From an optimization exercise on the open Yosys and OpenROAD flow, aimed at small area and a short achievable clock period; shortcuts taken in it are not production practice.
RTL that was checked went through simulation tests only; none was proved equivalent to the original.
Not every run is shown, and edits may drop behaviour that the tests do not exercise.
No functional check of the RTL was part of runs 1 to 9 and 12 to 14.

==> flow/design.v, too long to show whole: its modules and the start of the top module <==
// module fir: 3387 lines
// module x2: 3 lines
// module mj: 3 lines
module fir(
    input clk,
    input signed [15:0] noisy_signal,
    output signed [15:0] filtered_signal
);
  // ...
==> flow/run.sh <==
#!/bin/bash
# synth_recipe.tcl (not shown) runs the flow's synth.tcl, then flattens the netlist and writes it again
# the make line also repeats each setting of config.mk as NAME=value (left out here)
make -C /OpenROAD-flow-scripts/flow DESIGN_CONFIG=/design/flow/config.mk WORK_HOME=/design/flow/orfs CLKGATE_MAP_FILE= SYNTH_SCRIPT=/design/flow/synth_recipe.tcl finish
==> flow/config.mk <==
export PLATFORM = sky130hd
export DESIGN_NAME = fir
export DESIGN_NICKNAME = fir
export VERILOG_FILES = /design/flow/design.v
export SDC_FILE = /design/flow/constraint.sdc
export NUM_CORES = 4
export LEC_CHECK = 0
export CAP_MARGIN = 20
export CORE_MARGIN = 2
export CORE_UTILIZATION = 65
export CTS_CLUSTER_DIAMETER = 100
export CTS_CLUSTER_SIZE = 20
export SETUP_SLACK_MARGIN = 4.2
export SLEW_MARGIN = 20
export SYNTH_HIERARCHICAL = 1
export SYNTH_MINIMUM_KEEP_SIZE = 0
==> flow/constraint.sdc <==
create_clock -name core_clock -period 6.0 [get_ports {clk}]
set_input_delay 1.2000 -clock core_clock [delete_from_list [all_inputs] [get_ports {clk}]]
set_output_delay 1.2000 -clock core_clock [all_outputs]
set_load 0.01 [all_outputs]
Fig. 1: run 1, routing view
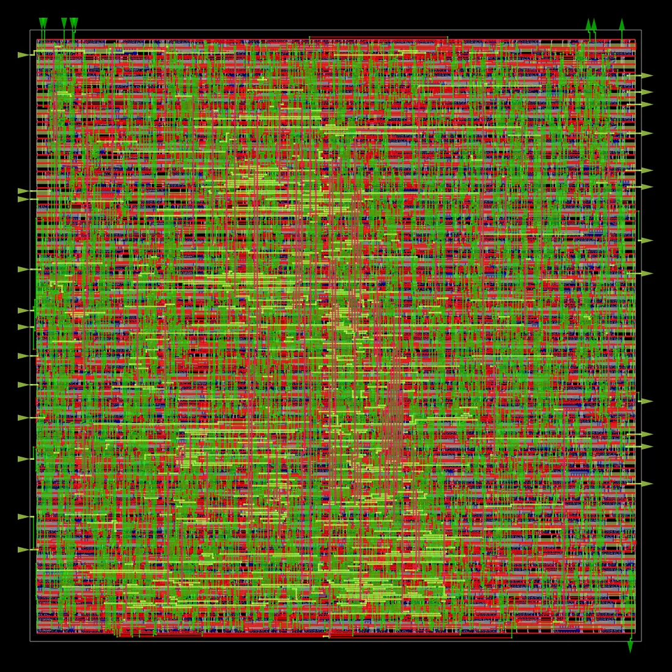
met3 wire length: 4690 um
drt wl/cell: 22.6 um

Fig. 2: run 1, local utilization
20 x 20 tiles, from white (low) to dark blue (high), 0 to 100% covered.
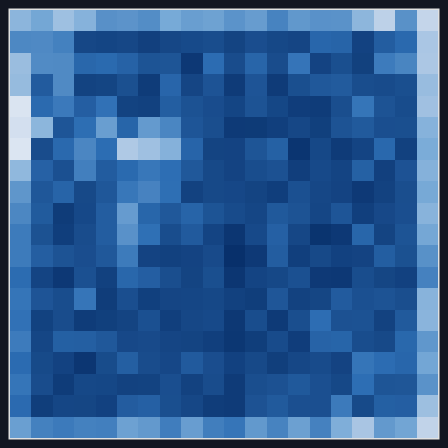
tiles over 75% full	74%
mean over tiles	80%
fullest tile	100%

Fig. 3: run 1, cell placement
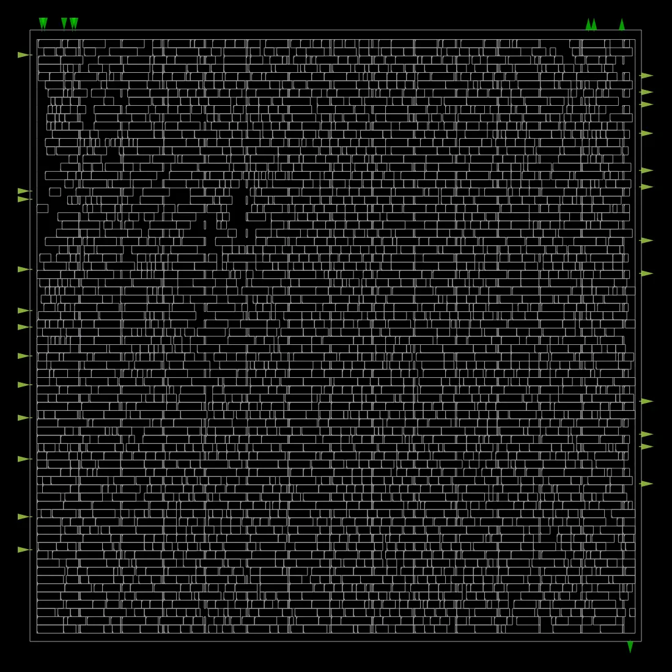
Fillers: 1,859
seq_cells: 457
CORE AREA: 38,600 um^2
n_taps: 518
# rows: 72

==> qor.yml, run 1 <==
grtUsageMet3_pct: 2.61
start_util_pct: 65.7
rr_worst_depth: 12
timing.final.ws_setup_ns: 3.69
grt_pass1_wl_um: 99200
synth_edf_count: 0
finClkSkew_ns: 0.0258
wl_um: 75500
cts.sinks: 457
netlist.top_cell.by_area: "dfxtp_1"
run_status: "timing/DRC/antenna clean"
synth_most_common_cell: "xor2_1"
syn-cell-area_um2: 25400
critical_path_class: "reg -> reg"
drc: 0
die_h_um: 202
crit_chain: "nor2_1 > o21ai_1 > maj3_2 > ha_4 > inv_2 > fa_2 > nor2b_4 > o31ai_4 > a21bo_4 > o41ai_4 > a21oi_2 > xnor2_1"
ant_nets: 0
drv_slew: 0
synth_cells: 2393
relSlewSlack_pct: 67.1
post-place-ws_ns: 3.58
drtPass1Iterations: 6
synthTopCellsByArea: "dfxtp_1, xor2_1, maj3_2"
synth_top_area_share_pct: 36.0
start_kind: "flip-flop"
htree_levels: 1
track_usage_pct: 31.4
gr-usage-met2_pct: 53.8
crit_fanout: 4
end_kind: "flip-flop"
dieArea_um2: 40700
fmax_mhz: 432
critical-path-slowest-cell: "fa_2"
met1_length_um: 30200
route.met2.wl_um: 37400
synth_nets: 2494
grt_start_max_net_pins: 22
drt-initial-drc-count: 1294
r2r_slack_ns: 3.69
worst_pin_slew_ns: 0.493
io_buffer_count: 32
grt_pass1_vias: 18100
gr-usage-met1_pct: 41.8
hold_depth: 0
hold_viol: 0
gp_congestion: 0.913
clock_latency_ns: 0.61
ioPinCount: 33
max_stage_delay_ns: 0.36
maxCapViolCount: 0
finalCritPeriodShare_pct: 38.6
hpwl_um: 45900
die_w_um: 202
grt_antenna_before_repair: 1
setup_violations: 0
routed.top_layer: "met4"
yosysSeqAreaShare_pct: 36.0
synthArstFlopShare_pct: 0
final_nets: 2908
clockBufferDepth: 3
yosysUniqueCellTypes: 64
area_growth_pct: 30.3
hold_path.class: "reg -> reg"
cp.required_ns: 6.49
dr_total_vias: 19000
==> run 1: timing repair <==
action / CTS / global route
setup endpoints to repair: 197 / 199
setup buffers: 215 / 144
gates cloned: 0 / 0
resized for setup: 342 / 325
pin swaps: 222 / 357
==> run 1: cell usage in the layout (no fill, tap or decap), types with 9 or more instances in the layout <==
cell             netlist  layout
buf_4                  0     265
a21oi_2                3      14
clkbuf_16              0      27
ha_4                   0      27
xor2_4                 0      22
a21o_1                30      29
dfxtp_2                0      73
dfxtp_4                0      92
xor2_1               827     678
nand2_1               40      37
o21ai_1                3      12
xnor2_2                0      10
inv_1                215     211
buf_6                  0      78
o21ai_2                0       9
a21oi_1               60      39
buf_2                  0      14
o21ai_0               38      19
dfxtp_1              457     292
xnor2_1               41      30
clkdlybuf4s50_1        0      16
nand3_1               12      12
maj3_2               408     409
buf_12                 0      13
a21oi_4                1      11
nor2_1                36      33
ha_1                  79      44
xor2_2                 0     127
==> run 1: worst max-delay path: cells and delay by family (launching register included) <==
family                     cells  cell delay (ns)
AOI/OAI and AO/OA              5             0.80
DFF                            1             0.33
and+or+nand+nor                2             0.19
xor gates and xnor gates       1             0.13
buffers and inverters          1             0.04
adders and majority gates      3             0.72
==> run 1: area by class of cell <==
cell class | instances | area (um^2)
Multi-Input combinational cell | 1714 | 17900
Sequential cell | 457 | 9590
Fill cell | 1859 | 5530
Timing Repair Buffer | 392 | 3450
Inverter | 215 | 807
Clock buffer | 35 | 706
Tap cell | 518 | 648
Clock inverter | 4 | 38.8
==> run 1: metrics by stage <==
| stage | cell area [um^2] | instances |
|---|---|---|
| 6_report | 33100 | 3335 |
| 5_1_grt | 33100 | 3335 |
| 4_1_cts | 30100 | 3191 |
| 3_5_place_dp | 26700 | 2937 |
| 3_3_place_gp | 26700 | 2937 |
| 2_1_floorplan | 25800 | 2393 |
==> run 1: cells by family (layout without fill, tap and decap cells) <==
family,after synthesis,after routing,share of synthesized area [%]
DFF,457,457,36.0
muxes,1,1,0.0394
AOI/OAI and AO/OA,217,217,5.80
buffers and inverters,222,646,3.28
xor gates and xnor gates,868,868,29.9
and+or+nand+nor,135,135,2.54
adders and majority gates,493,493,22.4
Fig. 4: run 1, a small window of the routed layout
Region (136, 136) to (166, 166) um. Cells in gray, sequential cells in the stronger gray; small squares are vias.
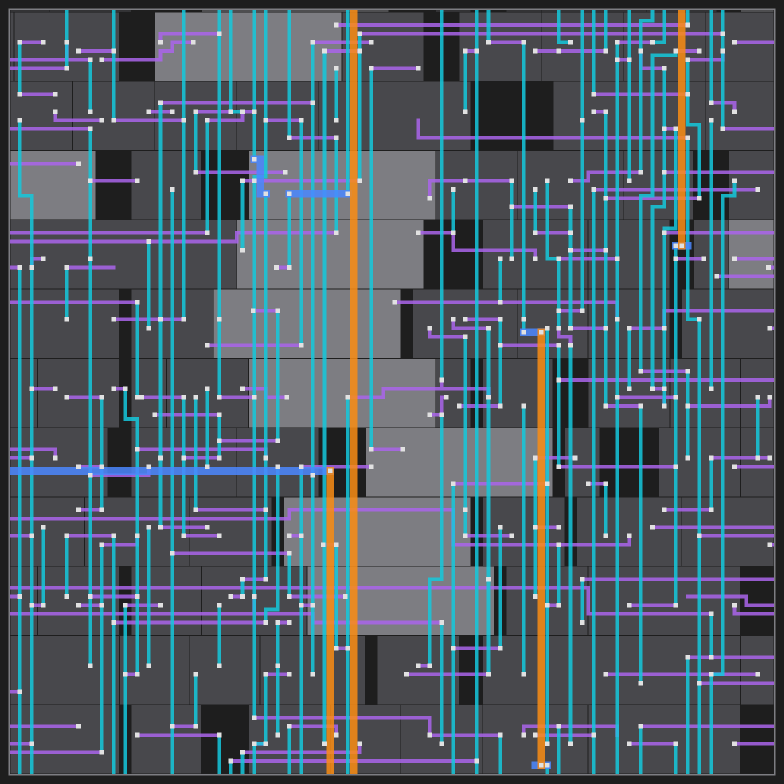

## Run 2: large edit since run 1, in outline
flow/design.v: 3393 -> 2795 lines; modules unchanged: 2
  fir: edited, 3387 -> 2785 lines
  fa: new, 4 lines
==> module fa as of run 2 <==
module fa(input a, input b, input c, output s, output co);
    assign s = a ^ b ^ c;
    assign co = (a & b) | (a & c) | (b & c);
endmodule
--- a/flow/config.mk
+++ b/flow/config.mk
@@ -11,5 +11,5 @@
 export CTS_CLUSTER_DIAMETER = 100
 export CTS_CLUSTER_SIZE = 20
-export SETUP_SLACK_MARGIN = 4.2
+export SETUP_SLACK_MARGIN = 3.85
 export SLEW_MARGIN = 20
 export SYNTH_HIERARCHICAL = 1
Fig. 5: run 2, a small window of the routed layout
Region (127, 127) to (157, 157) um. Cells in gray, sequential cells in the stronger gray; small squares are vias.
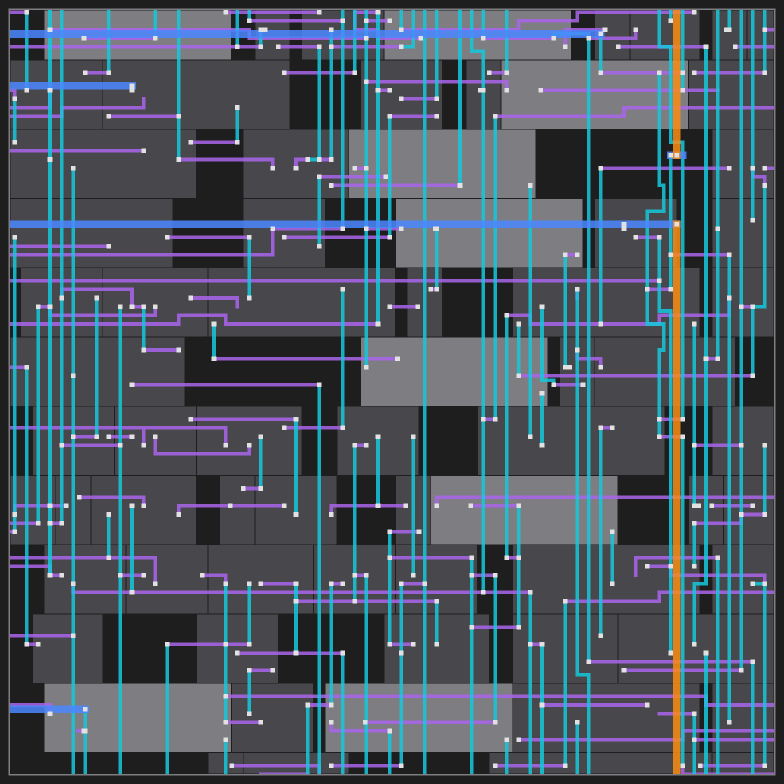
color	layer
purple	M1
orange	M4
blue	M3
cyan	M2
most frequent	xor2_1 (18), inv_1 (10), maj3_2 (10)
cells with their middle in the window	62
sequential cells in the window	9

==> qor.yml, run 2 <==
yosys_warnings: 7
ioPinCount: 33
hold_path.class: "reg -> reg"
htree_levels: 1
syn_area_per_cell_um2: 11.6
viasPerCell: 5.47
io_buffer_count: 32
dieArea_um2: 36000
fin_cells: 2629
std_cell_rows: 67
syn-cell-area_um2: 22400
detail_route.wl_per_cell_um: 21.1
synth_seq_cells: 393
finalCritPeriodShare_pct: 45.2
synth_cells: 1930
rr_worst_depth: 12
cts_made_buffers: 23
drive_gt1_share_pct: 33.2
run_status: "timing/DRC/antenna clean"
synth_edf_count: 0
start_kind: "flip-flop"
setup_violations: 0
grt_pass1_wl_um: 83600
worst_pin_slew_ns: 0.623
hpwl_um: 42600
relSlewSlack_pct: 58.1
min_period_ns: 2.71
die_h_um: 190
final_cell_mix: "xor2_1, dfxtp_1, inv_1"
yosysSeqAreaShare_pct: 35.1
synth_most_common_cell: "xor2_1"
area_growth_pct: 18.5
dr_total_vias: 14400
finClkSkew_ns: 0.0356
design_area_um2: 26500
final_common_cell: "xor2_1"
ctsHoldBuffers: 0
drtPass1Iterations: 5
grt_pass1_vias: 15000
synthTopCellsByArea: "dfxtp_1, fa_1, xor2_1"
root_buffer: "clkbuf_16"
clockBufferDepth: 3
track_usage_pct: 31.0
cts_tree: "built"
critical_path_class: "reg -> reg"
setup_tns_ns: 0
max_stage_delay_ns: 0.56
dp.cells: 2403
synth_top_area_share_pct: 35.1
hold_depth: 0
maxCapViolCount: 0
ys.flop_type: "dfxtp_1"
grt_antenna_before_repair: 3
drv_slew: 0
r2r_slack_ns: 3.29
fmax_mhz: 369
final_nets: 2478
crit_fanout: 2
gp_congestion: 0.941
crit_path_frequent_cell: "buf_6"
grtUsageMet3_pct: 6.05
grt_setup_unrepaired: "yes"
gr-total-overflow: 0
busiest_layer: "met2"
critical-path-slowest-cell: "fa_1"
yosysUniqueCellTypes: 62
gr-usage-met1_pct: 41.6
synth_commonest_cells: "xor2_1, dfxtp_1, inv_1"
wl_um: 55500
end_kind: "flip-flop"
crit_chain: "fa_1 > xor2_1 > xor2_1 > buf_4 > buf_6 > buf_6 > buf_6 > buf_6 > maj3_2 > inv_2 > fa_2 > inv_1"
hold_viol: 0
cp.required_ns: 6.45
synth_nets: 2239
clock_latency_ns: 0.57
synthArstFlopShare_pct: 0
die_w_um: 190
gr-usage-met2_pct: 51.5
cts.sinks: 393
grt_start_max_net_pins: 22
ant_nets: 0
drt-initial-drc-count: 651
place_area_um2: 23400
drc: 0
cp.arrival_ns: 3.16
path_clk_slew_ns: 0.09
netlist.top_cell.by_area: "dfxtp_1"
Fig. 6: run 2, local utilization
19 x 19 tiles, from white (low) to dark blue (high), 0 to 100% covered.
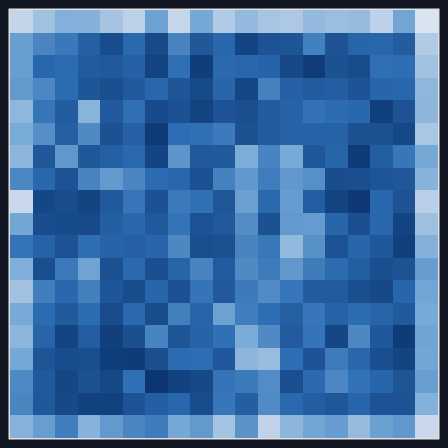
initial core utilization: 66.5%
final core occ: 78.8%
CORE AREA: 33,700 um^2

[run 2: changes by cell type after synthesis, sizes merged, moves of 5 or more]
cell	before	now
inv	215	239
xor2	827	424
fa	5	213
maj3	409	204
a21o	30	17
nand2	40	33
dfxtp	457	393
o21a	7	15
nor2	36	44
nand2b	6	12
a21oi	64	59
a31oi	11	6
[run 2: cells by family (layout without fill, tap and decap cells)]
family | Yosys count | count (layout) | share of synthesized area (%)
adder cells (fa/ha/maj) | 496 | 496 | 33.7
AND/OR/NAND/NOR | 135 | 135 | 2.84
multiplexers | 3 | 3 | 0.134
flip-flops | 393 | 393 | 35.1
AO/OA/AOI/OAI | 195 | 195 | 6.01
other | 0 | 2 | 0
XOR/XNOR | 462 | 462 | 18.1
buffers and inverters | 246 | 495 | 4.13
[run 2: what timing repair did]
| action | 4_1_cts | 5_1_grt |
|---|---|---|
| setup buffers | 125 | 64 |
| resized for setup | 245 | 115 |
| endpoints found under the setup margin | 146 | 149 |
| pin swaps | 202 | 187 |
[run 2: layer usage]
metal	vias to the layer above	share of wire (%)
met2	436	48
met5	-	0.029
met4	2	3.1
met1	7169	42
met3	112	6.6
li1	6673	-
[run 2: stage by stage]
stage	utilization, %	hold WS (ns)	setup slack (ns)
after floorplan	-	0.310	3.54
after global placement	69.5	0.311	3.41
after detailed placement	69.5	0.312	3.35
after CTS	75.8	0.327	3.38
after global routing	78.8	0.332	3.18
final	78.8	0.326	3.29
[run 2: worst max-delay path: cells and delay by family (launching register included)]
family / cells / cell delay [ns]
adder cells (fa/ha/maj): 3 / 1.24
buffers and inverters: 7 / 0.56
flip-flops: 1 / 0.33
XOR/XNOR: 2 / 0.48
[run 2: layout make-up]
type                       count  area, um^2
clock buffer                  33         633
sequential                   393        8190
timing repair buffer         221        1850
antenna                        2        5.00
tap                          448         561
fill                        2119        7150
clock inverter                 2        13.8
inverter                     239         901
multi-input combinational   1291       14400
Fig. 7: run 2, cell placement
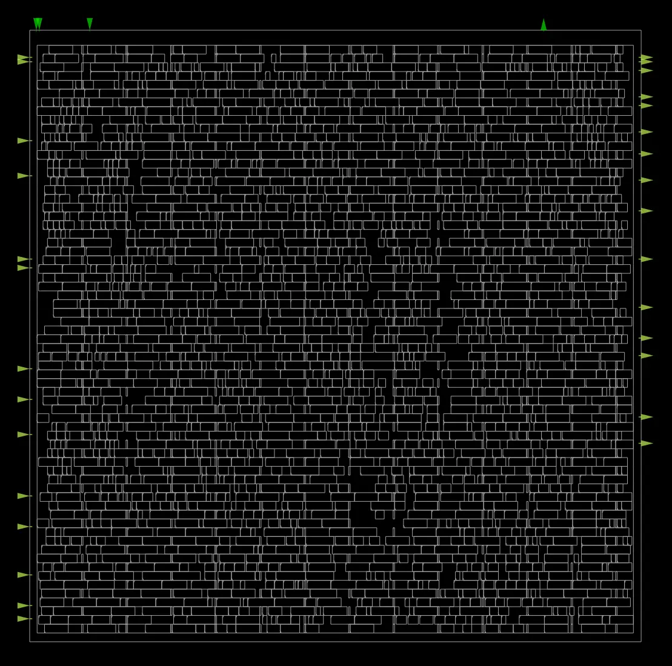

## Run 3: large edit since run 2, in outline
flow/design.v: 2795 -> 2140 lines; modules unchanged: 1
  fir: edited, 2785 -> 2136 lines
  removed: x2, mj
--- a/flow/config.mk
+++ b/flow/config.mk
@@ -11,5 +11,5 @@
 export CTS_CLUSTER_DIAMETER = 100
 export CTS_CLUSTER_SIZE = 20
-export SETUP_SLACK_MARGIN = 3.85
+export SETUP_SLACK_MARGIN = 3.9
 export SLEW_MARGIN = 20
 export SYNTH_HIERARCHICAL = 1
Fig. 8: run 3, cell placement
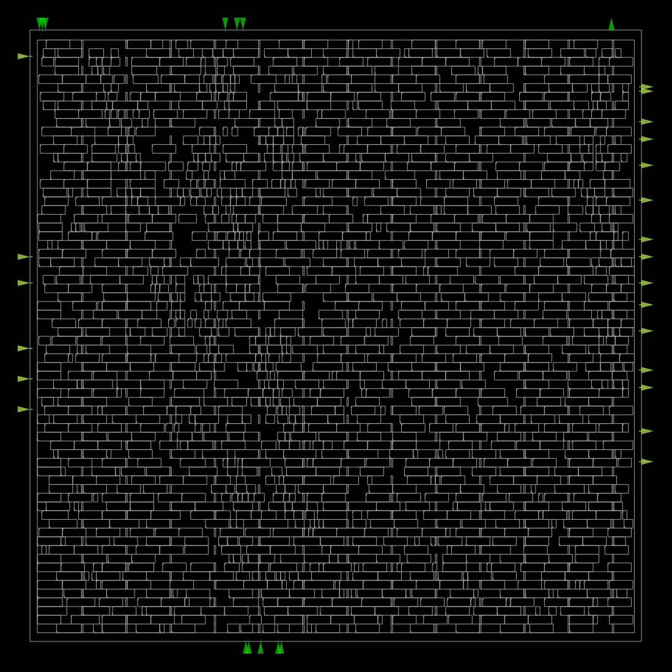
sequential share of cell area: 42.1%
# rows: 68

Fig. 9: run 3, routing view
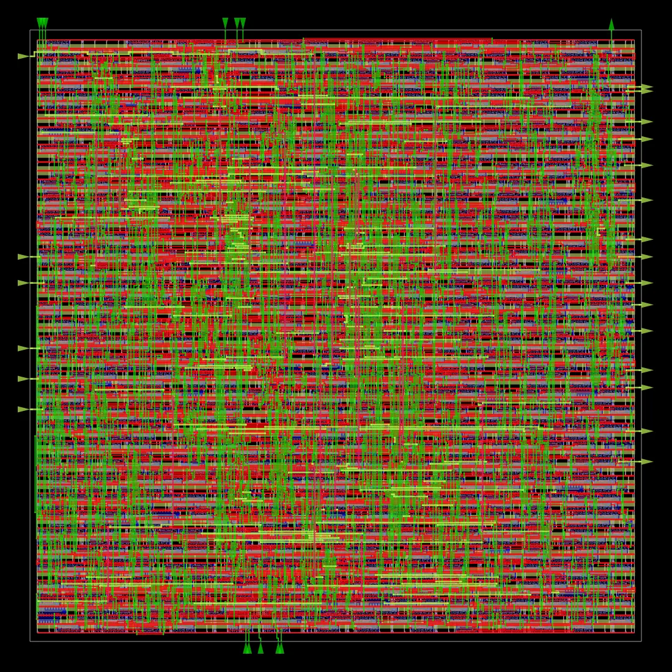
DRT Wirelength: 47,600 um
gr usage total: 27.8%
met1 wire length: 21,500 um

==> qor.yml, run 3 <==
grt_start_max_net_pins: 21
setup_tns_ns: 0
detail_route.wl_per_cell_um: 22.9
viasPerCell: 5.47
grt_pass1_vias: 12500
synth_edf_count: 0
hold_viol: 0
area_growth_pct: 11.6
rr_worst_depth: 16
design_area_um2: 25300
clock_latency_ns: 0.59
start_kind: "flip-flop"
run_status: "timing/DRC/antenna clean"
fin_hold_ws_ns: 0.326
fin_cells: 2082
synth_top_area_share_pct: 46.1
synthTopCellsByArea: "dfxtp_1, fa_1, ha_1"
maxCapViolCount: 0
ctsHoldBuffers: 0
r2r_slack_ns: 3.17
crit_fanout: 2
grt_setup_unrepaired: "yes"
final_nets: 2137
synth_nets: 2030
die_w_um: 191
cts_made_buffers: 30
gr-total-overflow: 0
finClkSkew_ns: 0.0174
yosysUniqueCellTypes: 55
dp.cells: 2006
netlist.top_cell.by_area: "dfxtp_1"
syn_area_per_cell_um2: 14.9
htree_levels: 1
cts_tree: "built"
synth_seq_cells: 522
ioPinCount: 33
syn-cell-area_um2: 22700
core_um2: 34500
fmax_mhz: 353
cts.sinks: 522
yosys_warnings: 7
ys.flop_type: "dfxtp_1"
critical_path_class: "reg -> reg"
cp.arrival_ns: 3.31
hold_depth: 0
worst_pin_slew_ns: 0.509
dr_total_vias: 11400
start_util_pct: 65.8
drive_gt1_share_pct: 16.7
dieArea_um2: 36400
grt_pass1_wl_um: 72900
drt-initial-drc-count: 692
relSlewSlack_pct: 66.0
end_kind: "flip-flop"
path_clk_slew_ns: 0.08
io_buffer_count: 32
setup_violations: 0
min_period_ns: 2.83
synthArstFlopShare_pct: 0
grt_antenna_before_repair: 1
hold_path.class: "reg -> reg"
synth_cells: 1520
==> run 3: cell count changes after synthesis, moves of 13 or more <==
cell	delta
a21o_1	+13
dfxtp_1	+129
fa_1	+201
inv_1	-120
maj3_2	-202
xor2_1	-407
==> run 3: per-layer routing <==
metal	global-route usage (%)	vias to the layer above	wire, um
li1	-	5089	-
met1	40.7	5944	21500
met2	44.5	312	22400
met3	4.42	52	2770
met4	6.32	0	896
met5	0	-	0
==> run 3: per-stage QoR <==
| stage | util [%] | setup WS [ns] |
|---|---|---|
| after detailed placement | 68.5 | 3.07 |
| after global placement | 68.5 | 3.10 |
| after CTS | 72.4 | 3.18 |
| after global routing | 73.5 | 3.03 |
| final | 73.5 | 3.17 |
| after floorplan | - | 3.28 |
==> run 3: cells by family (layout without fill, tap and decap cells) <==
logic type / Yosys count / count (layout) / share of synthesized area [%]
muxes: 3 / 3 / 0.132
buffers and inverters: 120 / 227 / 1.99
adders and majority gates: 496 / 496 / 41.0
and+or+nand+nor: 142 / 142 / 3.17
xor gates and xnor gates: 59 / 59 / 2.28
AOI/OAI and AO/OA: 178 / 178 / 5.34
DFF: 522 / 522 / 46.1
==> run 3: final cells by class <==
| cell class | instances | area [um^2] |
|---|---|---|
| clock inverters | 1 | 20.0 |
| repair buffers | 76 | 644 |
| inverters | 119 | 447 |
| clock buffers | 31 | 776 |
| well taps | 455 | 569 |
| fillers | 2257 | 9140 |
| multi-input cells | 878 | 12200 |
| flip-flops and latches | 522 | 10600 |
==> run 3: repair_timing <==
action | in CTS | in global routing
pin swaps | 49 | 46
setup buffers | 30 | 14
resized for setup | 214 | 84
endpoints found under the setup margin | 120 | 78
gates cloned | 0 | 0
==> run 3: critical path, cell delays in order, from the launching register on <==
cell and delay [ns]:
dfxtp_2 0.32, o211ai_1 0.17, a21boi_1 0.09, maj3_2 0.30
maj3_2 0.33, ha_4 0.18, fa_2 0.37, a21oi_4 0.15
buf_4 0.13, buf_6 0.08, buf_6 0.08, buf_6 0.08
buf_6 0.08, buf_6 0.08, buf_6 0.08, o21bai_1 0.07
xor2_1 0.16
Fig. 10: run 3, nets reached from selected ports
The bar under the picture is 50 um long.
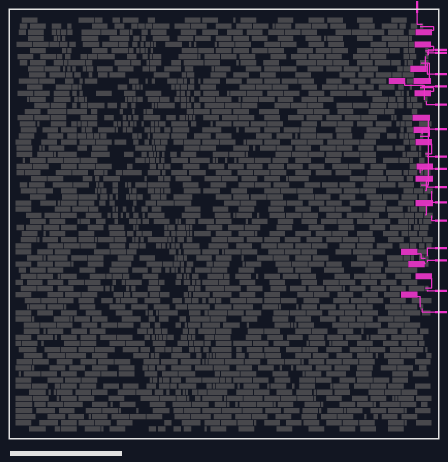

--- run 4: outline of the changes from run 3 ---
flow/design.v: 2140 -> 2167 lines; modules unchanged: 1
  fir: edited, 2136 -> 2163 lines
--- a/flow/config.mk
+++ b/flow/config.mk
@@ -11,5 +11,5 @@
 export CTS_CLUSTER_DIAMETER = 100
 export CTS_CLUSTER_SIZE = 20
-export SETUP_SLACK_MARGIN = 3.9
+export SETUP_SLACK_MARGIN = 3.7
 export SLEW_MARGIN = 20
 export SYNTH_HIERARCHICAL = 1
Fig. 11: run 4, nets reached from selected ports
The bar under the picture is 50 um long.
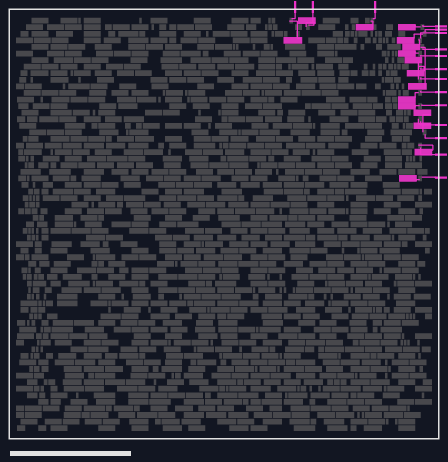
color	port	bits	direction	end cells	buffers	wire
magenta	filtered_signal	16	output	16	16	210 um

==> qor.yml, run 4 <==
synth_nets: 1721
hold_path.class: "reg -> reg"
dr_total_vias: 9362
clock_latency_ns: 0.56
synth_commonest_cells: "fa_1, dfxtp_1, inv_1"
run_status: "timing/DRC/antenna clean"
wl_um: 42000
drtPass1Iterations: 5
rr_worst_depth: 6
finClkSkew_ns: 0.0200
critical_path_class: "reg -> reg"
grtUsageMet3_pct: 4.90
crit_chain: "fa_2 > fa_2 > fa_2 > fa_2 > fa_2 > fa_1"
final_common_cell: "dfxtp_1"
synth_compound_area_share_pct: 2.79
synth_edf_count: 0
drive_gt1_share_pct: 30.2
synth_cells: 1214
gp_congestion: 0.919
detail_route.wl_per_cell_um: 24.1
synth_xor_area_share_pct: 1.39
start_util_pct: 65.9
cts_tree: "built"
synth_simple_gate_area_share_pct: 1.91
ctsHoldBuffers: 0
final_nets: 1847
synth_top_family_by_area: "adder cells"
syn-cell-area_um2: 19500
crit_path_frequent_cell: "fa_2"
gr-total-overflow: 0
end_kind: "flip-flop"
gr-usage-met1_pct: 44.8
synthAdderAreaFrac_pct: 49.1
syn_area_per_cell_um2: 16.0
grt_pass1_vias: 10900
ys.flop_type: "dfxtp_1"
cp.depth: 6
final_cell_mix: "dfxtp_1, fa_1, fa_2"
cts.sinks: 413
grt_setup_unrepaired: "yes"
hpwl_um: 32800
cts_made_buffers: 24
cp.required_ns: 6.43
busiest_layer: "met2"
die_w_um: 177
ioPinCount: 33
setup_tns_ns: 0
die_h_um: 177
core_um2: 29600
htree_levels: 1
synth_seq_cells: 413
worst_pin_slew_ns: 0.594
yosysSeqAreaShare_pct: 42.4
r2r_slack_ns: 3.33
gr-usage-met2_pct: 46.0
start_kind: "flip-flop"
synth_most_common_cell: "fa_1"
cp_num_buf_inv: 0
setup_violations: 0
ant_nets: 0
fin_util_pct: 75.4
std_cell_rows: 63
critical-path-slowest-cell: "fa_1"
hold_viol: 0
muxShareOfSynthArea_pct: 0.0514
grt_start_max_net_pins: 22
hold_depth: 0
netlist.top_cell.by_area: "fa_1"
grt_pass1_wl_um: 65300
path_delay_family: "adder cells"
synthArstFlopShare_pct: 0
grt_antenna_before_repair: 3
yosysUniqueCellTypes: 46
largest_reg_flops: 17
min_period_ns: 2.67
drc: 0
viasPerCell: 5.38
Fig. 12: run 4, wiring by layer
Two of the layers only.
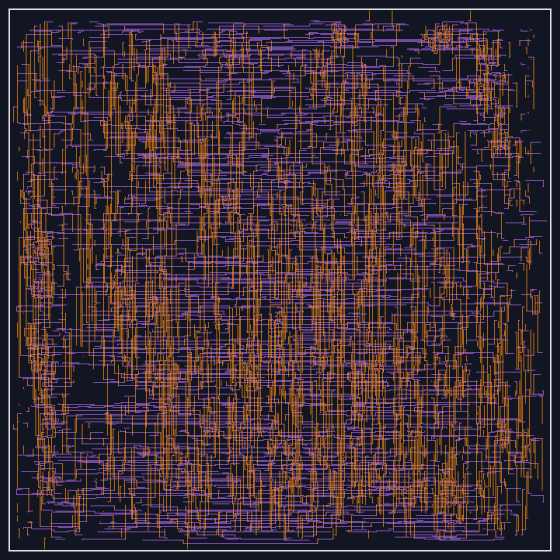
color	layer	wire length
purple	M1	18,900 um
orange	M2	19,700 um

## run 4: timing repair
item                       4_1_cts  5_1_grt
cloned                           0        0
pin swaps                       34       25
resized for setup              252       69
setup endpoints to repair      129      105
setup buffers                   58       19
## run 4: per-stage QoR
| step | area, um^2 | instances | setup WS, ns | hold WS [ns] |
|---|---|---|---|---|
| floorplan | 19700 | 1214 | 3.40 | 0.309 |
| global placement | 20500 | 1627 | 3.23 | 0.310 |
| detailed placement | 20500 | 1627 | 3.22 | 0.312 |
| CTS | 22100 | 1720 | 3.34 | 0.319 |
| global route | 22300 | 1739 | 3.28 | 0.332 |
| finish | 22300 | 1740 | 3.33 | 0.314 |
## run 4: metal layers
metal / vias to the layer above / wire length [um] / share of wire [%]
li1: 3995 / - / -
met4: 0 / 826 / 2.0
met3: 51 / 2580 / 6.1
met2: 267 / 19700 / 47
met5: - / 0 / 0
met1: 5049 / 18900 / 45
## run 4: cell type report
| cell class | count | area (um^2) | area share, % |
|---|---|---|---|
| multi-input cells | 684 | 11200 | 50.4 |
| flip-flops and latches | 413 | 8590 | 38.5 |
| clock buffers | 34 | 659 | 2.96 |
| clock inverters | 1 | 8.76 | 0.0393 |
| well taps | 390 | 488 | 2.19 |
| inverters | 108 | 408 | 1.83 |
| repair buffers | 109 | 902 | 4.05 |
| diodes | 1 | 2.50 | 0.0112 |
## run 4: cells by family (layout without fill, tap and decap cells)
group,after synthesis,count (layout)
fa+ha+maj,492,492
flops,413,413
buf+inv,117,252
compound gates,81,81
simple gates,78,78
xor+xnor,31,31
other cells,1,2
mux,1,1
## run 4: worst reg2reg max path: cells and delay by family, from the launching register on
family	cells	cell delay, ns
fa+ha+maj	6	2.20
flops	1	0.34
Fig. 13: run 4, cell placement
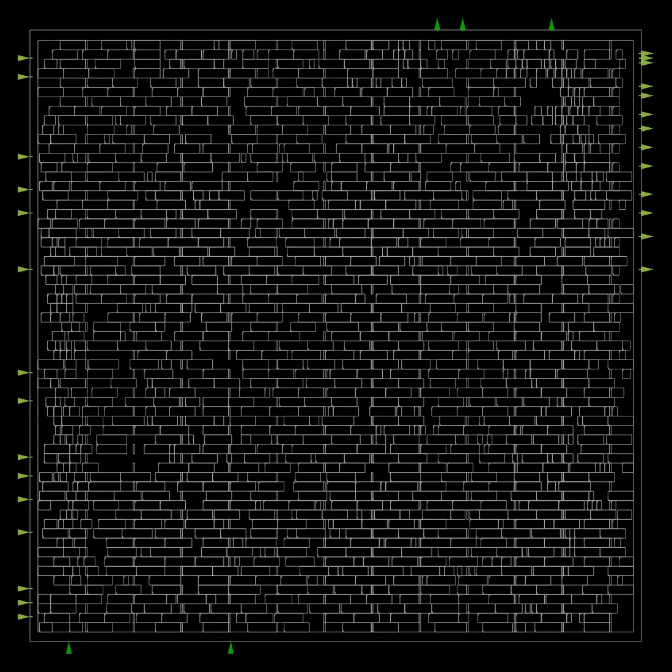

## Run 5: large edit since run 4, in outline
flow/design.v: 2167 -> 2428 lines; modules unchanged: 1
  fir: edited, 2163 -> 2424 lines
--- a/flow/config.mk
+++ b/flow/config.mk
@@ -10,6 +10,6 @@
 export CORE_UTILIZATION = 65
 export CTS_CLUSTER_DIAMETER = 100
-export CTS_CLUSTER_SIZE = 20
-export SETUP_SLACK_MARGIN = 3.7
+export CTS_CLUSTER_SIZE = 25
+export SETUP_SLACK_MARGIN = 3.8
 export SLEW_MARGIN = 20
 export SYNTH_HIERARCHICAL = 1
Fig. 14: run 5, cell placement
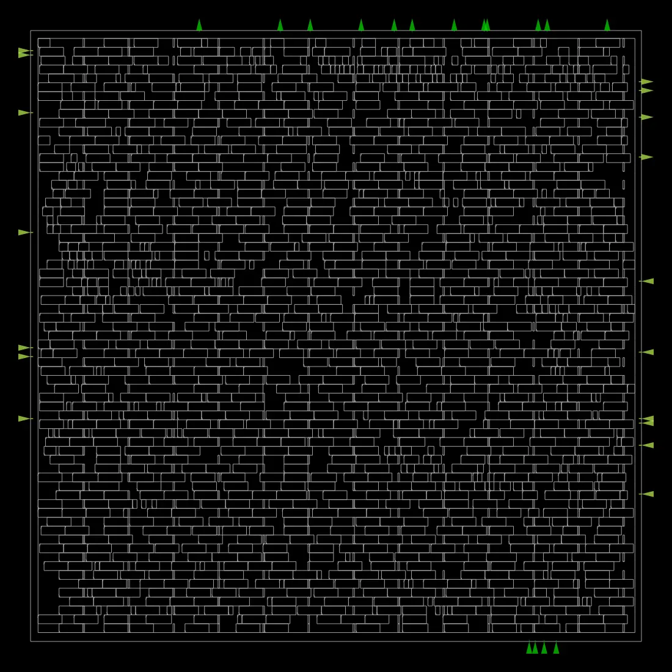
# rows: 67
Non-Filler Instances: 1,840

Fig. 15: run 5, nets reached from selected ports
The bar under the picture is 50 um long.
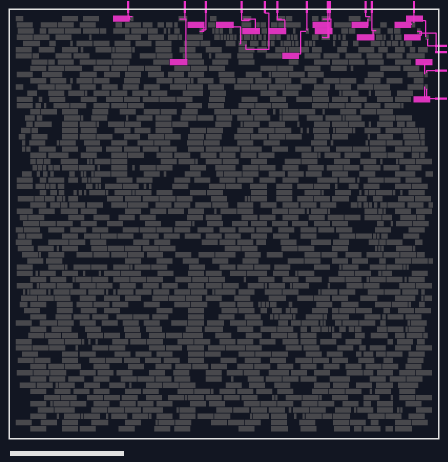
IO Pins: 33
I/O Buffers: 32

==> qor.yml, run 5 <==
post-place-ws_ns: 3.74
wl_um: 40400
cp.arrival_ns: 1.00
gp_congestion: 0.860
setup_violations: 0
worst_pin_slew_ns: 0.599
grt_setup_unrepaired: "yes"
drive_gt1_share_pct: 8.05
detail_route.wl_per_cell_um: 22.0
synth_edf_count: 0
gr-total-overflow: 0
yosysSeqAreaShare_pct: 48.6
end_kind: "output port"
synth_nets: 1845
dr_total_vias: 9603
yosysUniqueCellTypes: 46
grt_start_max_net_pins: 26
grt_pass1_vias: 11400
cts_made_buffers: 25
syn-cell-area_um2: 21900
diodes: 0
fillers: 2314
dieArea_um2: 35100
cts.sinks: 531
synthTopCellsByArea: "dfxtp_1, fa_1, ha_1"
synth_top_area_share_pct: 48.6
yosys_warnings: 7
critical_path_class: "reg -> out"
core_um2: 33400
ant_nets: 0
netlist.top_cell.by_area: "dfxtp_1"
die_h_um: 187
start_util_pct: 65.5
drv_slew: 0
cts_tree: "built"
ys.flop_type: "dfxtp_1"
multiInputGateArea_um2: 10800
timing.final.ws_setup_ns: 3.80
fmax_mhz: 454
ctsHoldBuffers: 0
final_cell_mix: "dfxtp_1, fa_1, inv_1"
synth_cells: 1335
r2r_slack_ns: 3.85
finalCritPeriodShare_pct: 36.7
die_w_um: 187
grt_pass1_wl_um: 65300
setup_tns_ns: 0
cp.depth: 1
cp_num_buf_inv: 1
maxCapViolCount: 0
post_cts_buffers: 0
final_nets: 1902
syn_area_per_cell_um2: 16.4
relSlewSlack_pct: 60.0
final_common_cell: "dfxtp_1"
place_area_um2: 22700
hold_path.class: "reg -> reg"
hpwl_um: 33800
crit_chain: "buf_6"
critical-path-slowest-cell: "dfxtp_2"
hold_depth: 0
max_stage_delay_ns: 0.33
viasPerCell: 5.22
root_buffer: "clkbuf_16"
clockBufferDepth: 3
drc: 0
rr_worst_depth: 3
grt_antenna_before_repair: 1
synthArstFlopShare_pct: 0
run_status: "timing/DRC/antenna clean"
finClkSkew_ns: 0.0208
fin_util_pct: 70.4
path_delay_family: "flip-flops"
track_usage_pct: 25.6
hold_viol: 0
area_growth_pct: 7.38
seqCellArea_um2: 10700
drt-initial-drc-count: 560
synth_seq_cells: 531
synth_commonest_cells: "dfxtp_1, fa_1, inv_1"
start_kind: "flip-flop"
design_area_um2: 23500
clock_latency_ns: 0.57
cp.required_ns: 4.80
path_clk_slew_ns: 0.09
htree_levels: 1
run 5: cells by family after synthesis:
logic type	count (synthesis)	synth area share, %
DFF	531	48.6
other	1	0.0172
AOI/OAI and AO/OA	81	2.57
xor gates and xnor gates	41	1.64
adders and majority gates	496	43.7
and+or+nand+nor	54	1.20
buffers and inverters	131	2.26
run 5: layout make-up:
| cell class | count | area share, % |
|---|---|---|
| well taps | 448 | 2.39 |
| repair buffers | 32 | 1.21 |
| multi-input cells | 673 | 46.0 |
| flip-flops and latches | 531 | 45.5 |
| clock buffers | 25 | 2.67 |
| inverters | 129 | 2.06 |
| clock inverters | 2 | 0.123 |
run 5: repair_timing:
item	in CTS	in global routing
endpoints found under the setup margin	28	61
gates resized for setup	78	56
hold endpoints to repair	0	0
pin swaps	0	5
run 5: routing by layer:
layer,global-route usage [%],up-vias,share of wire (%)
met5,0,-,0
met4,5.78,0,2.2
met3,5.38,48,5.5
met2,40.0,204,47
met1,37.9,5170,46
li1,-,4181,-
run 5: through the flow:
| step | hold WS [ns] | std cells |
|---|---|---|
| floorplan | 0.310 | 1335 |
| global placement | 0.311 | 1813 |
| detailed placement | 0.313 | 1813 |
| CTS | 0.334 | 1840 |
| global route | 0.343 | 1840 |
| finish | 0.329 | 1840 |
Fig. 16: run 5, routing view
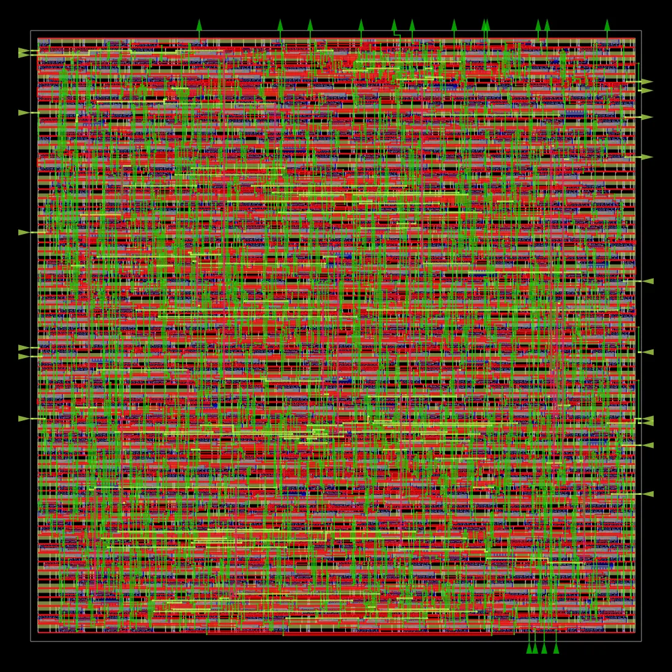

## Run 6: large edit since run 5, in outline
flow/design.v: 2428 -> 2198 lines; modules unchanged: 1
  fir: edited, 2424 -> 2194 lines
--- a/flow/config.mk
+++ b/flow/config.mk
@@ -8,5 +8,5 @@
 export CAP_MARGIN = 20
 export CORE_MARGIN = 2
-export CORE_UTILIZATION = 65
+export CORE_UTILIZATION = 58
 export CTS_CLUSTER_DIAMETER = 100
 export CTS_CLUSTER_SIZE = 25
Fig. 17: run 6, routing view
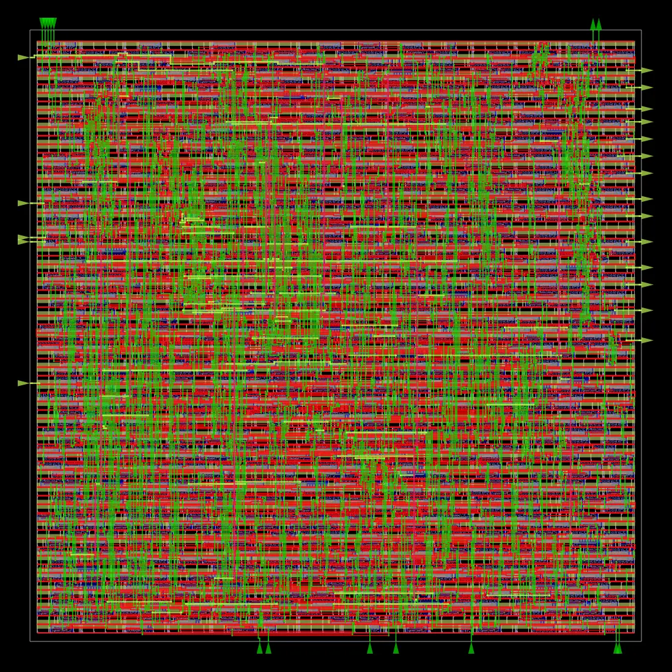
drt wl/cell: 22.9 um
gr usage total: 24.7%

Fig. 18: run 6, wiring by layer
Two of the layers only.
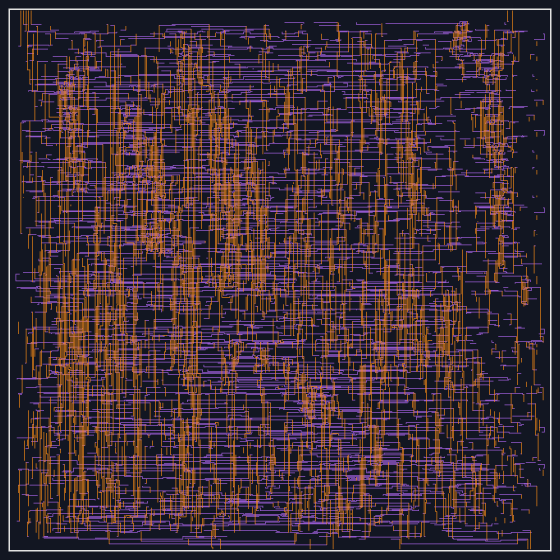
color	layer	wire length
purple	M1	21.4 mm
orange	M2	20.6 mm

==> qor.yml, run 6 <==
crit_fanout: 6
synth_seq_cells: 477
synth_edf_count: 0
ioPinCount: 33
syn-cell-area_um2: 20900
die_w_um: 194
netlist.top_cell.by_area: "dfxtp_1"
start_util_pct: 58.9
final_common_cell: "dfxtp_1"
maxCapViolCount: 0
cp.arrival_ns: 2.77
end_kind: "flip-flop"
final_cell_mix: "dfxtp_1, fa_1, fa_2"
rr_worst_depth: 4
path_clk_slew_ns: 0.10
htree_levels: 1
synth_most_common_cell: "dfxtp_1"
final_nets: 1966
cts_made_buffers: 23
setup_violations: 0
synthTopCellsByArea: "dfxtp_1, fa_1, ha_1"
critical_path_class: "reg -> reg"
io_buffer_count: 32
grt_start_max_net_pins: 27
min_period_ns: 2.33
gp_congestion: 0.902
synthArstFlopShare_pct: 0
drt-initial-drc-count: 448
root_buffer: "clkbuf_16"
drive_gt1_share_pct: 25.8
relSlewSlack_pct: 58.7
synth_nets: 1822
finalCritPeriodShare_pct: 38.8
clockBufferDepth: 3
yosys_warnings: 7
cts.sinks: 477
wl_um: 44100
worst_pin_slew_ns: 0.618
grt_antenna_before_repair: 1
clock_latency_ns: 0.56
finClkSkew_ns: 0.0254
cp.required_ns: 6.44
hold_path.class: "reg -> reg"
cts_tree: "built"
fmax_mhz: 430
gr-total-overflow: 0
synth_cells: 1314
dieArea_um2: 37700
drtPass1Iterations: 5
ctsHoldBuffers: 0
ant_nets: 0
run_status: "timing/DRC/antenna clean"
r2r_slack_ns: 3.67
setup_tns_ns: 0
diodes: 0
hold_depth: 0
drv_slew: 0
hpwl_um: 34600
core_um2: 35600
drc: 0
syn_area_per_cell_um2: 15.9
fin_util_pct: 67.1
die_h_um: 194
viasPerCell: 5.15
yosysSeqAreaShare_pct: 45.6
synth_top_area_share_pct: 45.6
grt_pass1_vias: 11300
grt_pass1_wl_um: 68400
grt_setup_unrepaired: "yes"
hold_viol: 0
start_kind: "flip-flop"
dr_total_vias: 9906
synth_commonest_cells: "dfxtp_1, fa_1, inv_1"
ys.flop_type: "dfxtp_1"
std_cell_rows: 69
area_growth_pct: 13.9
yosysUniqueCellTypes: 52
==> run 6: cell families after synthesis <==
kind of cell             count (synthesis)  share of synthesized area (%)
other                                    1                         0.0179
multiplexers                             1                         0.0478
XOR/XNOR                                41                           1.71
flip-flops                             477                           45.6
buffers and inverters                  104                           1.86
AND/OR/NAND/NOR                         90                           2.03
AO/OA/AOI/OAI                          108                           3.52
adder cells (fa/ha/maj)                492                           45.2
==> run 6: critical path, stage by stage, from the launching register on <==
cell and delay, ns:
dfxtp_4 0.44, fa_1 0.45, fa_2 0.36, fa_2 0.54, fa_2 0.42
==> run 6: area by class of cell <==
type                    instances  area, um^2
multi-input cells             733       11500
clock buffers                  29         598
fillers                      2565       11700
inverters                     104         390
flip-flops and latches        477        9870
repair buffers                119         930
clock inverters                 2        28.8
well taps                     461         577
==> run 6: routing by layer <==
metal | track usage [%] | part of all wire, % | vias to the layer above
met5 | 0 | 0 | -
met4 | 4.57 | 2.0 | 0
met3 | 2.26 | 2.9 | 43
met2 | 39.5 | 47 | 142
met1 | 37.9 | 48 | 5314
li1 | - | - | 4407
==> run 6: what timing repair did <==
item / in CTS / in global routing
resized for setup: 242 / 83
endpoints found under the setup margin: 114 / 84
setup buffers: 61 / 26
pin swaps: 32 / 42
==> run 6: metrics by stage <==
stage	cells	cell area, um^2	setup WS (ns)	hold WS [ns]
global placement	1807	22000	3.26	0.310
floorplan	1314	21100	3.73	0.309
detailed placement	1807	22000	3.25	0.312
CTS	1899	23400	3.61	0.331
global route	1925	23900	3.63	0.333
finish	1925	23900	3.67	0.330
Fig. 19: run 6, a small window of the routed layout
Region (131, 131) to (161, 161) um. Cells in gray, sequential cells in the stronger gray; small squares are vias.
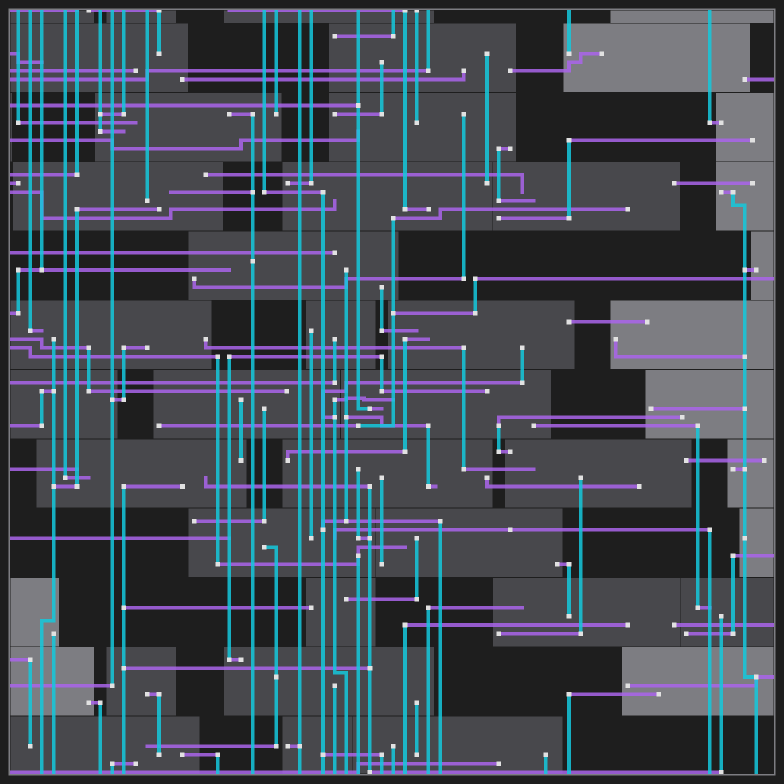

--- run 7: outline of the changes from run 6 ---
flow/design.v: 2198 -> 2262 lines; modules unchanged: 1
  fir: edited, 2194 -> 2258 lines
Fig. 20: run 7, a small window of the routed layout
Region (132, 132) to (162, 162) um. Cells in gray, sequential cells in the stronger gray; small squares are vias.
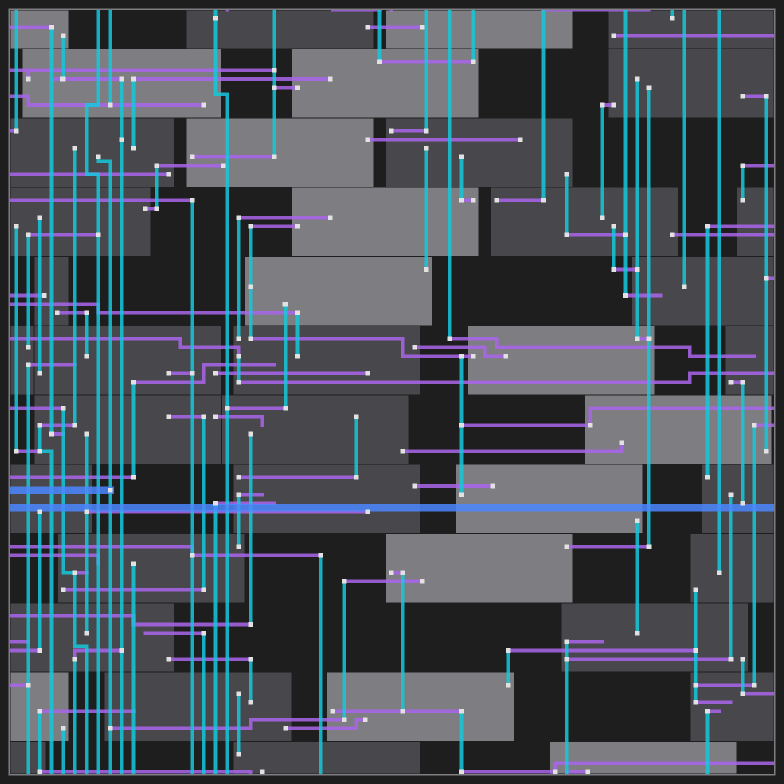

Fig. 21: run 7, cell placement
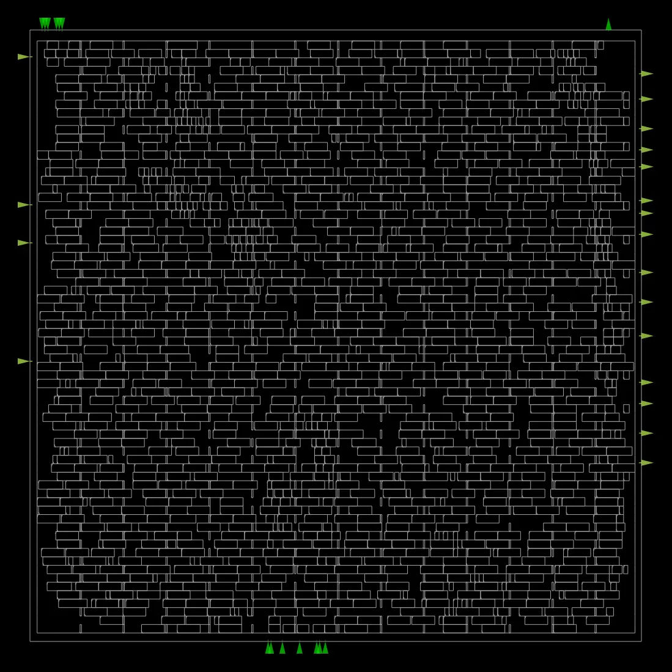
sequential share of cell area: 43.5%
Non-Filler Instances: 1,893
n_taps: 468

==> qor.yml, run 7 <==
clockBufferDepth: 3
synth_top_area_share_pct: 47.0
netlist.top_cell.by_area: "dfxtp_1"
detail_route.wl_per_cell_um: 22.7
die_w_um: 197
dr_total_vias: 9831
fin_hold_ws_ns: 0.327
ys.flop_type: "dfxtp_1"
synth_simple_gate_area_share_pct: 2.03
setup_tns_ns: 0
worst_pin_slew_ns: 0.568
start_kind: "flip-flop"
gr-total-overflow: 0
grt_setup_unrepaired: "yes"
maxCapViolCount: 0
setup_violations: 0
synth_cells: 1346
end_kind: "flip-flop"
synthTopCellsByArea: "dfxtp_1, fa_1, ha_1"
synthArstFlopShare_pct: 0
run_status: "timing/DRC/antenna clean"
drt-initial-drc-count: 563
final_nets: 1932
grt_antenna_before_repair: 2
yosysSeqAreaShare_pct: 47.0
cp_num_buf_inv: 0
synth_top_family_by_area: "adder cells"
synth_xor_area_share_pct: 1.67
crit_chain: "fa_2 > fa_2 > fa_2 > fa_2 > fa_2"
synthAdderAreaFrac_pct: 44.0
gp_congestion: 0.901
synth_nets: 1854
cts_made_buffers: 24
syn-cell-area_um2: 21500
hpwl_um: 35500
grt_pass1_wl_um: 66600
cp.depth: 5
hold_path.class: "reg -> reg"
design_area_um2: 23500
track_usage_pct: 23.9
core_um2: 36600
place_area_um2: 22500
root_buffer: "clkbuf_16"
crit_path_frequent_cell: "fa_2"
diodes: 0
synth_edf_count: 0
grt_start_max_net_pins: 27
grt_pass1_vias: 11300
cp.arrival_ns: 2.85
path_clk_slew_ns: 0.10
hold_viol: 0
area_growth_pct: 9.32
path_delay_family: "adder cells"
dieArea_um2: 38700
fmax_mhz: 430
wl_um: 42900
rr_worst_depth: 5
drtPass1Iterations: 5
drv_slew: 0
start_util_pct: 58.8
clock_latency_ns: 0.58
finClkSkew_ns: 0.0320
crit_fanout: 1
ant_nets: 0
cts.sinks: 505
r2r_slack_ns: 3.67
viasPerCell: 5.19
hold_depth: 0
synth_commonest_cells: "dfxtp_1, fa_1, inv_1"
htree_levels: 1
yosys_warnings: 7
final_common_cell: "fa_1"
drc: 0
synth_most_common_cell: "dfxtp_1"
cp.required_ns: 6.52
relSlewSlack_pct: 62.1
critical-path-slowest-cell: "fa_2"
synth_compound_area_share_pct: 3.40
ioPinCount: 33
critical_path_class: "reg -> reg"
io_buffer_count: 32
yosysUniqueCellTypes: 56
finalCritPeriodShare_pct: 38.8
fin_util_pct: 64.3
cts_tree: "built"
final_cell_mix: "fa_1, dfxtp_1, inv_1"
min_period_ns: 2.33
synth_seq_cells: 505
syn_area_per_cell_um2: 16.0
max_stage_delay_ns: 0.52
drive_gt1_share_pct: 13.9
muxShareOfSynthArea_pct: 0.0465
std_cell_rows: 70
die_h_um: 197
==> run 7: per-stage QoR <==
step | cells | setup WS (ns)
6_report | 1893 | 3.67
3_3_place_gp | 1846 | 3.54
4_1_cts | 1885 | 3.66
3_5_place_dp | 1846 | 3.44
5_1_grt | 1893 | 3.60
2_1_floorplan | 1346 | 3.74
==> run 7: timing repair <==
action	4_1_cts	5_1_grt
hold buffers	0	0
endpoints found under the hold margin	0	0
setup buffers	12	8
pin swaps	16	21
endpoints found under the setup margin	95	60
gates resized for setup	150	52
==> run 7: layer usage <==
metal  part of all wire (%)  GRT usage, %  up-vias
met4                    2.6          5.88        0
met5                      0         0.255        -
met3                    4.6          3.75       59
met1                     46          34.2     5193
met2                     47          39.2      212
li1                       -             -     4367
==> run 7: cells by family (layout without fill, tap and decap cells) <==
group,after synthesis,in the layout
fa+ha+maj,492,492
simple gates,92,92
other cells,1,1
mux,1,1
compound gates,107,107
flops,505,505
buf+inv,107,186
xor+xnor,41,41
==> run 7: final cells by class <==
type                    count  area, um^2
repair buffers             52         404
clock inverters             2        36.3
well taps                 468         586
fillers                  2697       13100
inverters                 107         402
multi-input cells         734       11300
clock buffers              25         604
flip-flops and latches    505       10200
Fig. 22: run 7, routing view
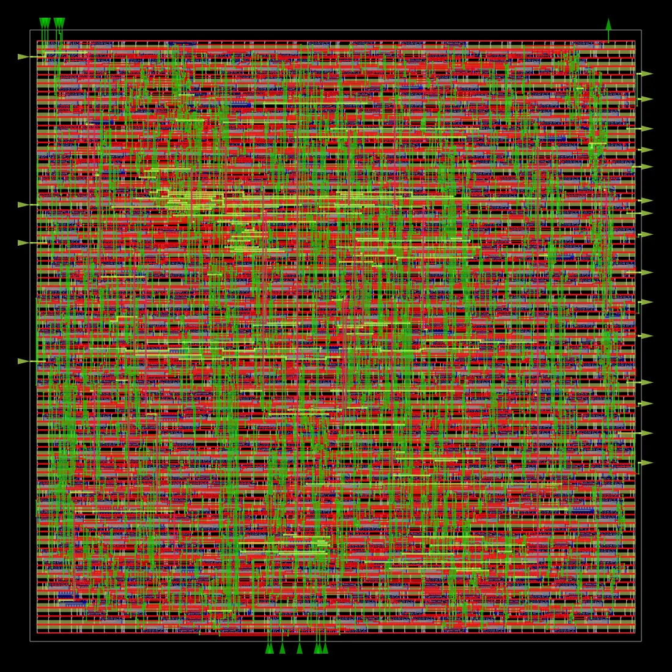

## Run 8: large edit since run 7, in outline
flow/design.v: 2262 -> 2234 lines; modules unchanged: 1
  fir: edited, 2258 -> 2230 lines
Fig. 23: run 8, routing view
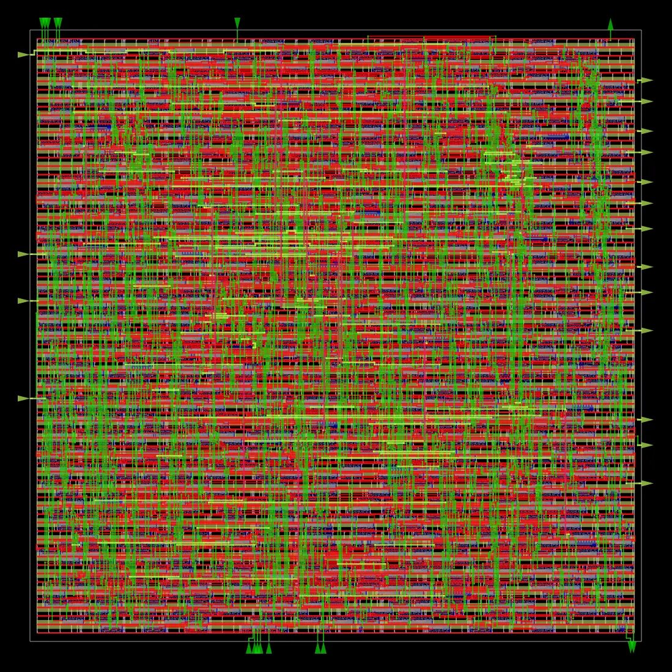
gr usage total: 25.1%
drt wl/cell: 24.1 um

==> qor.yml, run 8 <==
clockBufferDepth: 3
place_area_um2: 22300
setup_violations: 0
drive_gt1_share_pct: 16.0
io_buffer_count: 32
final_nets: 1908
wl_um: 45100
gp_congestion: 0.870
viasPerCell: 5.23
rr_worst_depth: 5
relSlewSlack_pct: 53.7
hpwl_um: 37200
crit_path_frequent_cell: "fa_2"
path_clk_slew_ns: 0.10
setup_tns_ns: 0
crit_fanout: 2
synth_nets: 1829
cts_tree: "built"
start_kind: "flip-flop"
synth_seq_cells: 495
r2r_slack_ns: 3.61
synthArstFlopShare_pct: 0
hold_depth: 0
ctsHoldBuffers: 0
cp.arrival_ns: 2.89
core_um2: 36400
final_cell_mix: "fa_1, dfxtp_1, inv_1"
maxCapViolCount: 0
end_kind: "flip-flop"
grt_antenna_before_repair: 2
grt_setup_unrepaired: "yes"
syn_area_per_cell_um2: 16.2
synth_compound_area_share_pct: 4.15
hold_viol: 0
drtPass1Iterations: 5
run_status: "timing/DRC/antenna clean"
synth_top_area_share_pct: 46.4
gr-total-overflow: 0
grt_pass1_vias: 11200
die_h_um: 196
area_growth_pct: 9.94
synthTopCellsByArea: "dfxtp_1, fa_1, ha_1"
std_cell_rows: 70
critical-path-slowest-cell: "fa_2"
synth_xor_area_share_pct: 1.84
htree_levels: 1
cp.required_ns: 6.50
synthAdderAreaFrac_pct: 44.5
design_area_um2: 23500
synth_simple_gate_area_share_pct: 1.41
ant_nets: 0
syn-cell-area_um2: 21400
drc: 0
start_util_pct: 58.7
synth_top_family_by_area: "adder cells"
critical_path_class: "reg -> reg"
Fig. 24: run 8, local utilization
20 x 20 tiles, from white (low) to dark blue (high), 0 to 100% covered.
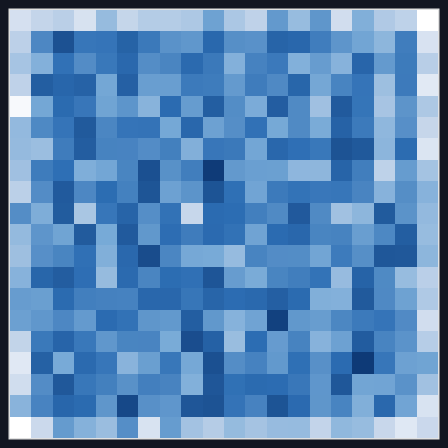
mean over tiles	60%
nearly empty tiles	0.50%
tiles over 75% full	23%
fullest tile	96%

## run 8: area by class of cell
type	count	area, um^2
clock buffers	23	576
clock inverters	2	16.3
fillers	2665	12900
inverters	98	368
multi-input cells	726	11500
flip-flops and latches	495	10000
well taps	468	586
repair buffers	56	438
## run 8: logic make-up after synthesis
kind of cell / count (synthesis)
other cells: 1
buf+inv: 100
fa+ha+maj: 495
compound gates: 120
flops: 495
simple gates: 65
xor+xnor: 45
## run 8: layer usage
| metal | global-route usage (%) | share of wire (%) | vias up |
|---|---|---|---|
| met1 | 37.0 | 47 | 5237 |
| li1 | - | - | 4293 |
| met4 | 4.04 | 1.5 | 0 |
| met5 | 0 | 0 | - |
| met3 | 5.21 | 5.6 | 48 |
| met2 | 39.8 | 46 | 197 |
## run 8: worst max-delay path: cells and delay by family (launching register included)
family     cells  cell delay [ns]
fa+ha+maj      5             1.98
flops          1             0.36
## run 8: timing repair
item / 4_1_cts / 5_1_grt
pin swaps: 20 / 25
endpoints found under the setup margin: 96 / 66
buffers inserted: 18 / 6
hold endpoints to repair: 0 / 0
gates resized for setup: 156 / 69
## run 8: stage by stage
| stage | worst slack, ns | instances | hold WS [ns] | utilization, % |
|---|---|---|---|---|
| after floorplan | 3.73 | 1321 | 0.310 | - |
| after global placement | 3.45 | 1819 | 0.311 | 61.2 |
| after detailed placement | 3.42 | 1819 | 0.312 | 61.2 |
| after CTS | 3.60 | 1862 | 0.332 | 63.8 |
| after global routing | 3.53 | 1868 | 0.337 | 64.5 |
| final | 3.61 | 1868 | 0.326 | 64.5 |
Fig. 25: run 8, cell placement
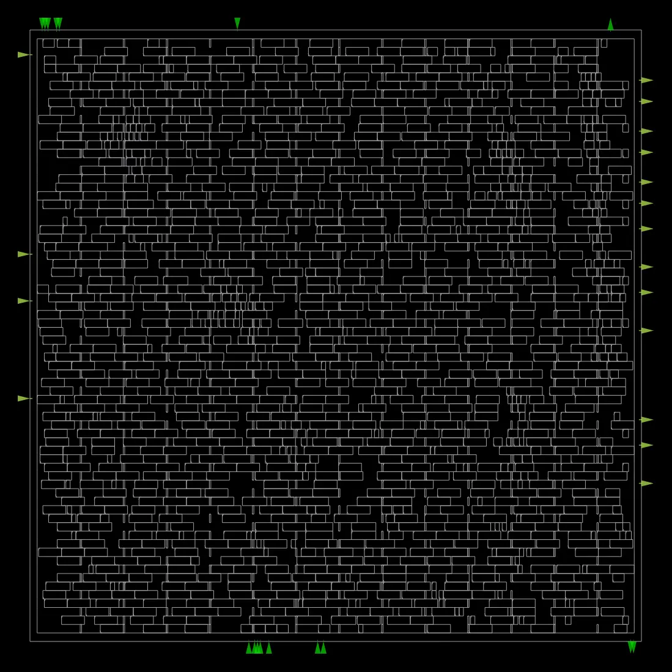

--- run 9: outline of the changes from run 8 ---
flow/design.v: 2234 -> 2413 lines; modules unchanged: 1
  fir: edited, 2230 -> 2409 lines
Fig. 26: run 9, cell placement
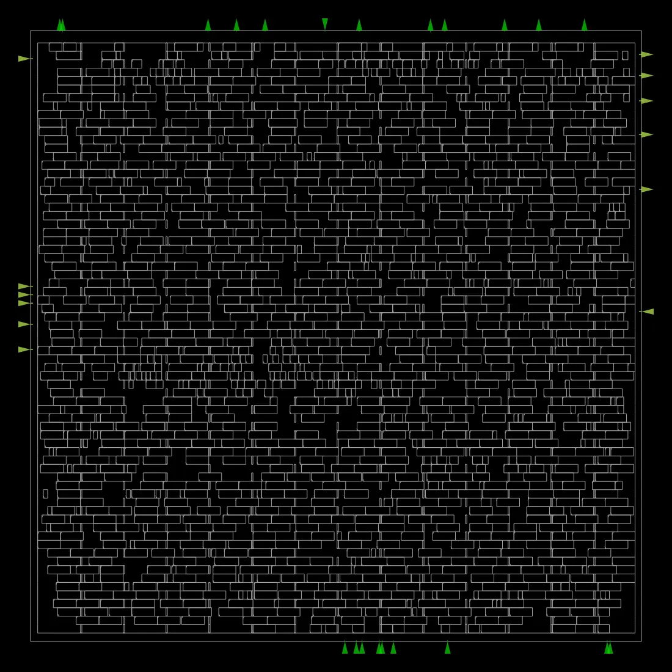
Non-Filler Instances: 1,842
CORE AREA: 36,700 um^2
Fillers: 2,684
seq_cells: 520

Fig. 27: run 9, a small window of the routed layout
Region (133, 133) to (163, 163) um. Cells in gray, sequential cells in the stronger gray; small squares are vias.
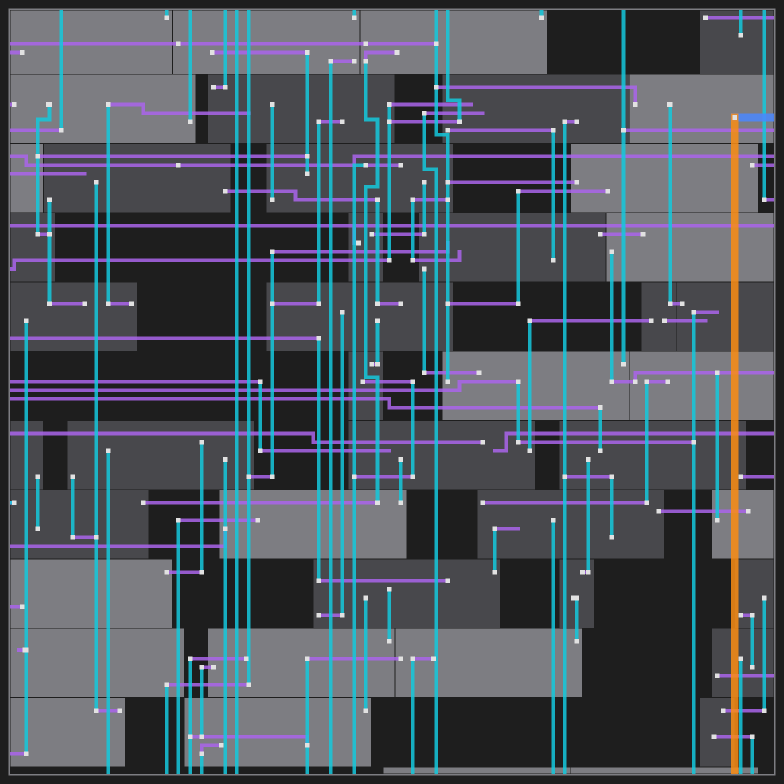
color	layer
orange	M4
cyan	M2
blue	M3
purple	M1
most frequent	dfxtp_1 (15), fa_1 (14), inv_1 (5)
sequential cells in the window	16
cells with their middle in the window	35

==> qor.yml, run 9 <==
path_clk_slew_ns: 0.10
crit_fanout: 2
relSlewSlack_pct: 63.4
diodes: 0
largest_reg_flops: 17
gr-total-overflow: 0
synth_commonest_cells: "dfxtp_1, fa_1, inv_1"
clock_latency_ns: 0.57
clockBufferDepth: 3
start_kind: "flip-flop"
grt_start_max_net_pins: 26
area_growth_pct: 8.18
fin_util_pct: 63.8
drive_gt1_share_pct: 11.4
multiInputGateArea_um2: 10900
ioPinCount: 33
drc: 0
grt_setup_unrepaired: "yes"
post-place-ws_ns: 3.62
run_status: "timing/DRC/antenna clean"
ys.flop_type: "dfxtp_1"
hold_depth: 0
cp.required_ns: 6.45
cts_tree: "built"
synth_top_area_share_pct: 48.1
grt_pass1_wl_um: 67200
start_util_pct: 58.9
synth_top_family_by_area: "adder cells"
setup_tns_ns: 0
worst_pin_slew_ns: 0.549
htree_levels: 1
finalCritPeriodShare_pct: 38.6
fmax_mhz: 432
yosysUniqueCellTypes: 54
synth_seq_cells: 520
ant_nets: 0
synth_compound_area_share_pct: 2.75
drtPass1Iterations: 5
gp_congestion: 0.832
timing.final.ws_setup_ns: 3.68
final_nets: 1881
end_kind: "flip-flop"
grt_antenna_before_repair: 1
design_area_um2: 23400
std_cell_rows: 70
yosysSeqAreaShare_pct: 48.1
die_w_um: 197
detail_route.wl_per_cell_um: 23.1
min_period_ns: 2.32
setup_violations: 0
yosys_warnings: 7
root_buffer: "clkbuf_16"
syn_area_per_cell_um2: 16.6
dp.cells: 1805
critical_path_class: "reg -> reg"
drv_slew: 0
synthArstFlopShare_pct: 0
hold_path.class: "reg -> reg"
synth_most_common_cell: "dfxtp_1"
synth_edf_count: 0
io_buffer_count: 32
dieArea_um2: 38800
-- run 9: layer usage --
layer | track usage (%) | routed length [um]
met5 | 0 | 0
met3 | 4.47 | 2120
met2 | 38.9 | 20200
met4 | 4.54 | 814
met1 | 35.6 | 19500
-- run 9: cell type report --
type	instances	area share [%]
repair buffers	43	1.46
well taps	468	2.50
clock buffers	25	2.67
clock inverters	1	0.0321
flip-flops and latches	520	44.9
multi-input cells	665	46.5
inverters	120	1.93
-- run 9: critical path: stages, from the launching register on --
cell     delay, ns
dfxtp_2       0.34
fa_2          0.39
fa_2          0.35
fa_2          0.35
fa_2          0.34
fa_1          0.43
-- run 9: per-stage QoR --
stage                     hold WS (ns)
final                            0.330
after global routing             0.340
after global placement           0.311
after CTS                        0.332
after detailed placement         0.312
after floorplan                  0.310
-- run 9: timing repair --
action | in CTS | in global routing
hold endpoints to repair | 0 | 0
endpoints found under the setup margin | 65 | 65
setup buffers | 5 | 6
gates resized for setup | 108 | 48
pin swaps | 2 | 7
-- run 9: cell families after synthesis --
group / after synthesis
and+or+nand+nor: 60
DFF: 520
AOI/OAI and AO/OA: 83
xor gates and xnor gates: 29
other: 1
adders and majority gates: 490
muxes: 2
buffers and inverters: 121
Fig. 28: run 9, routing view
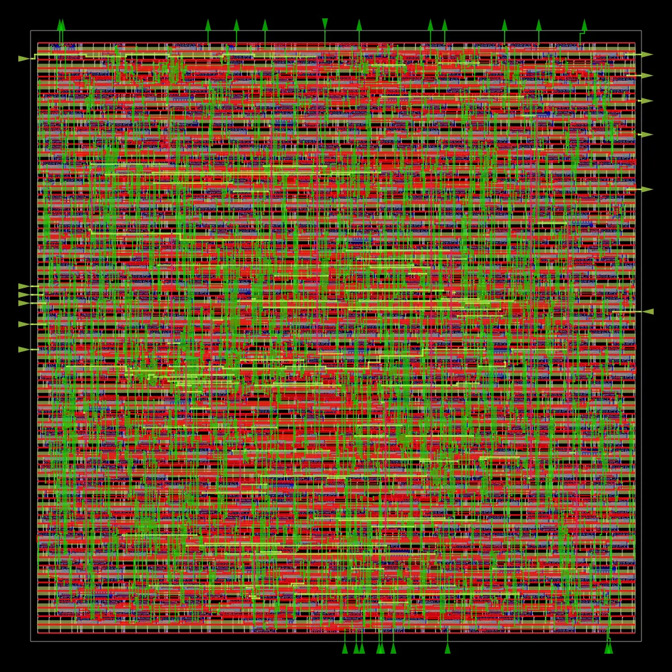

--- run 10: outline of the changes from run 9 ---
flow/design.v: 2413 -> 2131 lines; modules unchanged: 1
  fir: edited, 2409 -> 2127 lines
--- a/flow/config.mk
+++ b/flow/config.mk
@@ -8,8 +8,6 @@
 export CAP_MARGIN = 20
 export CORE_MARGIN = 2
-export CORE_UTILIZATION = 58
-export CTS_CLUSTER_DIAMETER = 100
-export CTS_CLUSTER_SIZE = 25
-export SETUP_SLACK_MARGIN = 3.8
+export CORE_UTILIZATION = 60
+export SETUP_SLACK_MARGIN = 3.0
 export SLEW_MARGIN = 20
 export SYNTH_HIERARCHICAL = 1
Fig. 29: run 10, routing view
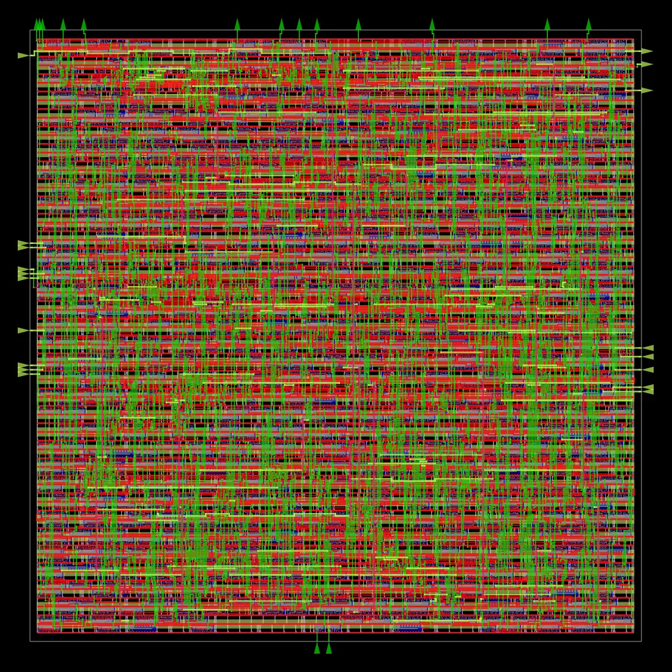
met1 wire length: 19,400 um
drt wl/cell: 22.4 um
DRT Wirelength: 44,300 um

Fig. 30: run 10, local utilization
19 x 19 tiles, from white (low) to dark blue (high), 0 to 100% covered.
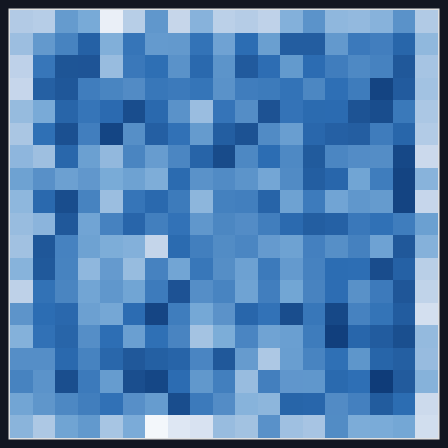
tiles over 75% full	27%
fullest tile	95%
mean over tiles	63%

==> qor.yml, run 10 <==
yosysUniqueCellTypes: 67
crit_fanout: 5
drv_slew: 0
cp.required_ns: 6.43
grt_start_max_net_pins: 15
cp_num_buf_inv: 0
end_kind: "flip-flop"
cp.depth: 8
finClkSkew_ns: 0.0128
gr-total-overflow: 0
yosys_warnings: 7
start_util_pct: 60.7
relSlewSlack_pct: 44.8
final_cell_mix: "fa_1, dfxtp_1, inv_1"
synth_cells: 1414
cts_made_buffers: 42
drt-initial-drc-count: 571
grt_antenna_before_repair: 0
final_common_cell: "fa_1"
finalCritPeriodShare_pct: 49.2
cp.arrival_ns: 3.39
final_nets: 2032
netlist.top_cell.by_area: "fa_1"
gp_congestion: 0.880
r2r_slack_ns: 3.05
setup_tns_ns: 0
grt_pass1_wl_um: 70800
maxCapViolCount: 0
path_delay_family: "adder cells"
synthTopCellsByArea: "fa_1, dfxtp_1, ha_1"
dp.cells: 1899
synth_seq_cells: 403
clock_latency_ns: 0.56
synthArstFlopShare_pct: 0
hold_viol: 0
drc: 0
cts_tree: "built"
track_usage_pct: 27.2
ys.flop_type: "dfxtp_1"
crit_path_frequent_cell: "fa_1"
synth_edf_count: 0
grt_pass1_vias: 12100
io_buffer_count: 32
syn-cell-area_um2: 20900
hold_depth: 0
critical-path-slowest-cell: "fa_1"
timing.final.ws_setup_ns: 3.05
drive_gt1_share_pct: 6.96
fin_cells: 1978
cts.sinks: 403
grt_setup_unrepaired: "yes"
rr_worst_depth: 8
htree_levels: 2
hpwl_um: 35300
die_w_um: 191
max_stage_delay_ns: 0.61
min_period_ns: 2.95
synth_top_area_share_pct: 44.3
area_growth_pct: 11.5
viasPerCell: 5.35
path_clk_slew_ns: 0.06
die_h_um: 191
clockBufferDepth: 3
root_buffer: "clkbuf_16"
synth_nets: 1956
ioPinCount: 33
diodes: 0
ant_nets: 0
dieArea_um2: 36300
fmax_mhz: 339
syn_area_per_cell_um2: 14.8
drtPass1Iterations: 5
synth_commonest_cells: "fa_1, dfxtp_1, inv_1"
std_cell_rows: 68
setup_violations: 0
crit_chain: "fa_1 > fa_1 > ha_1 > a211oi_1 > o21ai_2 > a31oi_2 > mux2i_1 > nand4_1"
critical_path_class: "reg -> reg"
run_status: "timing/DRC/antenna clean"
yosysSeqAreaShare_pct: 38.6
start_kind: "flip-flop"
dr_total_vias: 10600
hold_path.class: "reg -> reg"
post-place-ws_ns: 2.69
core_um2: 34400
worst_pin_slew_ns: 0.827
synth_most_common_cell: "fa_1"
run 10: cell type report:
cell class | instances | area, um^2
well taps | 455 | 569
multi-input cells | 860 | 12300
clock buffers | 60 | 1250
clock inverters | 17 | 205
fillers | 2495 | 11100
repair buffers | 36 | 350
inverters | 147 | 556
flip-flops and latches | 403 | 8090
run 10: stage by stage:
stage | instance area [um^2] | util, % | hold slack [ns]
finish | 23300 | 67.7 | 0.323
global route | 23300 | 67.7 | 0.329
CTS | 23200 | 67.6 | 0.324
detailed placement | 21800 | 63.3 | 0.312
global placement | 21800 | 63.3 | 0.310
floorplan | 20900 | - | 0.310
run 10: what timing repair did:
item / in CTS / in global routing
setup buffers: 0 / 2
endpoints found under the hold margin: 0 / 0
resized for setup: 3 / 12
hold buffers: 0 / 0
pin swaps: 0 / 0
endpoints found under the setup margin: 16 / 18
run 10: cells by family (layout without fill, tap and decap cells):
family / Yosys count / count (layout) / share of synthesized area [%]
other cells: 1 / 1 / 0.0180
simple gates: 113 / 113 / 2.70
buf+inv: 151 / 260 / 2.74
xor+xnor: 51 / 51 / 2.14
flops: 403 / 403 / 38.6
mux: 3 / 3 / 0.144
compound gates: 165 / 165 / 5.46
fa+ha+maj: 527 / 527 / 48.2
run 10: routing by layer:
metal,wire [um],GRT usage (%),vias up
li1,-,-,4683
met1,19400,38.4,5594
met2,21900,44.5,239
met3,2180,5.17,65
met4,910,6.50,0
met5,0,0,-
run 10: worst reg2reg max path: stages (launching register included):
cell and delay (ns):
dfxtp_1 0.31, fa_1 0.61, fa_1 0.44, ha_1 0.28
a211oi_1 0.43, o21ai_2 0.19, a31oi_2 0.25, mux2i_1 0.22
nand4_1 0.09
Fig. 31: run 10, nets reached from selected ports
The bar under the picture is 50 um long.
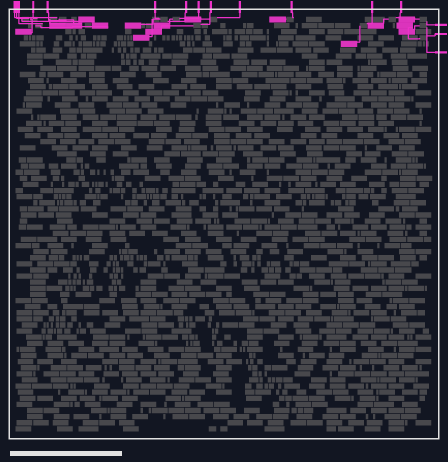

==> run 11, diff against run 10 <==
--- a/flow/config.mk
+++ b/flow/config.mk
@@ -9,4 +9,4 @@
 export CORE_MARGIN = 2
-export CORE_UTILIZATION = 60
-export SETUP_SLACK_MARGIN = 3.0
+export CORE_UTILIZATION = 40
+export SETUP_SLACK_MARGIN = 3.5
 export SLEW_MARGIN = 20
Fig. 32: run 11, nets reached from selected ports
The bar under the picture is 50 um long.
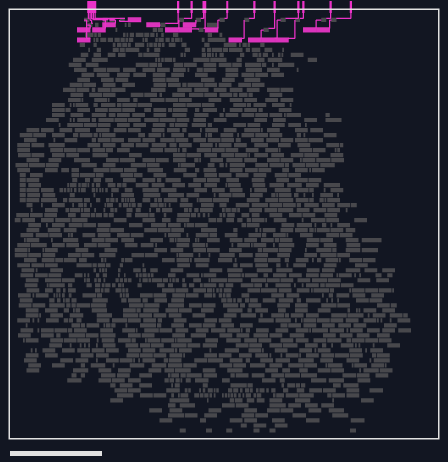

Fig. 33: run 11, routing view
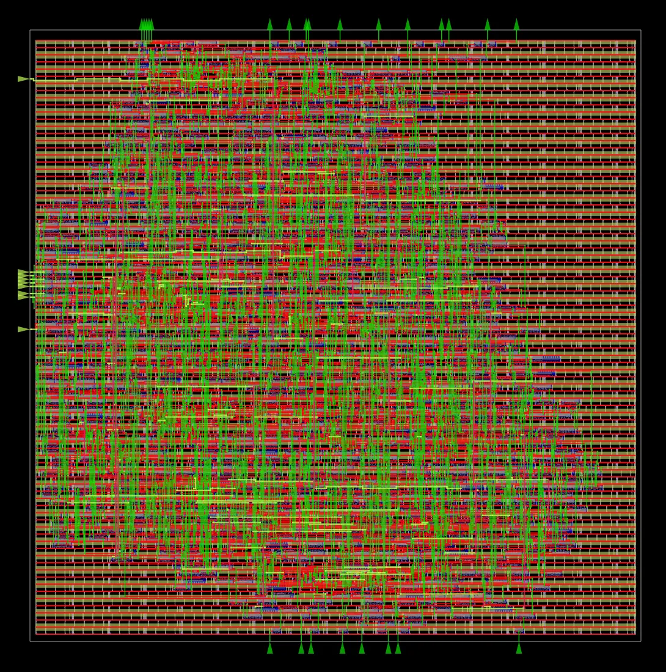
met3 wire length: 1650 um
drt wl/cell: 20.0 um
routed wl met2: 24,200 um
vias: 11,000
gr usage total: 18.0%

==> qor.yml, run 11 <==
synth_nets: 1956
synthArstFlopShare_pct: 0
post-place-ws_ns: 3.09
synth_commonest_cells: "fa_1, dfxtp_1, inv_1"
fin_hold_ws_ns: 0.319
fin_cells: 2290
drc: 0
drive_gt1_share_pct: 23.0
run_status: "timing/DRC/antenna clean"
gr-total-overflow: 0
yosys_warnings: 7
r2r_slack_ns: 3.32
hpwl_um: 35300
cp.arrival_ns: 3.12
crit_fanout: 5
syn_area_per_cell_um2: 14.8
io_buffer_count: 32
ctsHoldBuffers: 0
gp_congestion: 0.856
cts.sinks: 403
ant_nets: 0
yosysSeqAreaShare_pct: 38.6
start_util_pct: 40.5
synth_cells: 1414
drv_slew: 0
dp.cells: 2122
synth_top_area_share_pct: 44.3
netlist.top_cell.by_area: "fa_1"
dieArea_um2: 54000
finClkSkew_ns: 0.0247
synthTopCellsByArea: "fa_1, dfxtp_1, ha_1"
ioPinCount: 33
cts_made_buffers: 44
synth_edf_count: 0
min_period_ns: 2.68
die_h_um: 232
yosysUniqueCellTypes: 67
wl_um: 45800
ys.flop_type: "dfxtp_1"
rr_worst_depth: 8
hold_viol: 0
drt-initial-drc-count: 510
hold_path.class: "reg -> reg"
syn-cell-area_um2: 20900
std_cell_rows: 83
cp.required_ns: 6.44
diodes: 0
final_cell_mix: "fa_1, dfxtp_1, inv_1"
final_common_cell: "fa_1"
synth_seq_cells: 403
drtPass1Iterations: 5
setup_tns_ns: 0
htree_levels: 2
area_growth_pct: 18.7
grt_start_max_net_pins: 15
-- run 11: through the flow --
step | cell area (um^2) | util [%]
final | 24800 | 48.1
after global routing | 24800 | 48.1
after CTS | 24100 | 46.8
after detailed placement | 22100 | 42.9
after global placement | 22100 | 42.9
after floorplan | 21000 | -
-- run 11: worst max-delay path, cell delays in order (launching register included) --
cell      delay (ns)
dfxtp_1         0.31
fa_1            0.56
fa_1            0.46
ha_4            0.21
a211oi_2        0.37
o21ai_4         0.15
a31oi_4         0.20
mux2i_1         0.21
nand4_1         0.09
-- run 11: what timing repair did --
item | 4_1_cts | 5_1_grt
pin swaps | 20 | 60
gates resized for setup | 150 | 105
endpoints found under the setup margin | 120 | 71
setup buffers | 34 | 55
-- run 11: kinds of logic after synthesis --
kind of cell    share of synthesized area, %
compound gates                          5.46
xor+xnor                                2.14
fa+ha+maj                               48.2
buf+inv                                 2.74
flops                                   38.6
mux                                    0.144
other cells                           0.0180
simple gates                            2.70
-- run 11: layer usage --
metal  up-vias  global-route usage [%]  part of all wire (%)
met2       186                    31.6                    53
met1      5878                    23.2                    41
met3        68                    2.88                   3.6
li1       4852                       -                     -
met5         -                       0                     0
met4         0                    4.84                   2.3
-- run 11: area by class of cell --
| class | instances | area [um^2] |
|---|---|---|
| Clock inverter | 20 | 190 |
| Clock buffer | 59 | 1220 |
| Inverter | 147 | 558 |
| Tap cell | 680 | 851 |
| Fill cell | 4515 | 26700 |
| Sequential cell | 403 | 8340 |
| Multi-Input combinational cell | 860 | 12600 |
| Timing Repair Buffer | 121 | 1040 |
Fig. 34: run 11, local utilization
23 x 23 tiles, from white (low) to dark blue (high), 0 to 100% covered.
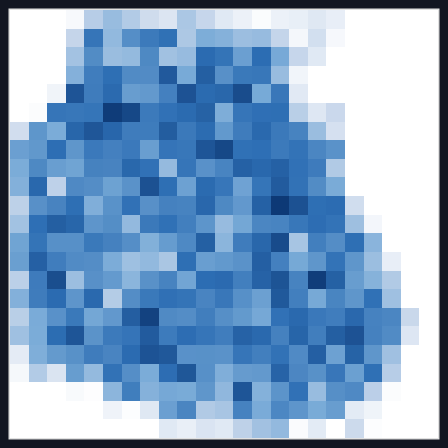

## Run 12: large edit since run 11, in outline
flow/design.v: 2131 -> 2153 lines; modules unchanged: 1
  fir: edited, 2127 -> 2149 lines
--- a/flow/config.mk
+++ b/flow/config.mk
@@ -8,6 +8,6 @@
 export CAP_MARGIN = 20
 export CORE_MARGIN = 2
-export CORE_UTILIZATION = 40
-export SETUP_SLACK_MARGIN = 3.5
+export CORE_UTILIZATION = 65
+export SETUP_SLACK_MARGIN = 3.7
 export SLEW_MARGIN = 20
 export SYNTH_HIERARCHICAL = 1
Fig. 35: run 12, local utilization
18 x 18 tiles, from white (low) to dark blue (high), 0 to 100% covered.
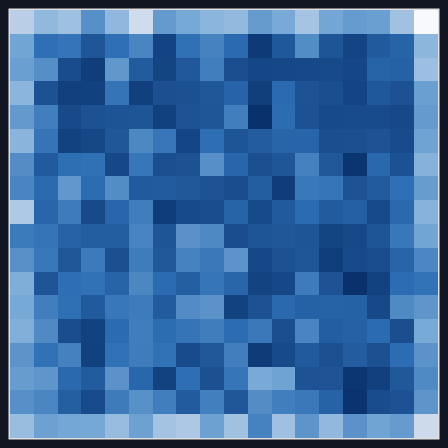
initial core utilization: 66.0%
final core occ: 79.9%
CORE AREA: 31,600 um^2

Fig. 36: run 12, a small window of the routed layout
Region (122, 122) to (152, 152) um. Cells in gray, sequential cells in the stronger gray; small squares are vias.
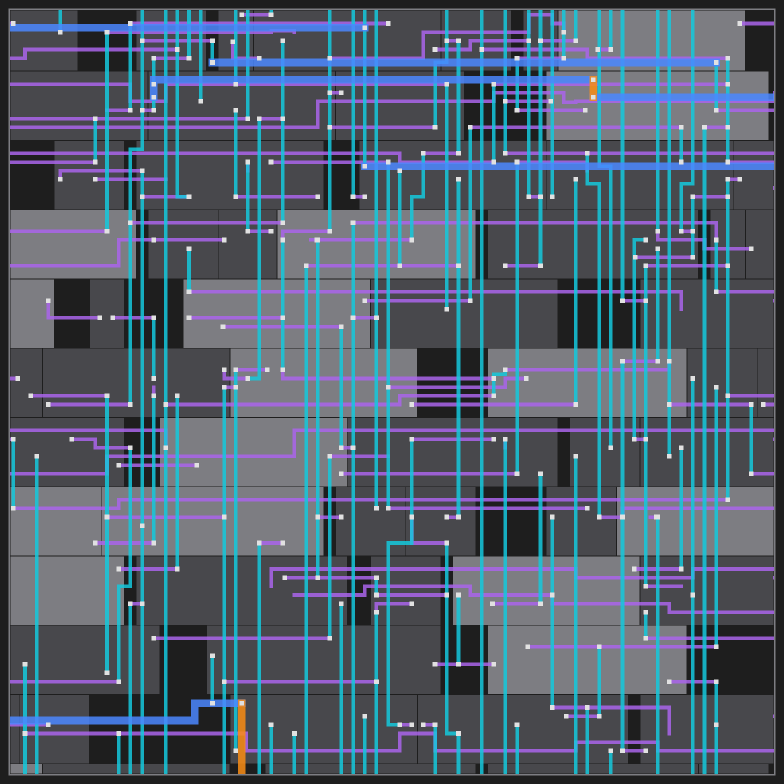
color	layer
cyan	M2
orange	M4
blue	M3
purple	M1
most frequent	fa_1 (14), buf_4 (12), dfxtp_1 (8)
sequential cells in the window	13
cells with their middle in the window	52

==> qor.yml, run 12 <==
clockBufferDepth: 3
setup_violations: 0
htree_levels: 2
grt_pass1_vias: 12800
crit_chain: "buf_12 > fa_2 > inv_1 > fa_2 > fa_1 > fa_1"
fin_hold_ws_ns: 0.312
wl_um: 45600
drv_slew: 0
hpwl_um: 33200
seqCellArea_um2: 8540
grt_pass1_wl_um: 70400
yosys_warnings: 7
hold_path.class: "reg -> reg"
cp.required_ns: 6.43
synth_cells: 1400
root_buffer: "clkbuf_16"
r2r_slack_ns: 3.49
rr_worst_depth: 6
clock_latency_ns: 0.55
hold_viol: 0
finalCritPeriodShare_pct: 41.8
ctsHoldBuffers: 0
io_buffer_count: 32
multiInputGateArea_um2: 12700
fin_cells: 2041
synth_nets: 1942
start_kind: "flip-flop"
cts_tree: "built"
grt_setup_unrepaired: "yes"
ioPinCount: 33
drt-initial-drc-count: 576
gp_congestion: 0.852
synthTopCellsByArea: "fa_1, dfxtp_1, ha_1"
netlist.top_cell.by_area: "fa_1"
syn_area_per_cell_um2: 14.9
viasPerCell: 5.40
drive_gt1_share_pct: 33.6
ys.flop_type: "dfxtp_1"
area_growth_pct: 21.1
synthArstFlopShare_pct: 0
end_kind: "flip-flop"
synth_commonest_cells: "fa_1, dfxtp_1, inv_1"
cts.sinks: 411
track_usage_pct: 29.0
final_cell_mix: "dfxtp_1, fa_1, fa_2"
ant_nets: 0
critical-path-slowest-cell: "fa_2"
run_status: "timing/DRC/antenna clean"
synth_top_area_share_pct: 44.4
gr-total-overflow: 0
grt_start_max_net_pins: 15
std_cell_rows: 65
crit_fanout: 4
cts_made_buffers: 42
synth_edf_count: 0
min_period_ns: 2.51
syn-cell-area_um2: 20800
yosysSeqAreaShare_pct: 39.5
max_stage_delay_ns: 0.55
final_nets: 2149
synth_seq_cells: 411
path_clk_slew_ns: 0.06
yosysUniqueCellTypes: 51
hold_depth: 0
dieArea_um2: 33500
die_w_um: 183
synth_most_common_cell: "fa_1"
drtPass1Iterations: 5
critical_path_class: "reg -> reg"
maxCapViolCount: 0
grt_antenna_before_repair: 0
fillers: 1790
detail_route.wl_per_cell_um: 22.3
drc: 0
die_h_um: 183
dp.cells: 1828
setup_tns_ns: 0
diodes: 0
final_common_cell: "dfxtp_1"
finClkSkew_ns: 0.0310
dr_total_vias: 11000
cp.arrival_ns: 2.93
timing.final.ws_setup_ns: 3.49
fmax_mhz: 399
post-place-ws_ns: 3.36
-- run 12: cell count changes in the layout (fill, tap and decap cells not counted), sizes merged, moves of 9 or more --
cell | before | now
buf | 89 | 138
clkbuf | 59 | 74
dlygate4sd2 | 16 | 0
inv | 147 | 157
nand2 | 36 | 22
nand4 | 2 | 11
o21ai | 29 | 20
-- run 12: logic make-up after synthesis --
| kind of cell | count (synthesis) | synth area share, % |
|---|---|---|
| adders and majority gates | 527 | 48.3 |
| DFF | 411 | 39.5 |
| buffers and inverters | 161 | 2.90 |
| AOI/OAI and AO/OA | 131 | 4.19 |
| and+or+nand+nor | 116 | 2.82 |
| xor gates and xnor gates | 52 | 2.19 |
| other | 1 | 0.0180 |
| muxes | 1 | 0.0481 |
-- run 12: per-stage QoR --
stage          instance area [um^2]
6_report                      25200
4_1_cts                       24600
3_5_place_dp                  21900
2_1_floorplan                 21100
3_3_place_gp                  21900
5_1_grt                       25200
-- run 12: timing repair --
item / in CTS / in global routing
pin swaps: 79 / 78
setup endpoints to repair: 140 / 128
buffers inserted: 92 / 45
resized for setup: 243 / 107
hold endpoints to repair: 0 / 0
-- run 12: area by class of cell --
class	instances	share of cell area, %
Sequential cell	411	33.9
Inverter	155	2.34
Multi-Input combinational cell	828	50.4
Timing Repair Buffer	169	5.91
Tap cell	402	1.99
Clock inverter	13	0.486
Clock buffer	63	4.96
-- run 12: metal layers --
metal | GRT usage [%] | wire, um
met5 | 0 | 0
met3 | 4.77 | 1740
met2 | 49.2 | 23300
met1 | 38.6 | 18900
met4 | 10.0 | 1630
-- run 12: worst max-delay path: cells and delay by family, from the launching register on --
kind | cells | cell delay (ns)
adders and majority gates | 4 | 1.81
buffers and inverters | 2 | 0.19
DFF | 1 | 0.38
Fig. 37: run 12, cell placement
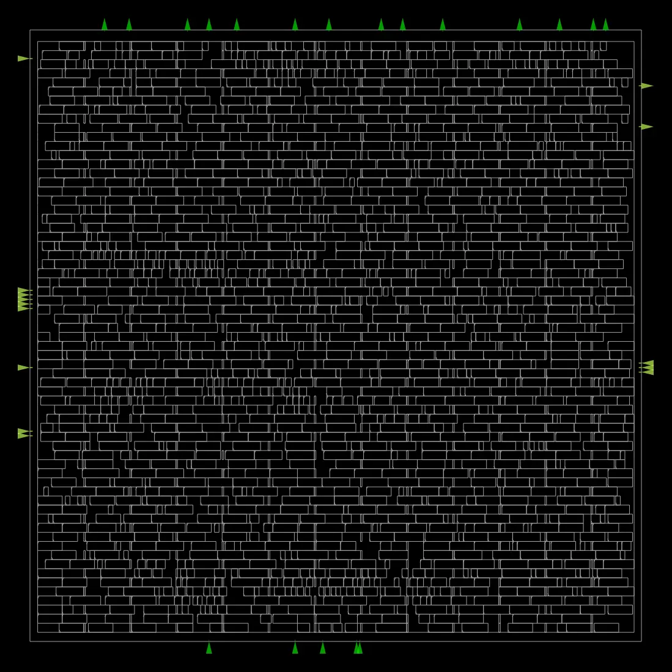

==> run 13, diff against run 12 <==
--- a/flow/config.mk
+++ b/flow/config.mk
@@ -10,2 +10,3 @@
 export CORE_UTILIZATION = 65
+export CTS_BUF_LIST = sky130_fd_sc_hd__clkbuf_4 sky130_fd_sc_hd__clkbuf_8
 export SETUP_SLACK_MARGIN = 3.7
Fig. 38: run 13, cell placement
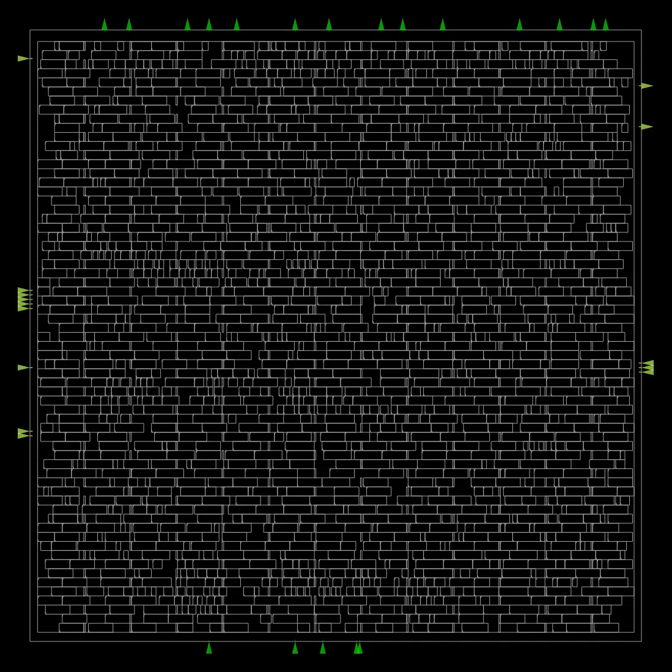
sequential share of cell area: 33.8%
Non-Filler Instances: 2,087
seq_cells: 411
# rows: 65
final core occ: 80.1%

Fig. 39: run 13, a small window of the routed layout
Region (122, 122) to (152, 152) um. Cells in gray, sequential cells in the stronger gray; small squares are vias.
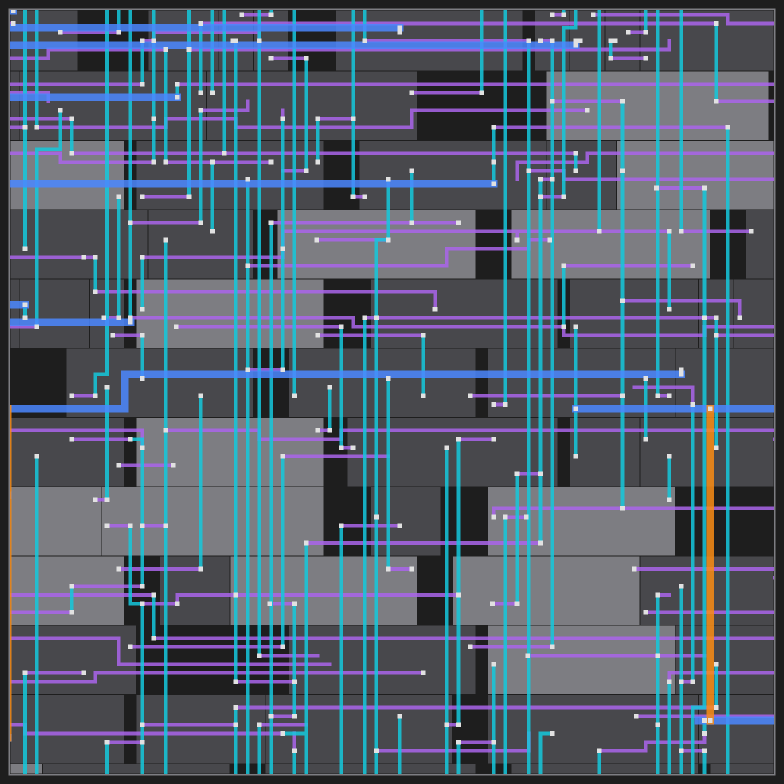
color	layer
purple	M1
orange	M4
blue	M3
cyan	M2
sequential cells in the window	13
most frequent	fa_1 (14), dfxtp_1 (9), clkbuf_8 (5)
cells with their middle in the window	53

==> qor.yml, run 13 <==
run_status: "timing/DRC/antenna clean"
gp_congestion: 0.852
dieArea_um2: 33500
final_common_cell: "fa_1"
syn_area_per_cell_um2: 14.9
clockBufferDepth: 3
maxCapViolCount: 0
cp.required_ns: 6.51
die_w_um: 183
yosysSeqAreaShare_pct: 39.5
grt_pass1_vias: 13000
ys.flop_type: "dfxtp_1"
rr_worst_depth: 6
wl_um: 45600
multiInputGateArea_um2: 12700
drc: 0
path_clk_slew_ns: 0.06
core_um2: 31600
htree_levels: 3
grt_antenna_before_repair: 0
seqCellArea_um2: 8550
finClkSkew_ns: 0.0363
synth_cells: 1400
setup_violations: 0
finalCritPeriodShare_pct: 41.9
start_kind: "flip-flop"
yosys_warnings: 7
root_buffer: "clkbuf_8"
ant_nets: 0
diodes: 0
track_usage_pct: 29.5
ioPinCount: 33
setup_tns_ns: 0
synth_top_area_share_pct: 44.4
grt_start_max_net_pins: 11
synth_edf_count: 0
drive_gt1_share_pct: 36.0
timing.final.ws_setup_ns: 3.49
fin_hold_ws_ns: 0.301
drt-initial-drc-count: 658
hold_depth: 0
min_period_ns: 2.51
grt_setup_unrepaired: "yes"
viasPerCell: 5.35
final_nets: 2174
detail_route.wl_per_cell_um: 21.8
synth_nets: 1942
synthArstFlopShare_pct: 0
syn-cell-area_um2: 20800
crit_fanout: 4
cts_made_buffers: 68
cts.sinks: 411
start_util_pct: 66.0
hold_viol: 0
synth_seq_cells: 411
r2r_slack_ns: 3.49
design_area_um2: 25300
clock_latency_ns: 0.63
hold_path.class: "reg -> reg"
synth_most_common_cell: "fa_1"
dr_total_vias: 11200
ctsHoldBuffers: 0
[run 13: cell type report]
class	instances	area share, %
tap	402	1.99
clock inverter	16	0.366
clock buffer	107	5.18
multi-input combinational	828	50.5
inverter	155	2.33
sequential	411	33.8
timing repair buffer	168	5.85
[run 13: cells by family after synthesis]
family                   count (synthesis)  share of synthesized area [%]
multiplexers                             1                         0.0481
other                                    1                         0.0180
buffers and inverters                  161                           2.90
XOR/XNOR                                52                           2.19
AO/OA/AOI/OAI                          131                           4.19
flip-flops                             411                           39.5
AND/OR/NAND/NOR                        116                           2.82
adder cells (fa/ha/maj)                527                           48.3
[run 13: routing by layer]
layer | up-vias | track usage [%] | wire length (um) | part of all wire (%)
met5 | - | 0 | 0 | 0
li1 | 4909 | - | - | -
met1 | 5844 | 37.9 | 18100 | 40
met4 | 0 | 11.5 | 1790 | 3.9
met3 | 110 | 6.59 | 2420 | 5.3
met2 | 311 | 49.7 | 23300 | 51
[run 13: repair_timing]
| item | in CTS | in global routing |
|---|---|---|
| gates cloned | 0 | 0 |
| pin swaps | 97 | 72 |
| gates resized for setup | 266 | 104 |
| setup buffers | 98 | 38 |
| setup endpoints to repair | 140 | 111 |
[run 13: through the flow]
step / util [%]
after floorplan: -
after global placement: 69.3
after detailed placement: 69.3
after CTS: 78.1
after global routing: 80.1
final: 80.1
[run 13: critical path, cell delays in order (launching register included)]
cell and delay [ns]:
dfxtp_4 0.38, buf_12 0.14, fa_2 0.56, inv_2 0.04, fa_2 0.33, fa_1 0.52
fa_2 0.43
Fig. 40: run 13, wiring by layer
Two of the layers only.
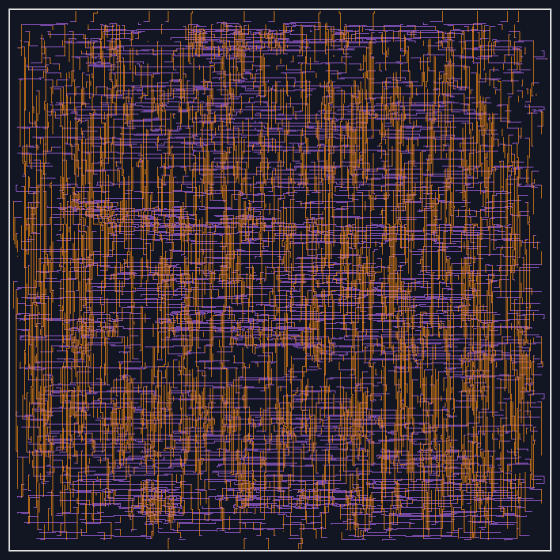

==> run 14, diff against run 13 <==
--- a/flow/config.mk
+++ b/flow/config.mk
@@ -10,3 +10,4 @@
 export CORE_UTILIZATION = 65
-export CTS_BUF_LIST = sky130_fd_sc_hd__clkbuf_4 sky130_fd_sc_hd__clkbuf_8
+export CTS_CLUSTER_DIAMETER = 100
+export CTS_CLUSTER_SIZE = 30
 export SETUP_SLACK_MARGIN = 3.7
Fig. 41: run 14, wiring by layer
Two of the layers only.
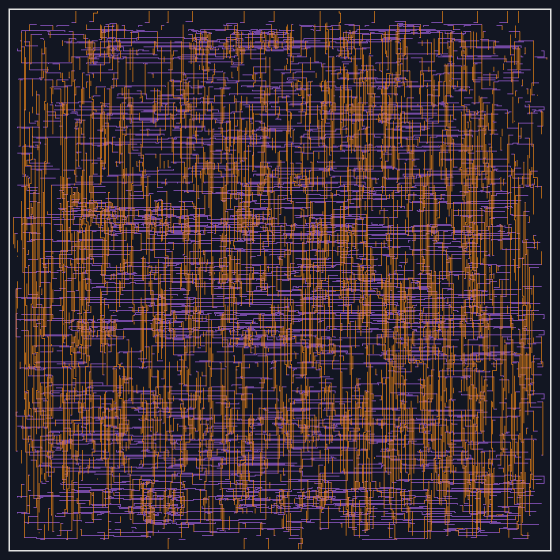
drt wl/cell: 21.9 um
gr usage total: 28.3%
vias: 10,800
DRT Wirelength: 44,000 um

Fig. 42: run 14, a small window of the routed layout
Region (122, 122) to (152, 152) um. Cells in gray, sequential cells in the stronger gray; small squares are vias.
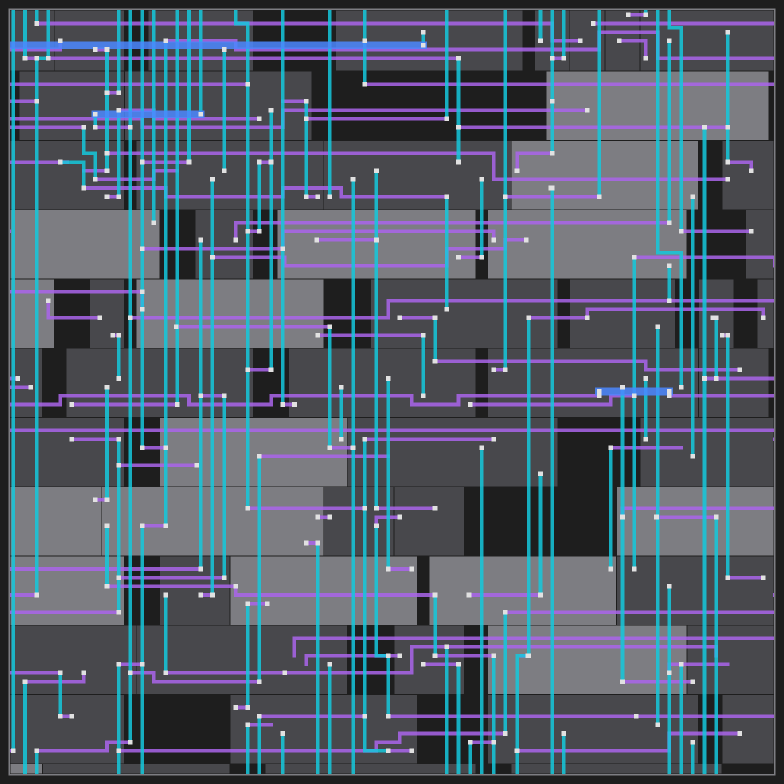

==> qor.yml, run 14 <==
run_status: "timing/DRC/antenna clean"
dp.cells: 1828
finalCritPeriodShare_pct: 41.7
maxCapViolCount: 0
synth_edf_count: 0
start_util_pct: 66.0
synth_cells: 1400
hold_depth: 0
end_kind: "flip-flop"
cts_tree: "built"
r2r_slack_ns: 3.50
synthArstFlopShare_pct: 0
place_area_um2: 21900
grt_setup_unrepaired: "yes"
met3_wirelength_um: 1460
ioPinCount: 33
rr_worst_depth: 5
met1_length_um: 18300
grt_pass1_wl_um: 69100
drive_gt1_share_pct: 33.0
ctsHoldBuffers: 0
seqCellArea_um2: 8550
fillers: 1903
start_kind: "flip-flop"
final_cell_mix: "dfxtp_1, fa_1, fa_2"
ys.flop_type: "dfxtp_1"
core_um2: 31600
synth_top_area_share_pct: 44.4
drt-initial-drc-count: 639
viasPerCell: 5.38
clockBufferDepth: 3
drv_slew: 0
area_growth_pct: 17.6
hold_path.class: "reg -> reg"
cts.sinks: 411
finClkSkew_ns: 0.0180
yosysSeqAreaShare_pct: 39.5
yosys_warnings: 7
io_buffer_count: 32
std_cell_rows: 65
synth_commonest_cells: "fa_1, dfxtp_1, inv_1"
fmax_mhz: 400
setup_violations: 0
gp_congestion: 0.852
cts_made_buffers: 17
diodes: 0
synth_seq_cells: 411
cp.required_ns: 6.42
critical_path_class: "reg -> reg"
clock_latency_ns: 0.53
path_clk_slew_ns: 0.12
drtPass1Iterations: 5
final_nets: 2142
fin_cells: 2010
grt_pass1_vias: 12500
dieArea_um2: 33500
ant_nets: 0
die_h_um: 183
crit_fanout: 4
htree_levels: 1
setup_tns_ns: 0
design_area_um2: 24500
grt_start_max_net_pins: 32
syn-cell-area_um2: 20800
synthTopCellsByArea: "fa_1, dfxtp_1, ha_1"
netlist.top_cell.by_area: "fa_1"
die_w_um: 183
## run 14: cell counts after synthesis
Identical to the previous run, type by type.
## run 14: kinds of logic after synthesis
| family | Yosys count | share of synthesized area [%] |
|---|---|---|
| AOI/OAI and AO/OA | 131 | 4.19 |
| xor gates and xnor gates | 52 | 2.19 |
| adders and majority gates | 527 | 48.3 |
| buffers and inverters | 161 | 2.90 |
| DFF | 411 | 39.5 |
| muxes | 1 | 0.0481 |
| other | 1 | 0.0180 |
| and+or+nand+nor | 116 | 2.82 |
## run 14: metrics by stage
step                worst slack [ns]  utilization (%)  hold WS [ns]
floorplan                       3.59                -         0.310
global placement                3.45             69.3         0.310
detailed placement              3.36             69.3         0.312
CTS                             3.50             75.9         0.328
global route                    3.45             77.6         0.332
finish                          3.50             77.6         0.327
## run 14: worst max-delay path: stages (launching register included)
cell     delay [ns]
dfxtp_4        0.40
inv_2          0.04
fa_1           0.53
fa_1           0.45
fa_2           0.55
fa_2           0.43
## run 14: layout make-up
cell class                      instances  share of cell area (%)
Clock inverter                          1                  0.0460
Timing Repair Buffer                  187                    6.63
Sequential cell                       411                    34.9
Tap cell                              402                    2.05
Multi-Input combinational cell        828                    52.1
Clock buffer                           26                    1.88
Inverter                              155                    2.41
## run 14: repair_timing
item	in CTS	in global routing
setup endpoints to repair	138	133
pin swaps	103	76
setup buffers	117	38
hold endpoints to repair	0	0
resized for setup	251	119
## run 14: per-layer routing
| metal | vias to the layer above | global-route usage (%) |
|---|---|---|
| li1 | 4796 | - |
| met1 | 5745 | 38.3 |
| met2 | 197 | 48.4 |
| met3 | 71 | 3.28 |
| met4 | 0 | 9.70 |
| met5 | - | 0 |
Fig. 43: run 14, routing view
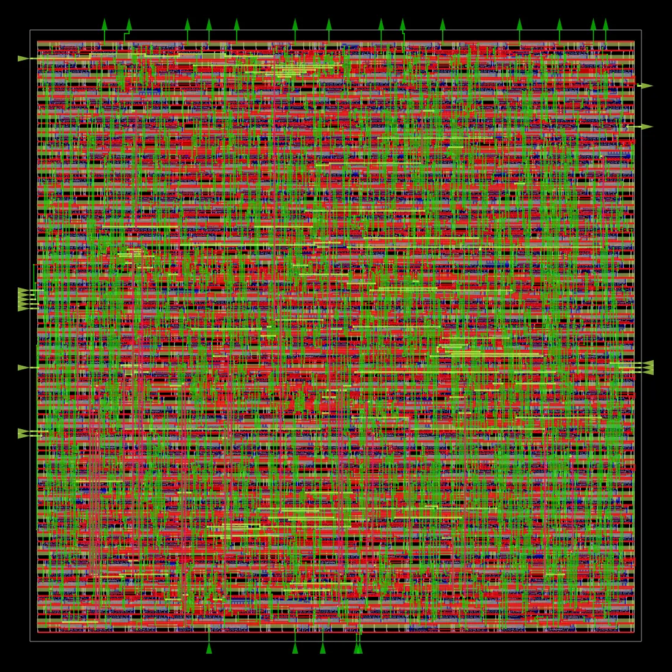

--- run 15: outline of the changes from run 14 ---
flow/design.v: 2153 -> 1888 lines; modules unchanged: 1
  fir: edited, 2149 -> 1884 lines
--- a/flow/config.mk
+++ b/flow/config.mk
@@ -10,5 +10,5 @@
 export CORE_UTILIZATION = 65
 export CTS_CLUSTER_DIAMETER = 100
-export CTS_CLUSTER_SIZE = 30
+export CTS_CLUSTER_SIZE = 20
 export SETUP_SLACK_MARGIN = 3.7
 export SLEW_MARGIN = 20
Fig. 44: run 15, routing view
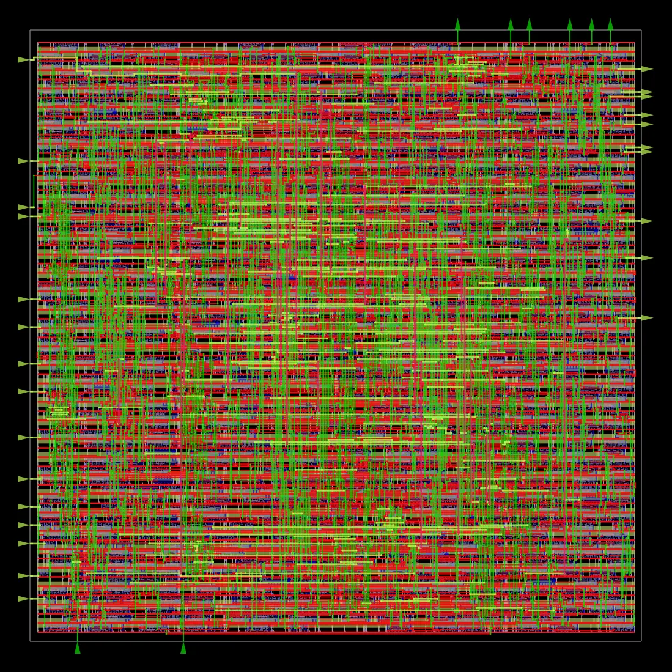
met1 wire length: 20,400 um
drt wl/cell: 24.5 um
routed wl met2: 21,500 um

==> qor.yml, run 15 <==
run_status: "timing/DRC/antenna clean"
netlist.top_cell.by_area: "fa_1"
finalCritPeriodShare_pct: 42.1
cp.required_ns: 6.43
drc: 0
grt_antenna_before_repair: 0
hpwl_um: 37000
end_kind: "flip-flop"
viasPerCell: 5.67
fmax_mhz: 396
drtPass1Iterations: 5
ys.flop_type: "dfxtp_1"
clockBufferDepth: 3
die_h_um: 181
area_growth_pct: 14.7
synth_commonest_cells: "fa_1, dfxtp_1, inv_1"
crit_fanout: 3
cts_made_buffers: 24
hold_depth: 0
fin_cells: 1915
syn_area_per_cell_um2: 14.7
drive_gt1_share_pct: 28.2
relSlewSlack_pct: 58.6
crit_path_frequent_cell: "fa_2"
maxCapViolCount: 0
dp.cells: 1807
yosysUniqueCellTypes: 60
die_w_um: 181
synth_cells: 1381
synth_most_common_cell: "fa_1"
crit_chain: "fa_2 > fa_2 > fa_2 > fa_2"
synth_edf_count: 0
finClkSkew_ns: 0.0197
cp_num_buf_inv: 0
path_clk_slew_ns: 0.09
ant_nets: 0
clock_latency_ns: 0.56
grt_start_max_net_pins: 22
final_nets: 2020
rr_worst_depth: 4
synthArstFlopShare_pct: 0
yosysSeqAreaShare_pct: 39.9
fin_util_pct: 75.7
gp_congestion: 0.928
grt_pass1_vias: 12200
place_area_um2: 21200
min_period_ns: 2.52
grt_pass1_wl_um: 71900
syn-cell-area_um2: 20300
setup_tns_ns: 0
synthTopCellsByArea: "fa_1, dfxtp_1, ha_1"
wl_um: 46900
start_kind: "flip-flop"
root_buffer: "clkbuf_16"
critical-path-slowest-cell: "fa_2"
synth_nets: 1891
max_stage_delay_ns: 0.59
cp.arrival_ns: 2.96
Fig. 45: run 15, a small window of the routed layout
Region (120, 120) to (150, 150) um. Cells in gray, sequential cells in the stronger gray; small squares are vias.
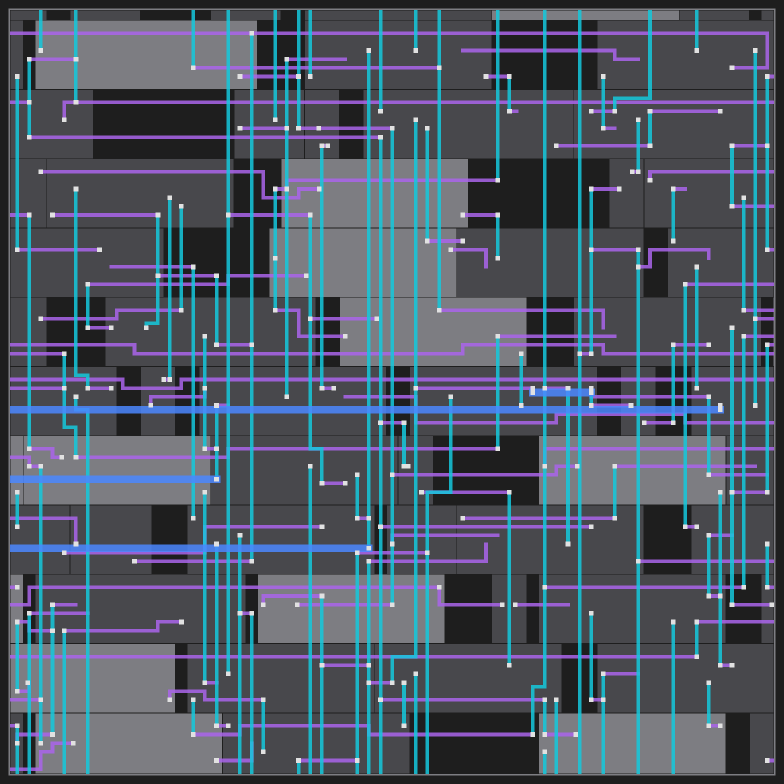
color	layer
blue	M3
purple	M1
cyan	M2
most frequent	fa_1 (17), dfxtp_1 (9)
cells with their middle in the window	42
sequential cells in the window	10

-- run 15: cell types whose count changed after synthesis, sizes merged, moves of 7 or more --
cell   change
fa        -48
inv       -45
ha        +16
a21oi     +12
a21o      +10
o21ai     +10
xor2      +10
o21a       +9
nand4      -8
dfxtp      -7
-- run 15: cell type report --
class | instances | area [um^2]
Clock buffer | 33 | 634
Multi-Input combinational cell | 865 | 12300
Inverter | 110 | 418
Clock inverter | 2 | 32.5
Tap cell | 396 | 495
Timing Repair Buffer | 105 | 880
Fill cell | 1936 | 7450
Sequential cell | 404 | 8430
-- run 15: cells by family after synthesis --
group / Yosys count / share of synthesized area (%)
fa+ha+maj: 493 / 45.8
flops: 404 / 39.9
compound gates: 195 / 6.49
simple gates: 114 / 2.95
buf+inv: 112 / 2.09
xor+xnor: 63 / 2.72
-- run 15: stage by stage --
stage | hold slack (ns) | setup WS, ns
2_1_floorplan | 0.310 | 3.60
3_3_place_gp | 0.311 | 3.37
3_5_place_dp | 0.312 | 3.34
4_1_cts | 0.329 | 3.50
5_1_grt | 0.334 | 3.44
6_report | 0.329 | 3.48
-- run 15: metal layers --
layer | vias up | global-route usage, % | wire length, um
met2 | 417 | 47.4 | 21500
met1 | 5631 | 43.2 | 20400
met5 | - | 0 | 0
li1 | 4743 | - | -
met3 | 72 | 6.95 | 3770
met4 | 0 | 7.65 | 1250
-- run 15: timing repair --
action                     4_1_cts  5_1_grt
gates resized for setup        251      101
setup endpoints to repair      115      105
buffers inserted                45       28
pin swaps                       69       89

==> layout pictures side by side <==
Wiring by layer.
Two of the layers only.
panel A
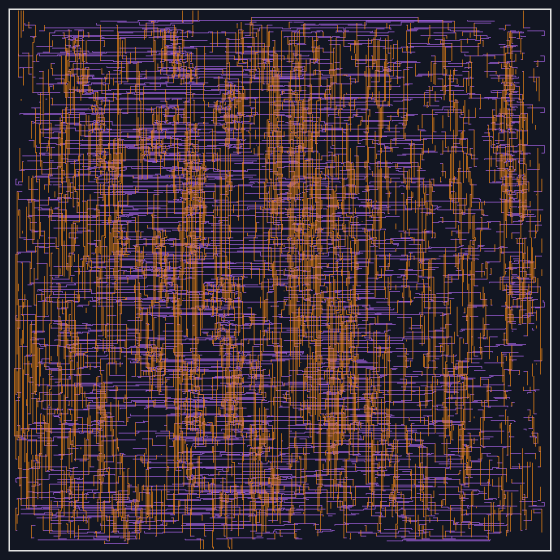
panel B
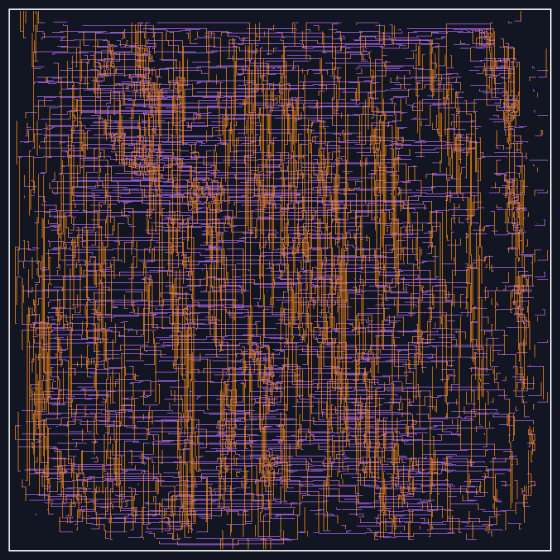
panel C
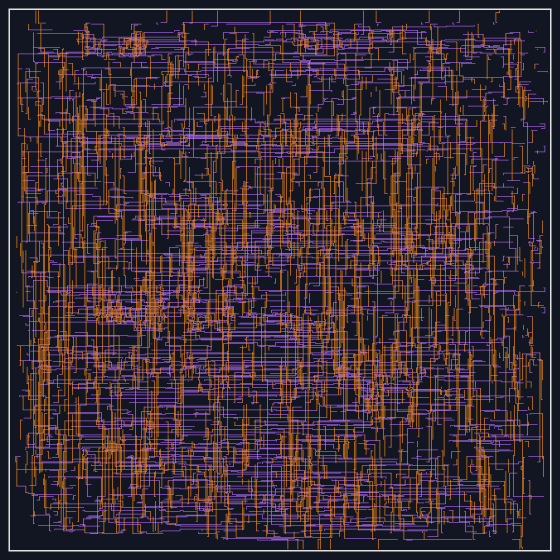
panel D
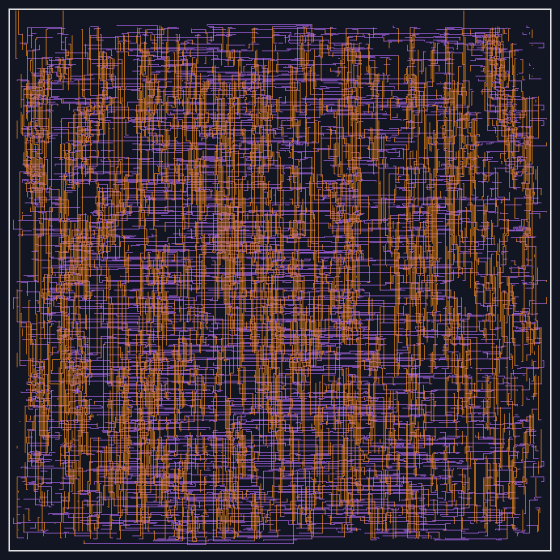
panel E
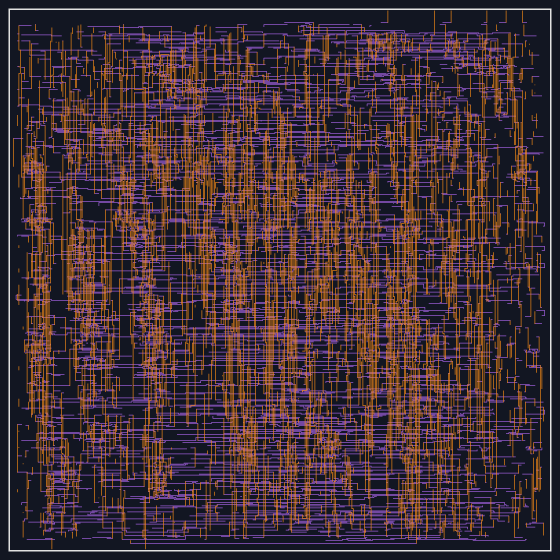
panel F
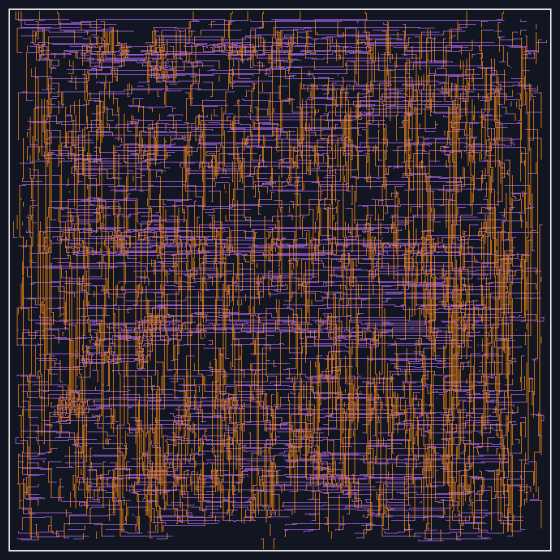
run 7: panel B
run 3: panel A
run 2: panel D
run 10: panel F
run 9: panel C
run 15: panel E

==> what the ideal ports hide <==
How much do the figures lean on ideal ports? The routed layouts below were timed once more, with nothing changed but the port constraints.
Step 1 sets driving cells, clkbuf_16 on the clock port and buf_2 on the other inputs (assumed; they add their load-dependent delay and slew).
Step 2 moves the port delays by t, midway between the first and last clock arrival at a register: inputs arrive t later, outputs are due t later. That takes back most of the time a late clock gives input paths.
Three values: no drivers, after step 1, after step 2; two values: the first two.
run	t (ns)	setup slack, ns	worst setup path after step 2	slew at the worst register clock pin (ns)	pins driven straight from the clock port
run 1	0.649	3.685 / 3.685 / 3.685	register to register	0.10 / 0.10	1
run 2	0.609	3.287 / 3.287 / 3.287	register to register	0.09 / 0.09	1
run 3	0.637	3.169 / 3.169 / 3.169	register to register	0.09 / 0.09	1
run 4	0.606	3.326 / 3.326 / 3.326	register to register	0.09 / 0.09	1
run 5	0.616	3.798 / 3.742 / 3.848	register to register	0.10 / 0.10	1
run 6	0.602	3.675 / 3.675 / 3.675	register to register	0.10 / 0.10	1
run 7	0.621	3.675 / 3.675 / 3.675	register to register	0.10 / 0.10	1
run 8	0.617	3.611 / 3.611 / 3.611	register to register	0.10 / 0.10	1
run 9	0.617	3.683 / 3.683 / 3.683	register to register	0.10 / 0.10	1
run 10	0.611	3.048 / 3.048 / 3.048	register to register	0.07 / 0.07	1
run 11	0.619	3.323 / 3.323 / 3.323	register to register	0.06 / 0.06	1
run 12	0.591	3.495 / 3.495 / 3.495	register to register	0.06 / 0.06	1
run 13	0.663	3.487 / 3.487 / 3.487	register to register	0.06 / 0.06	1
run 14	0.575	3.498 / 3.498 / 3.498	register to register	0.12 / 0.12	1
run 15	0.605	3.477 / 3.477 / 3.477	register to register	0.09 / 0.09	1
After both steps setup and hold are still met in every run listed.
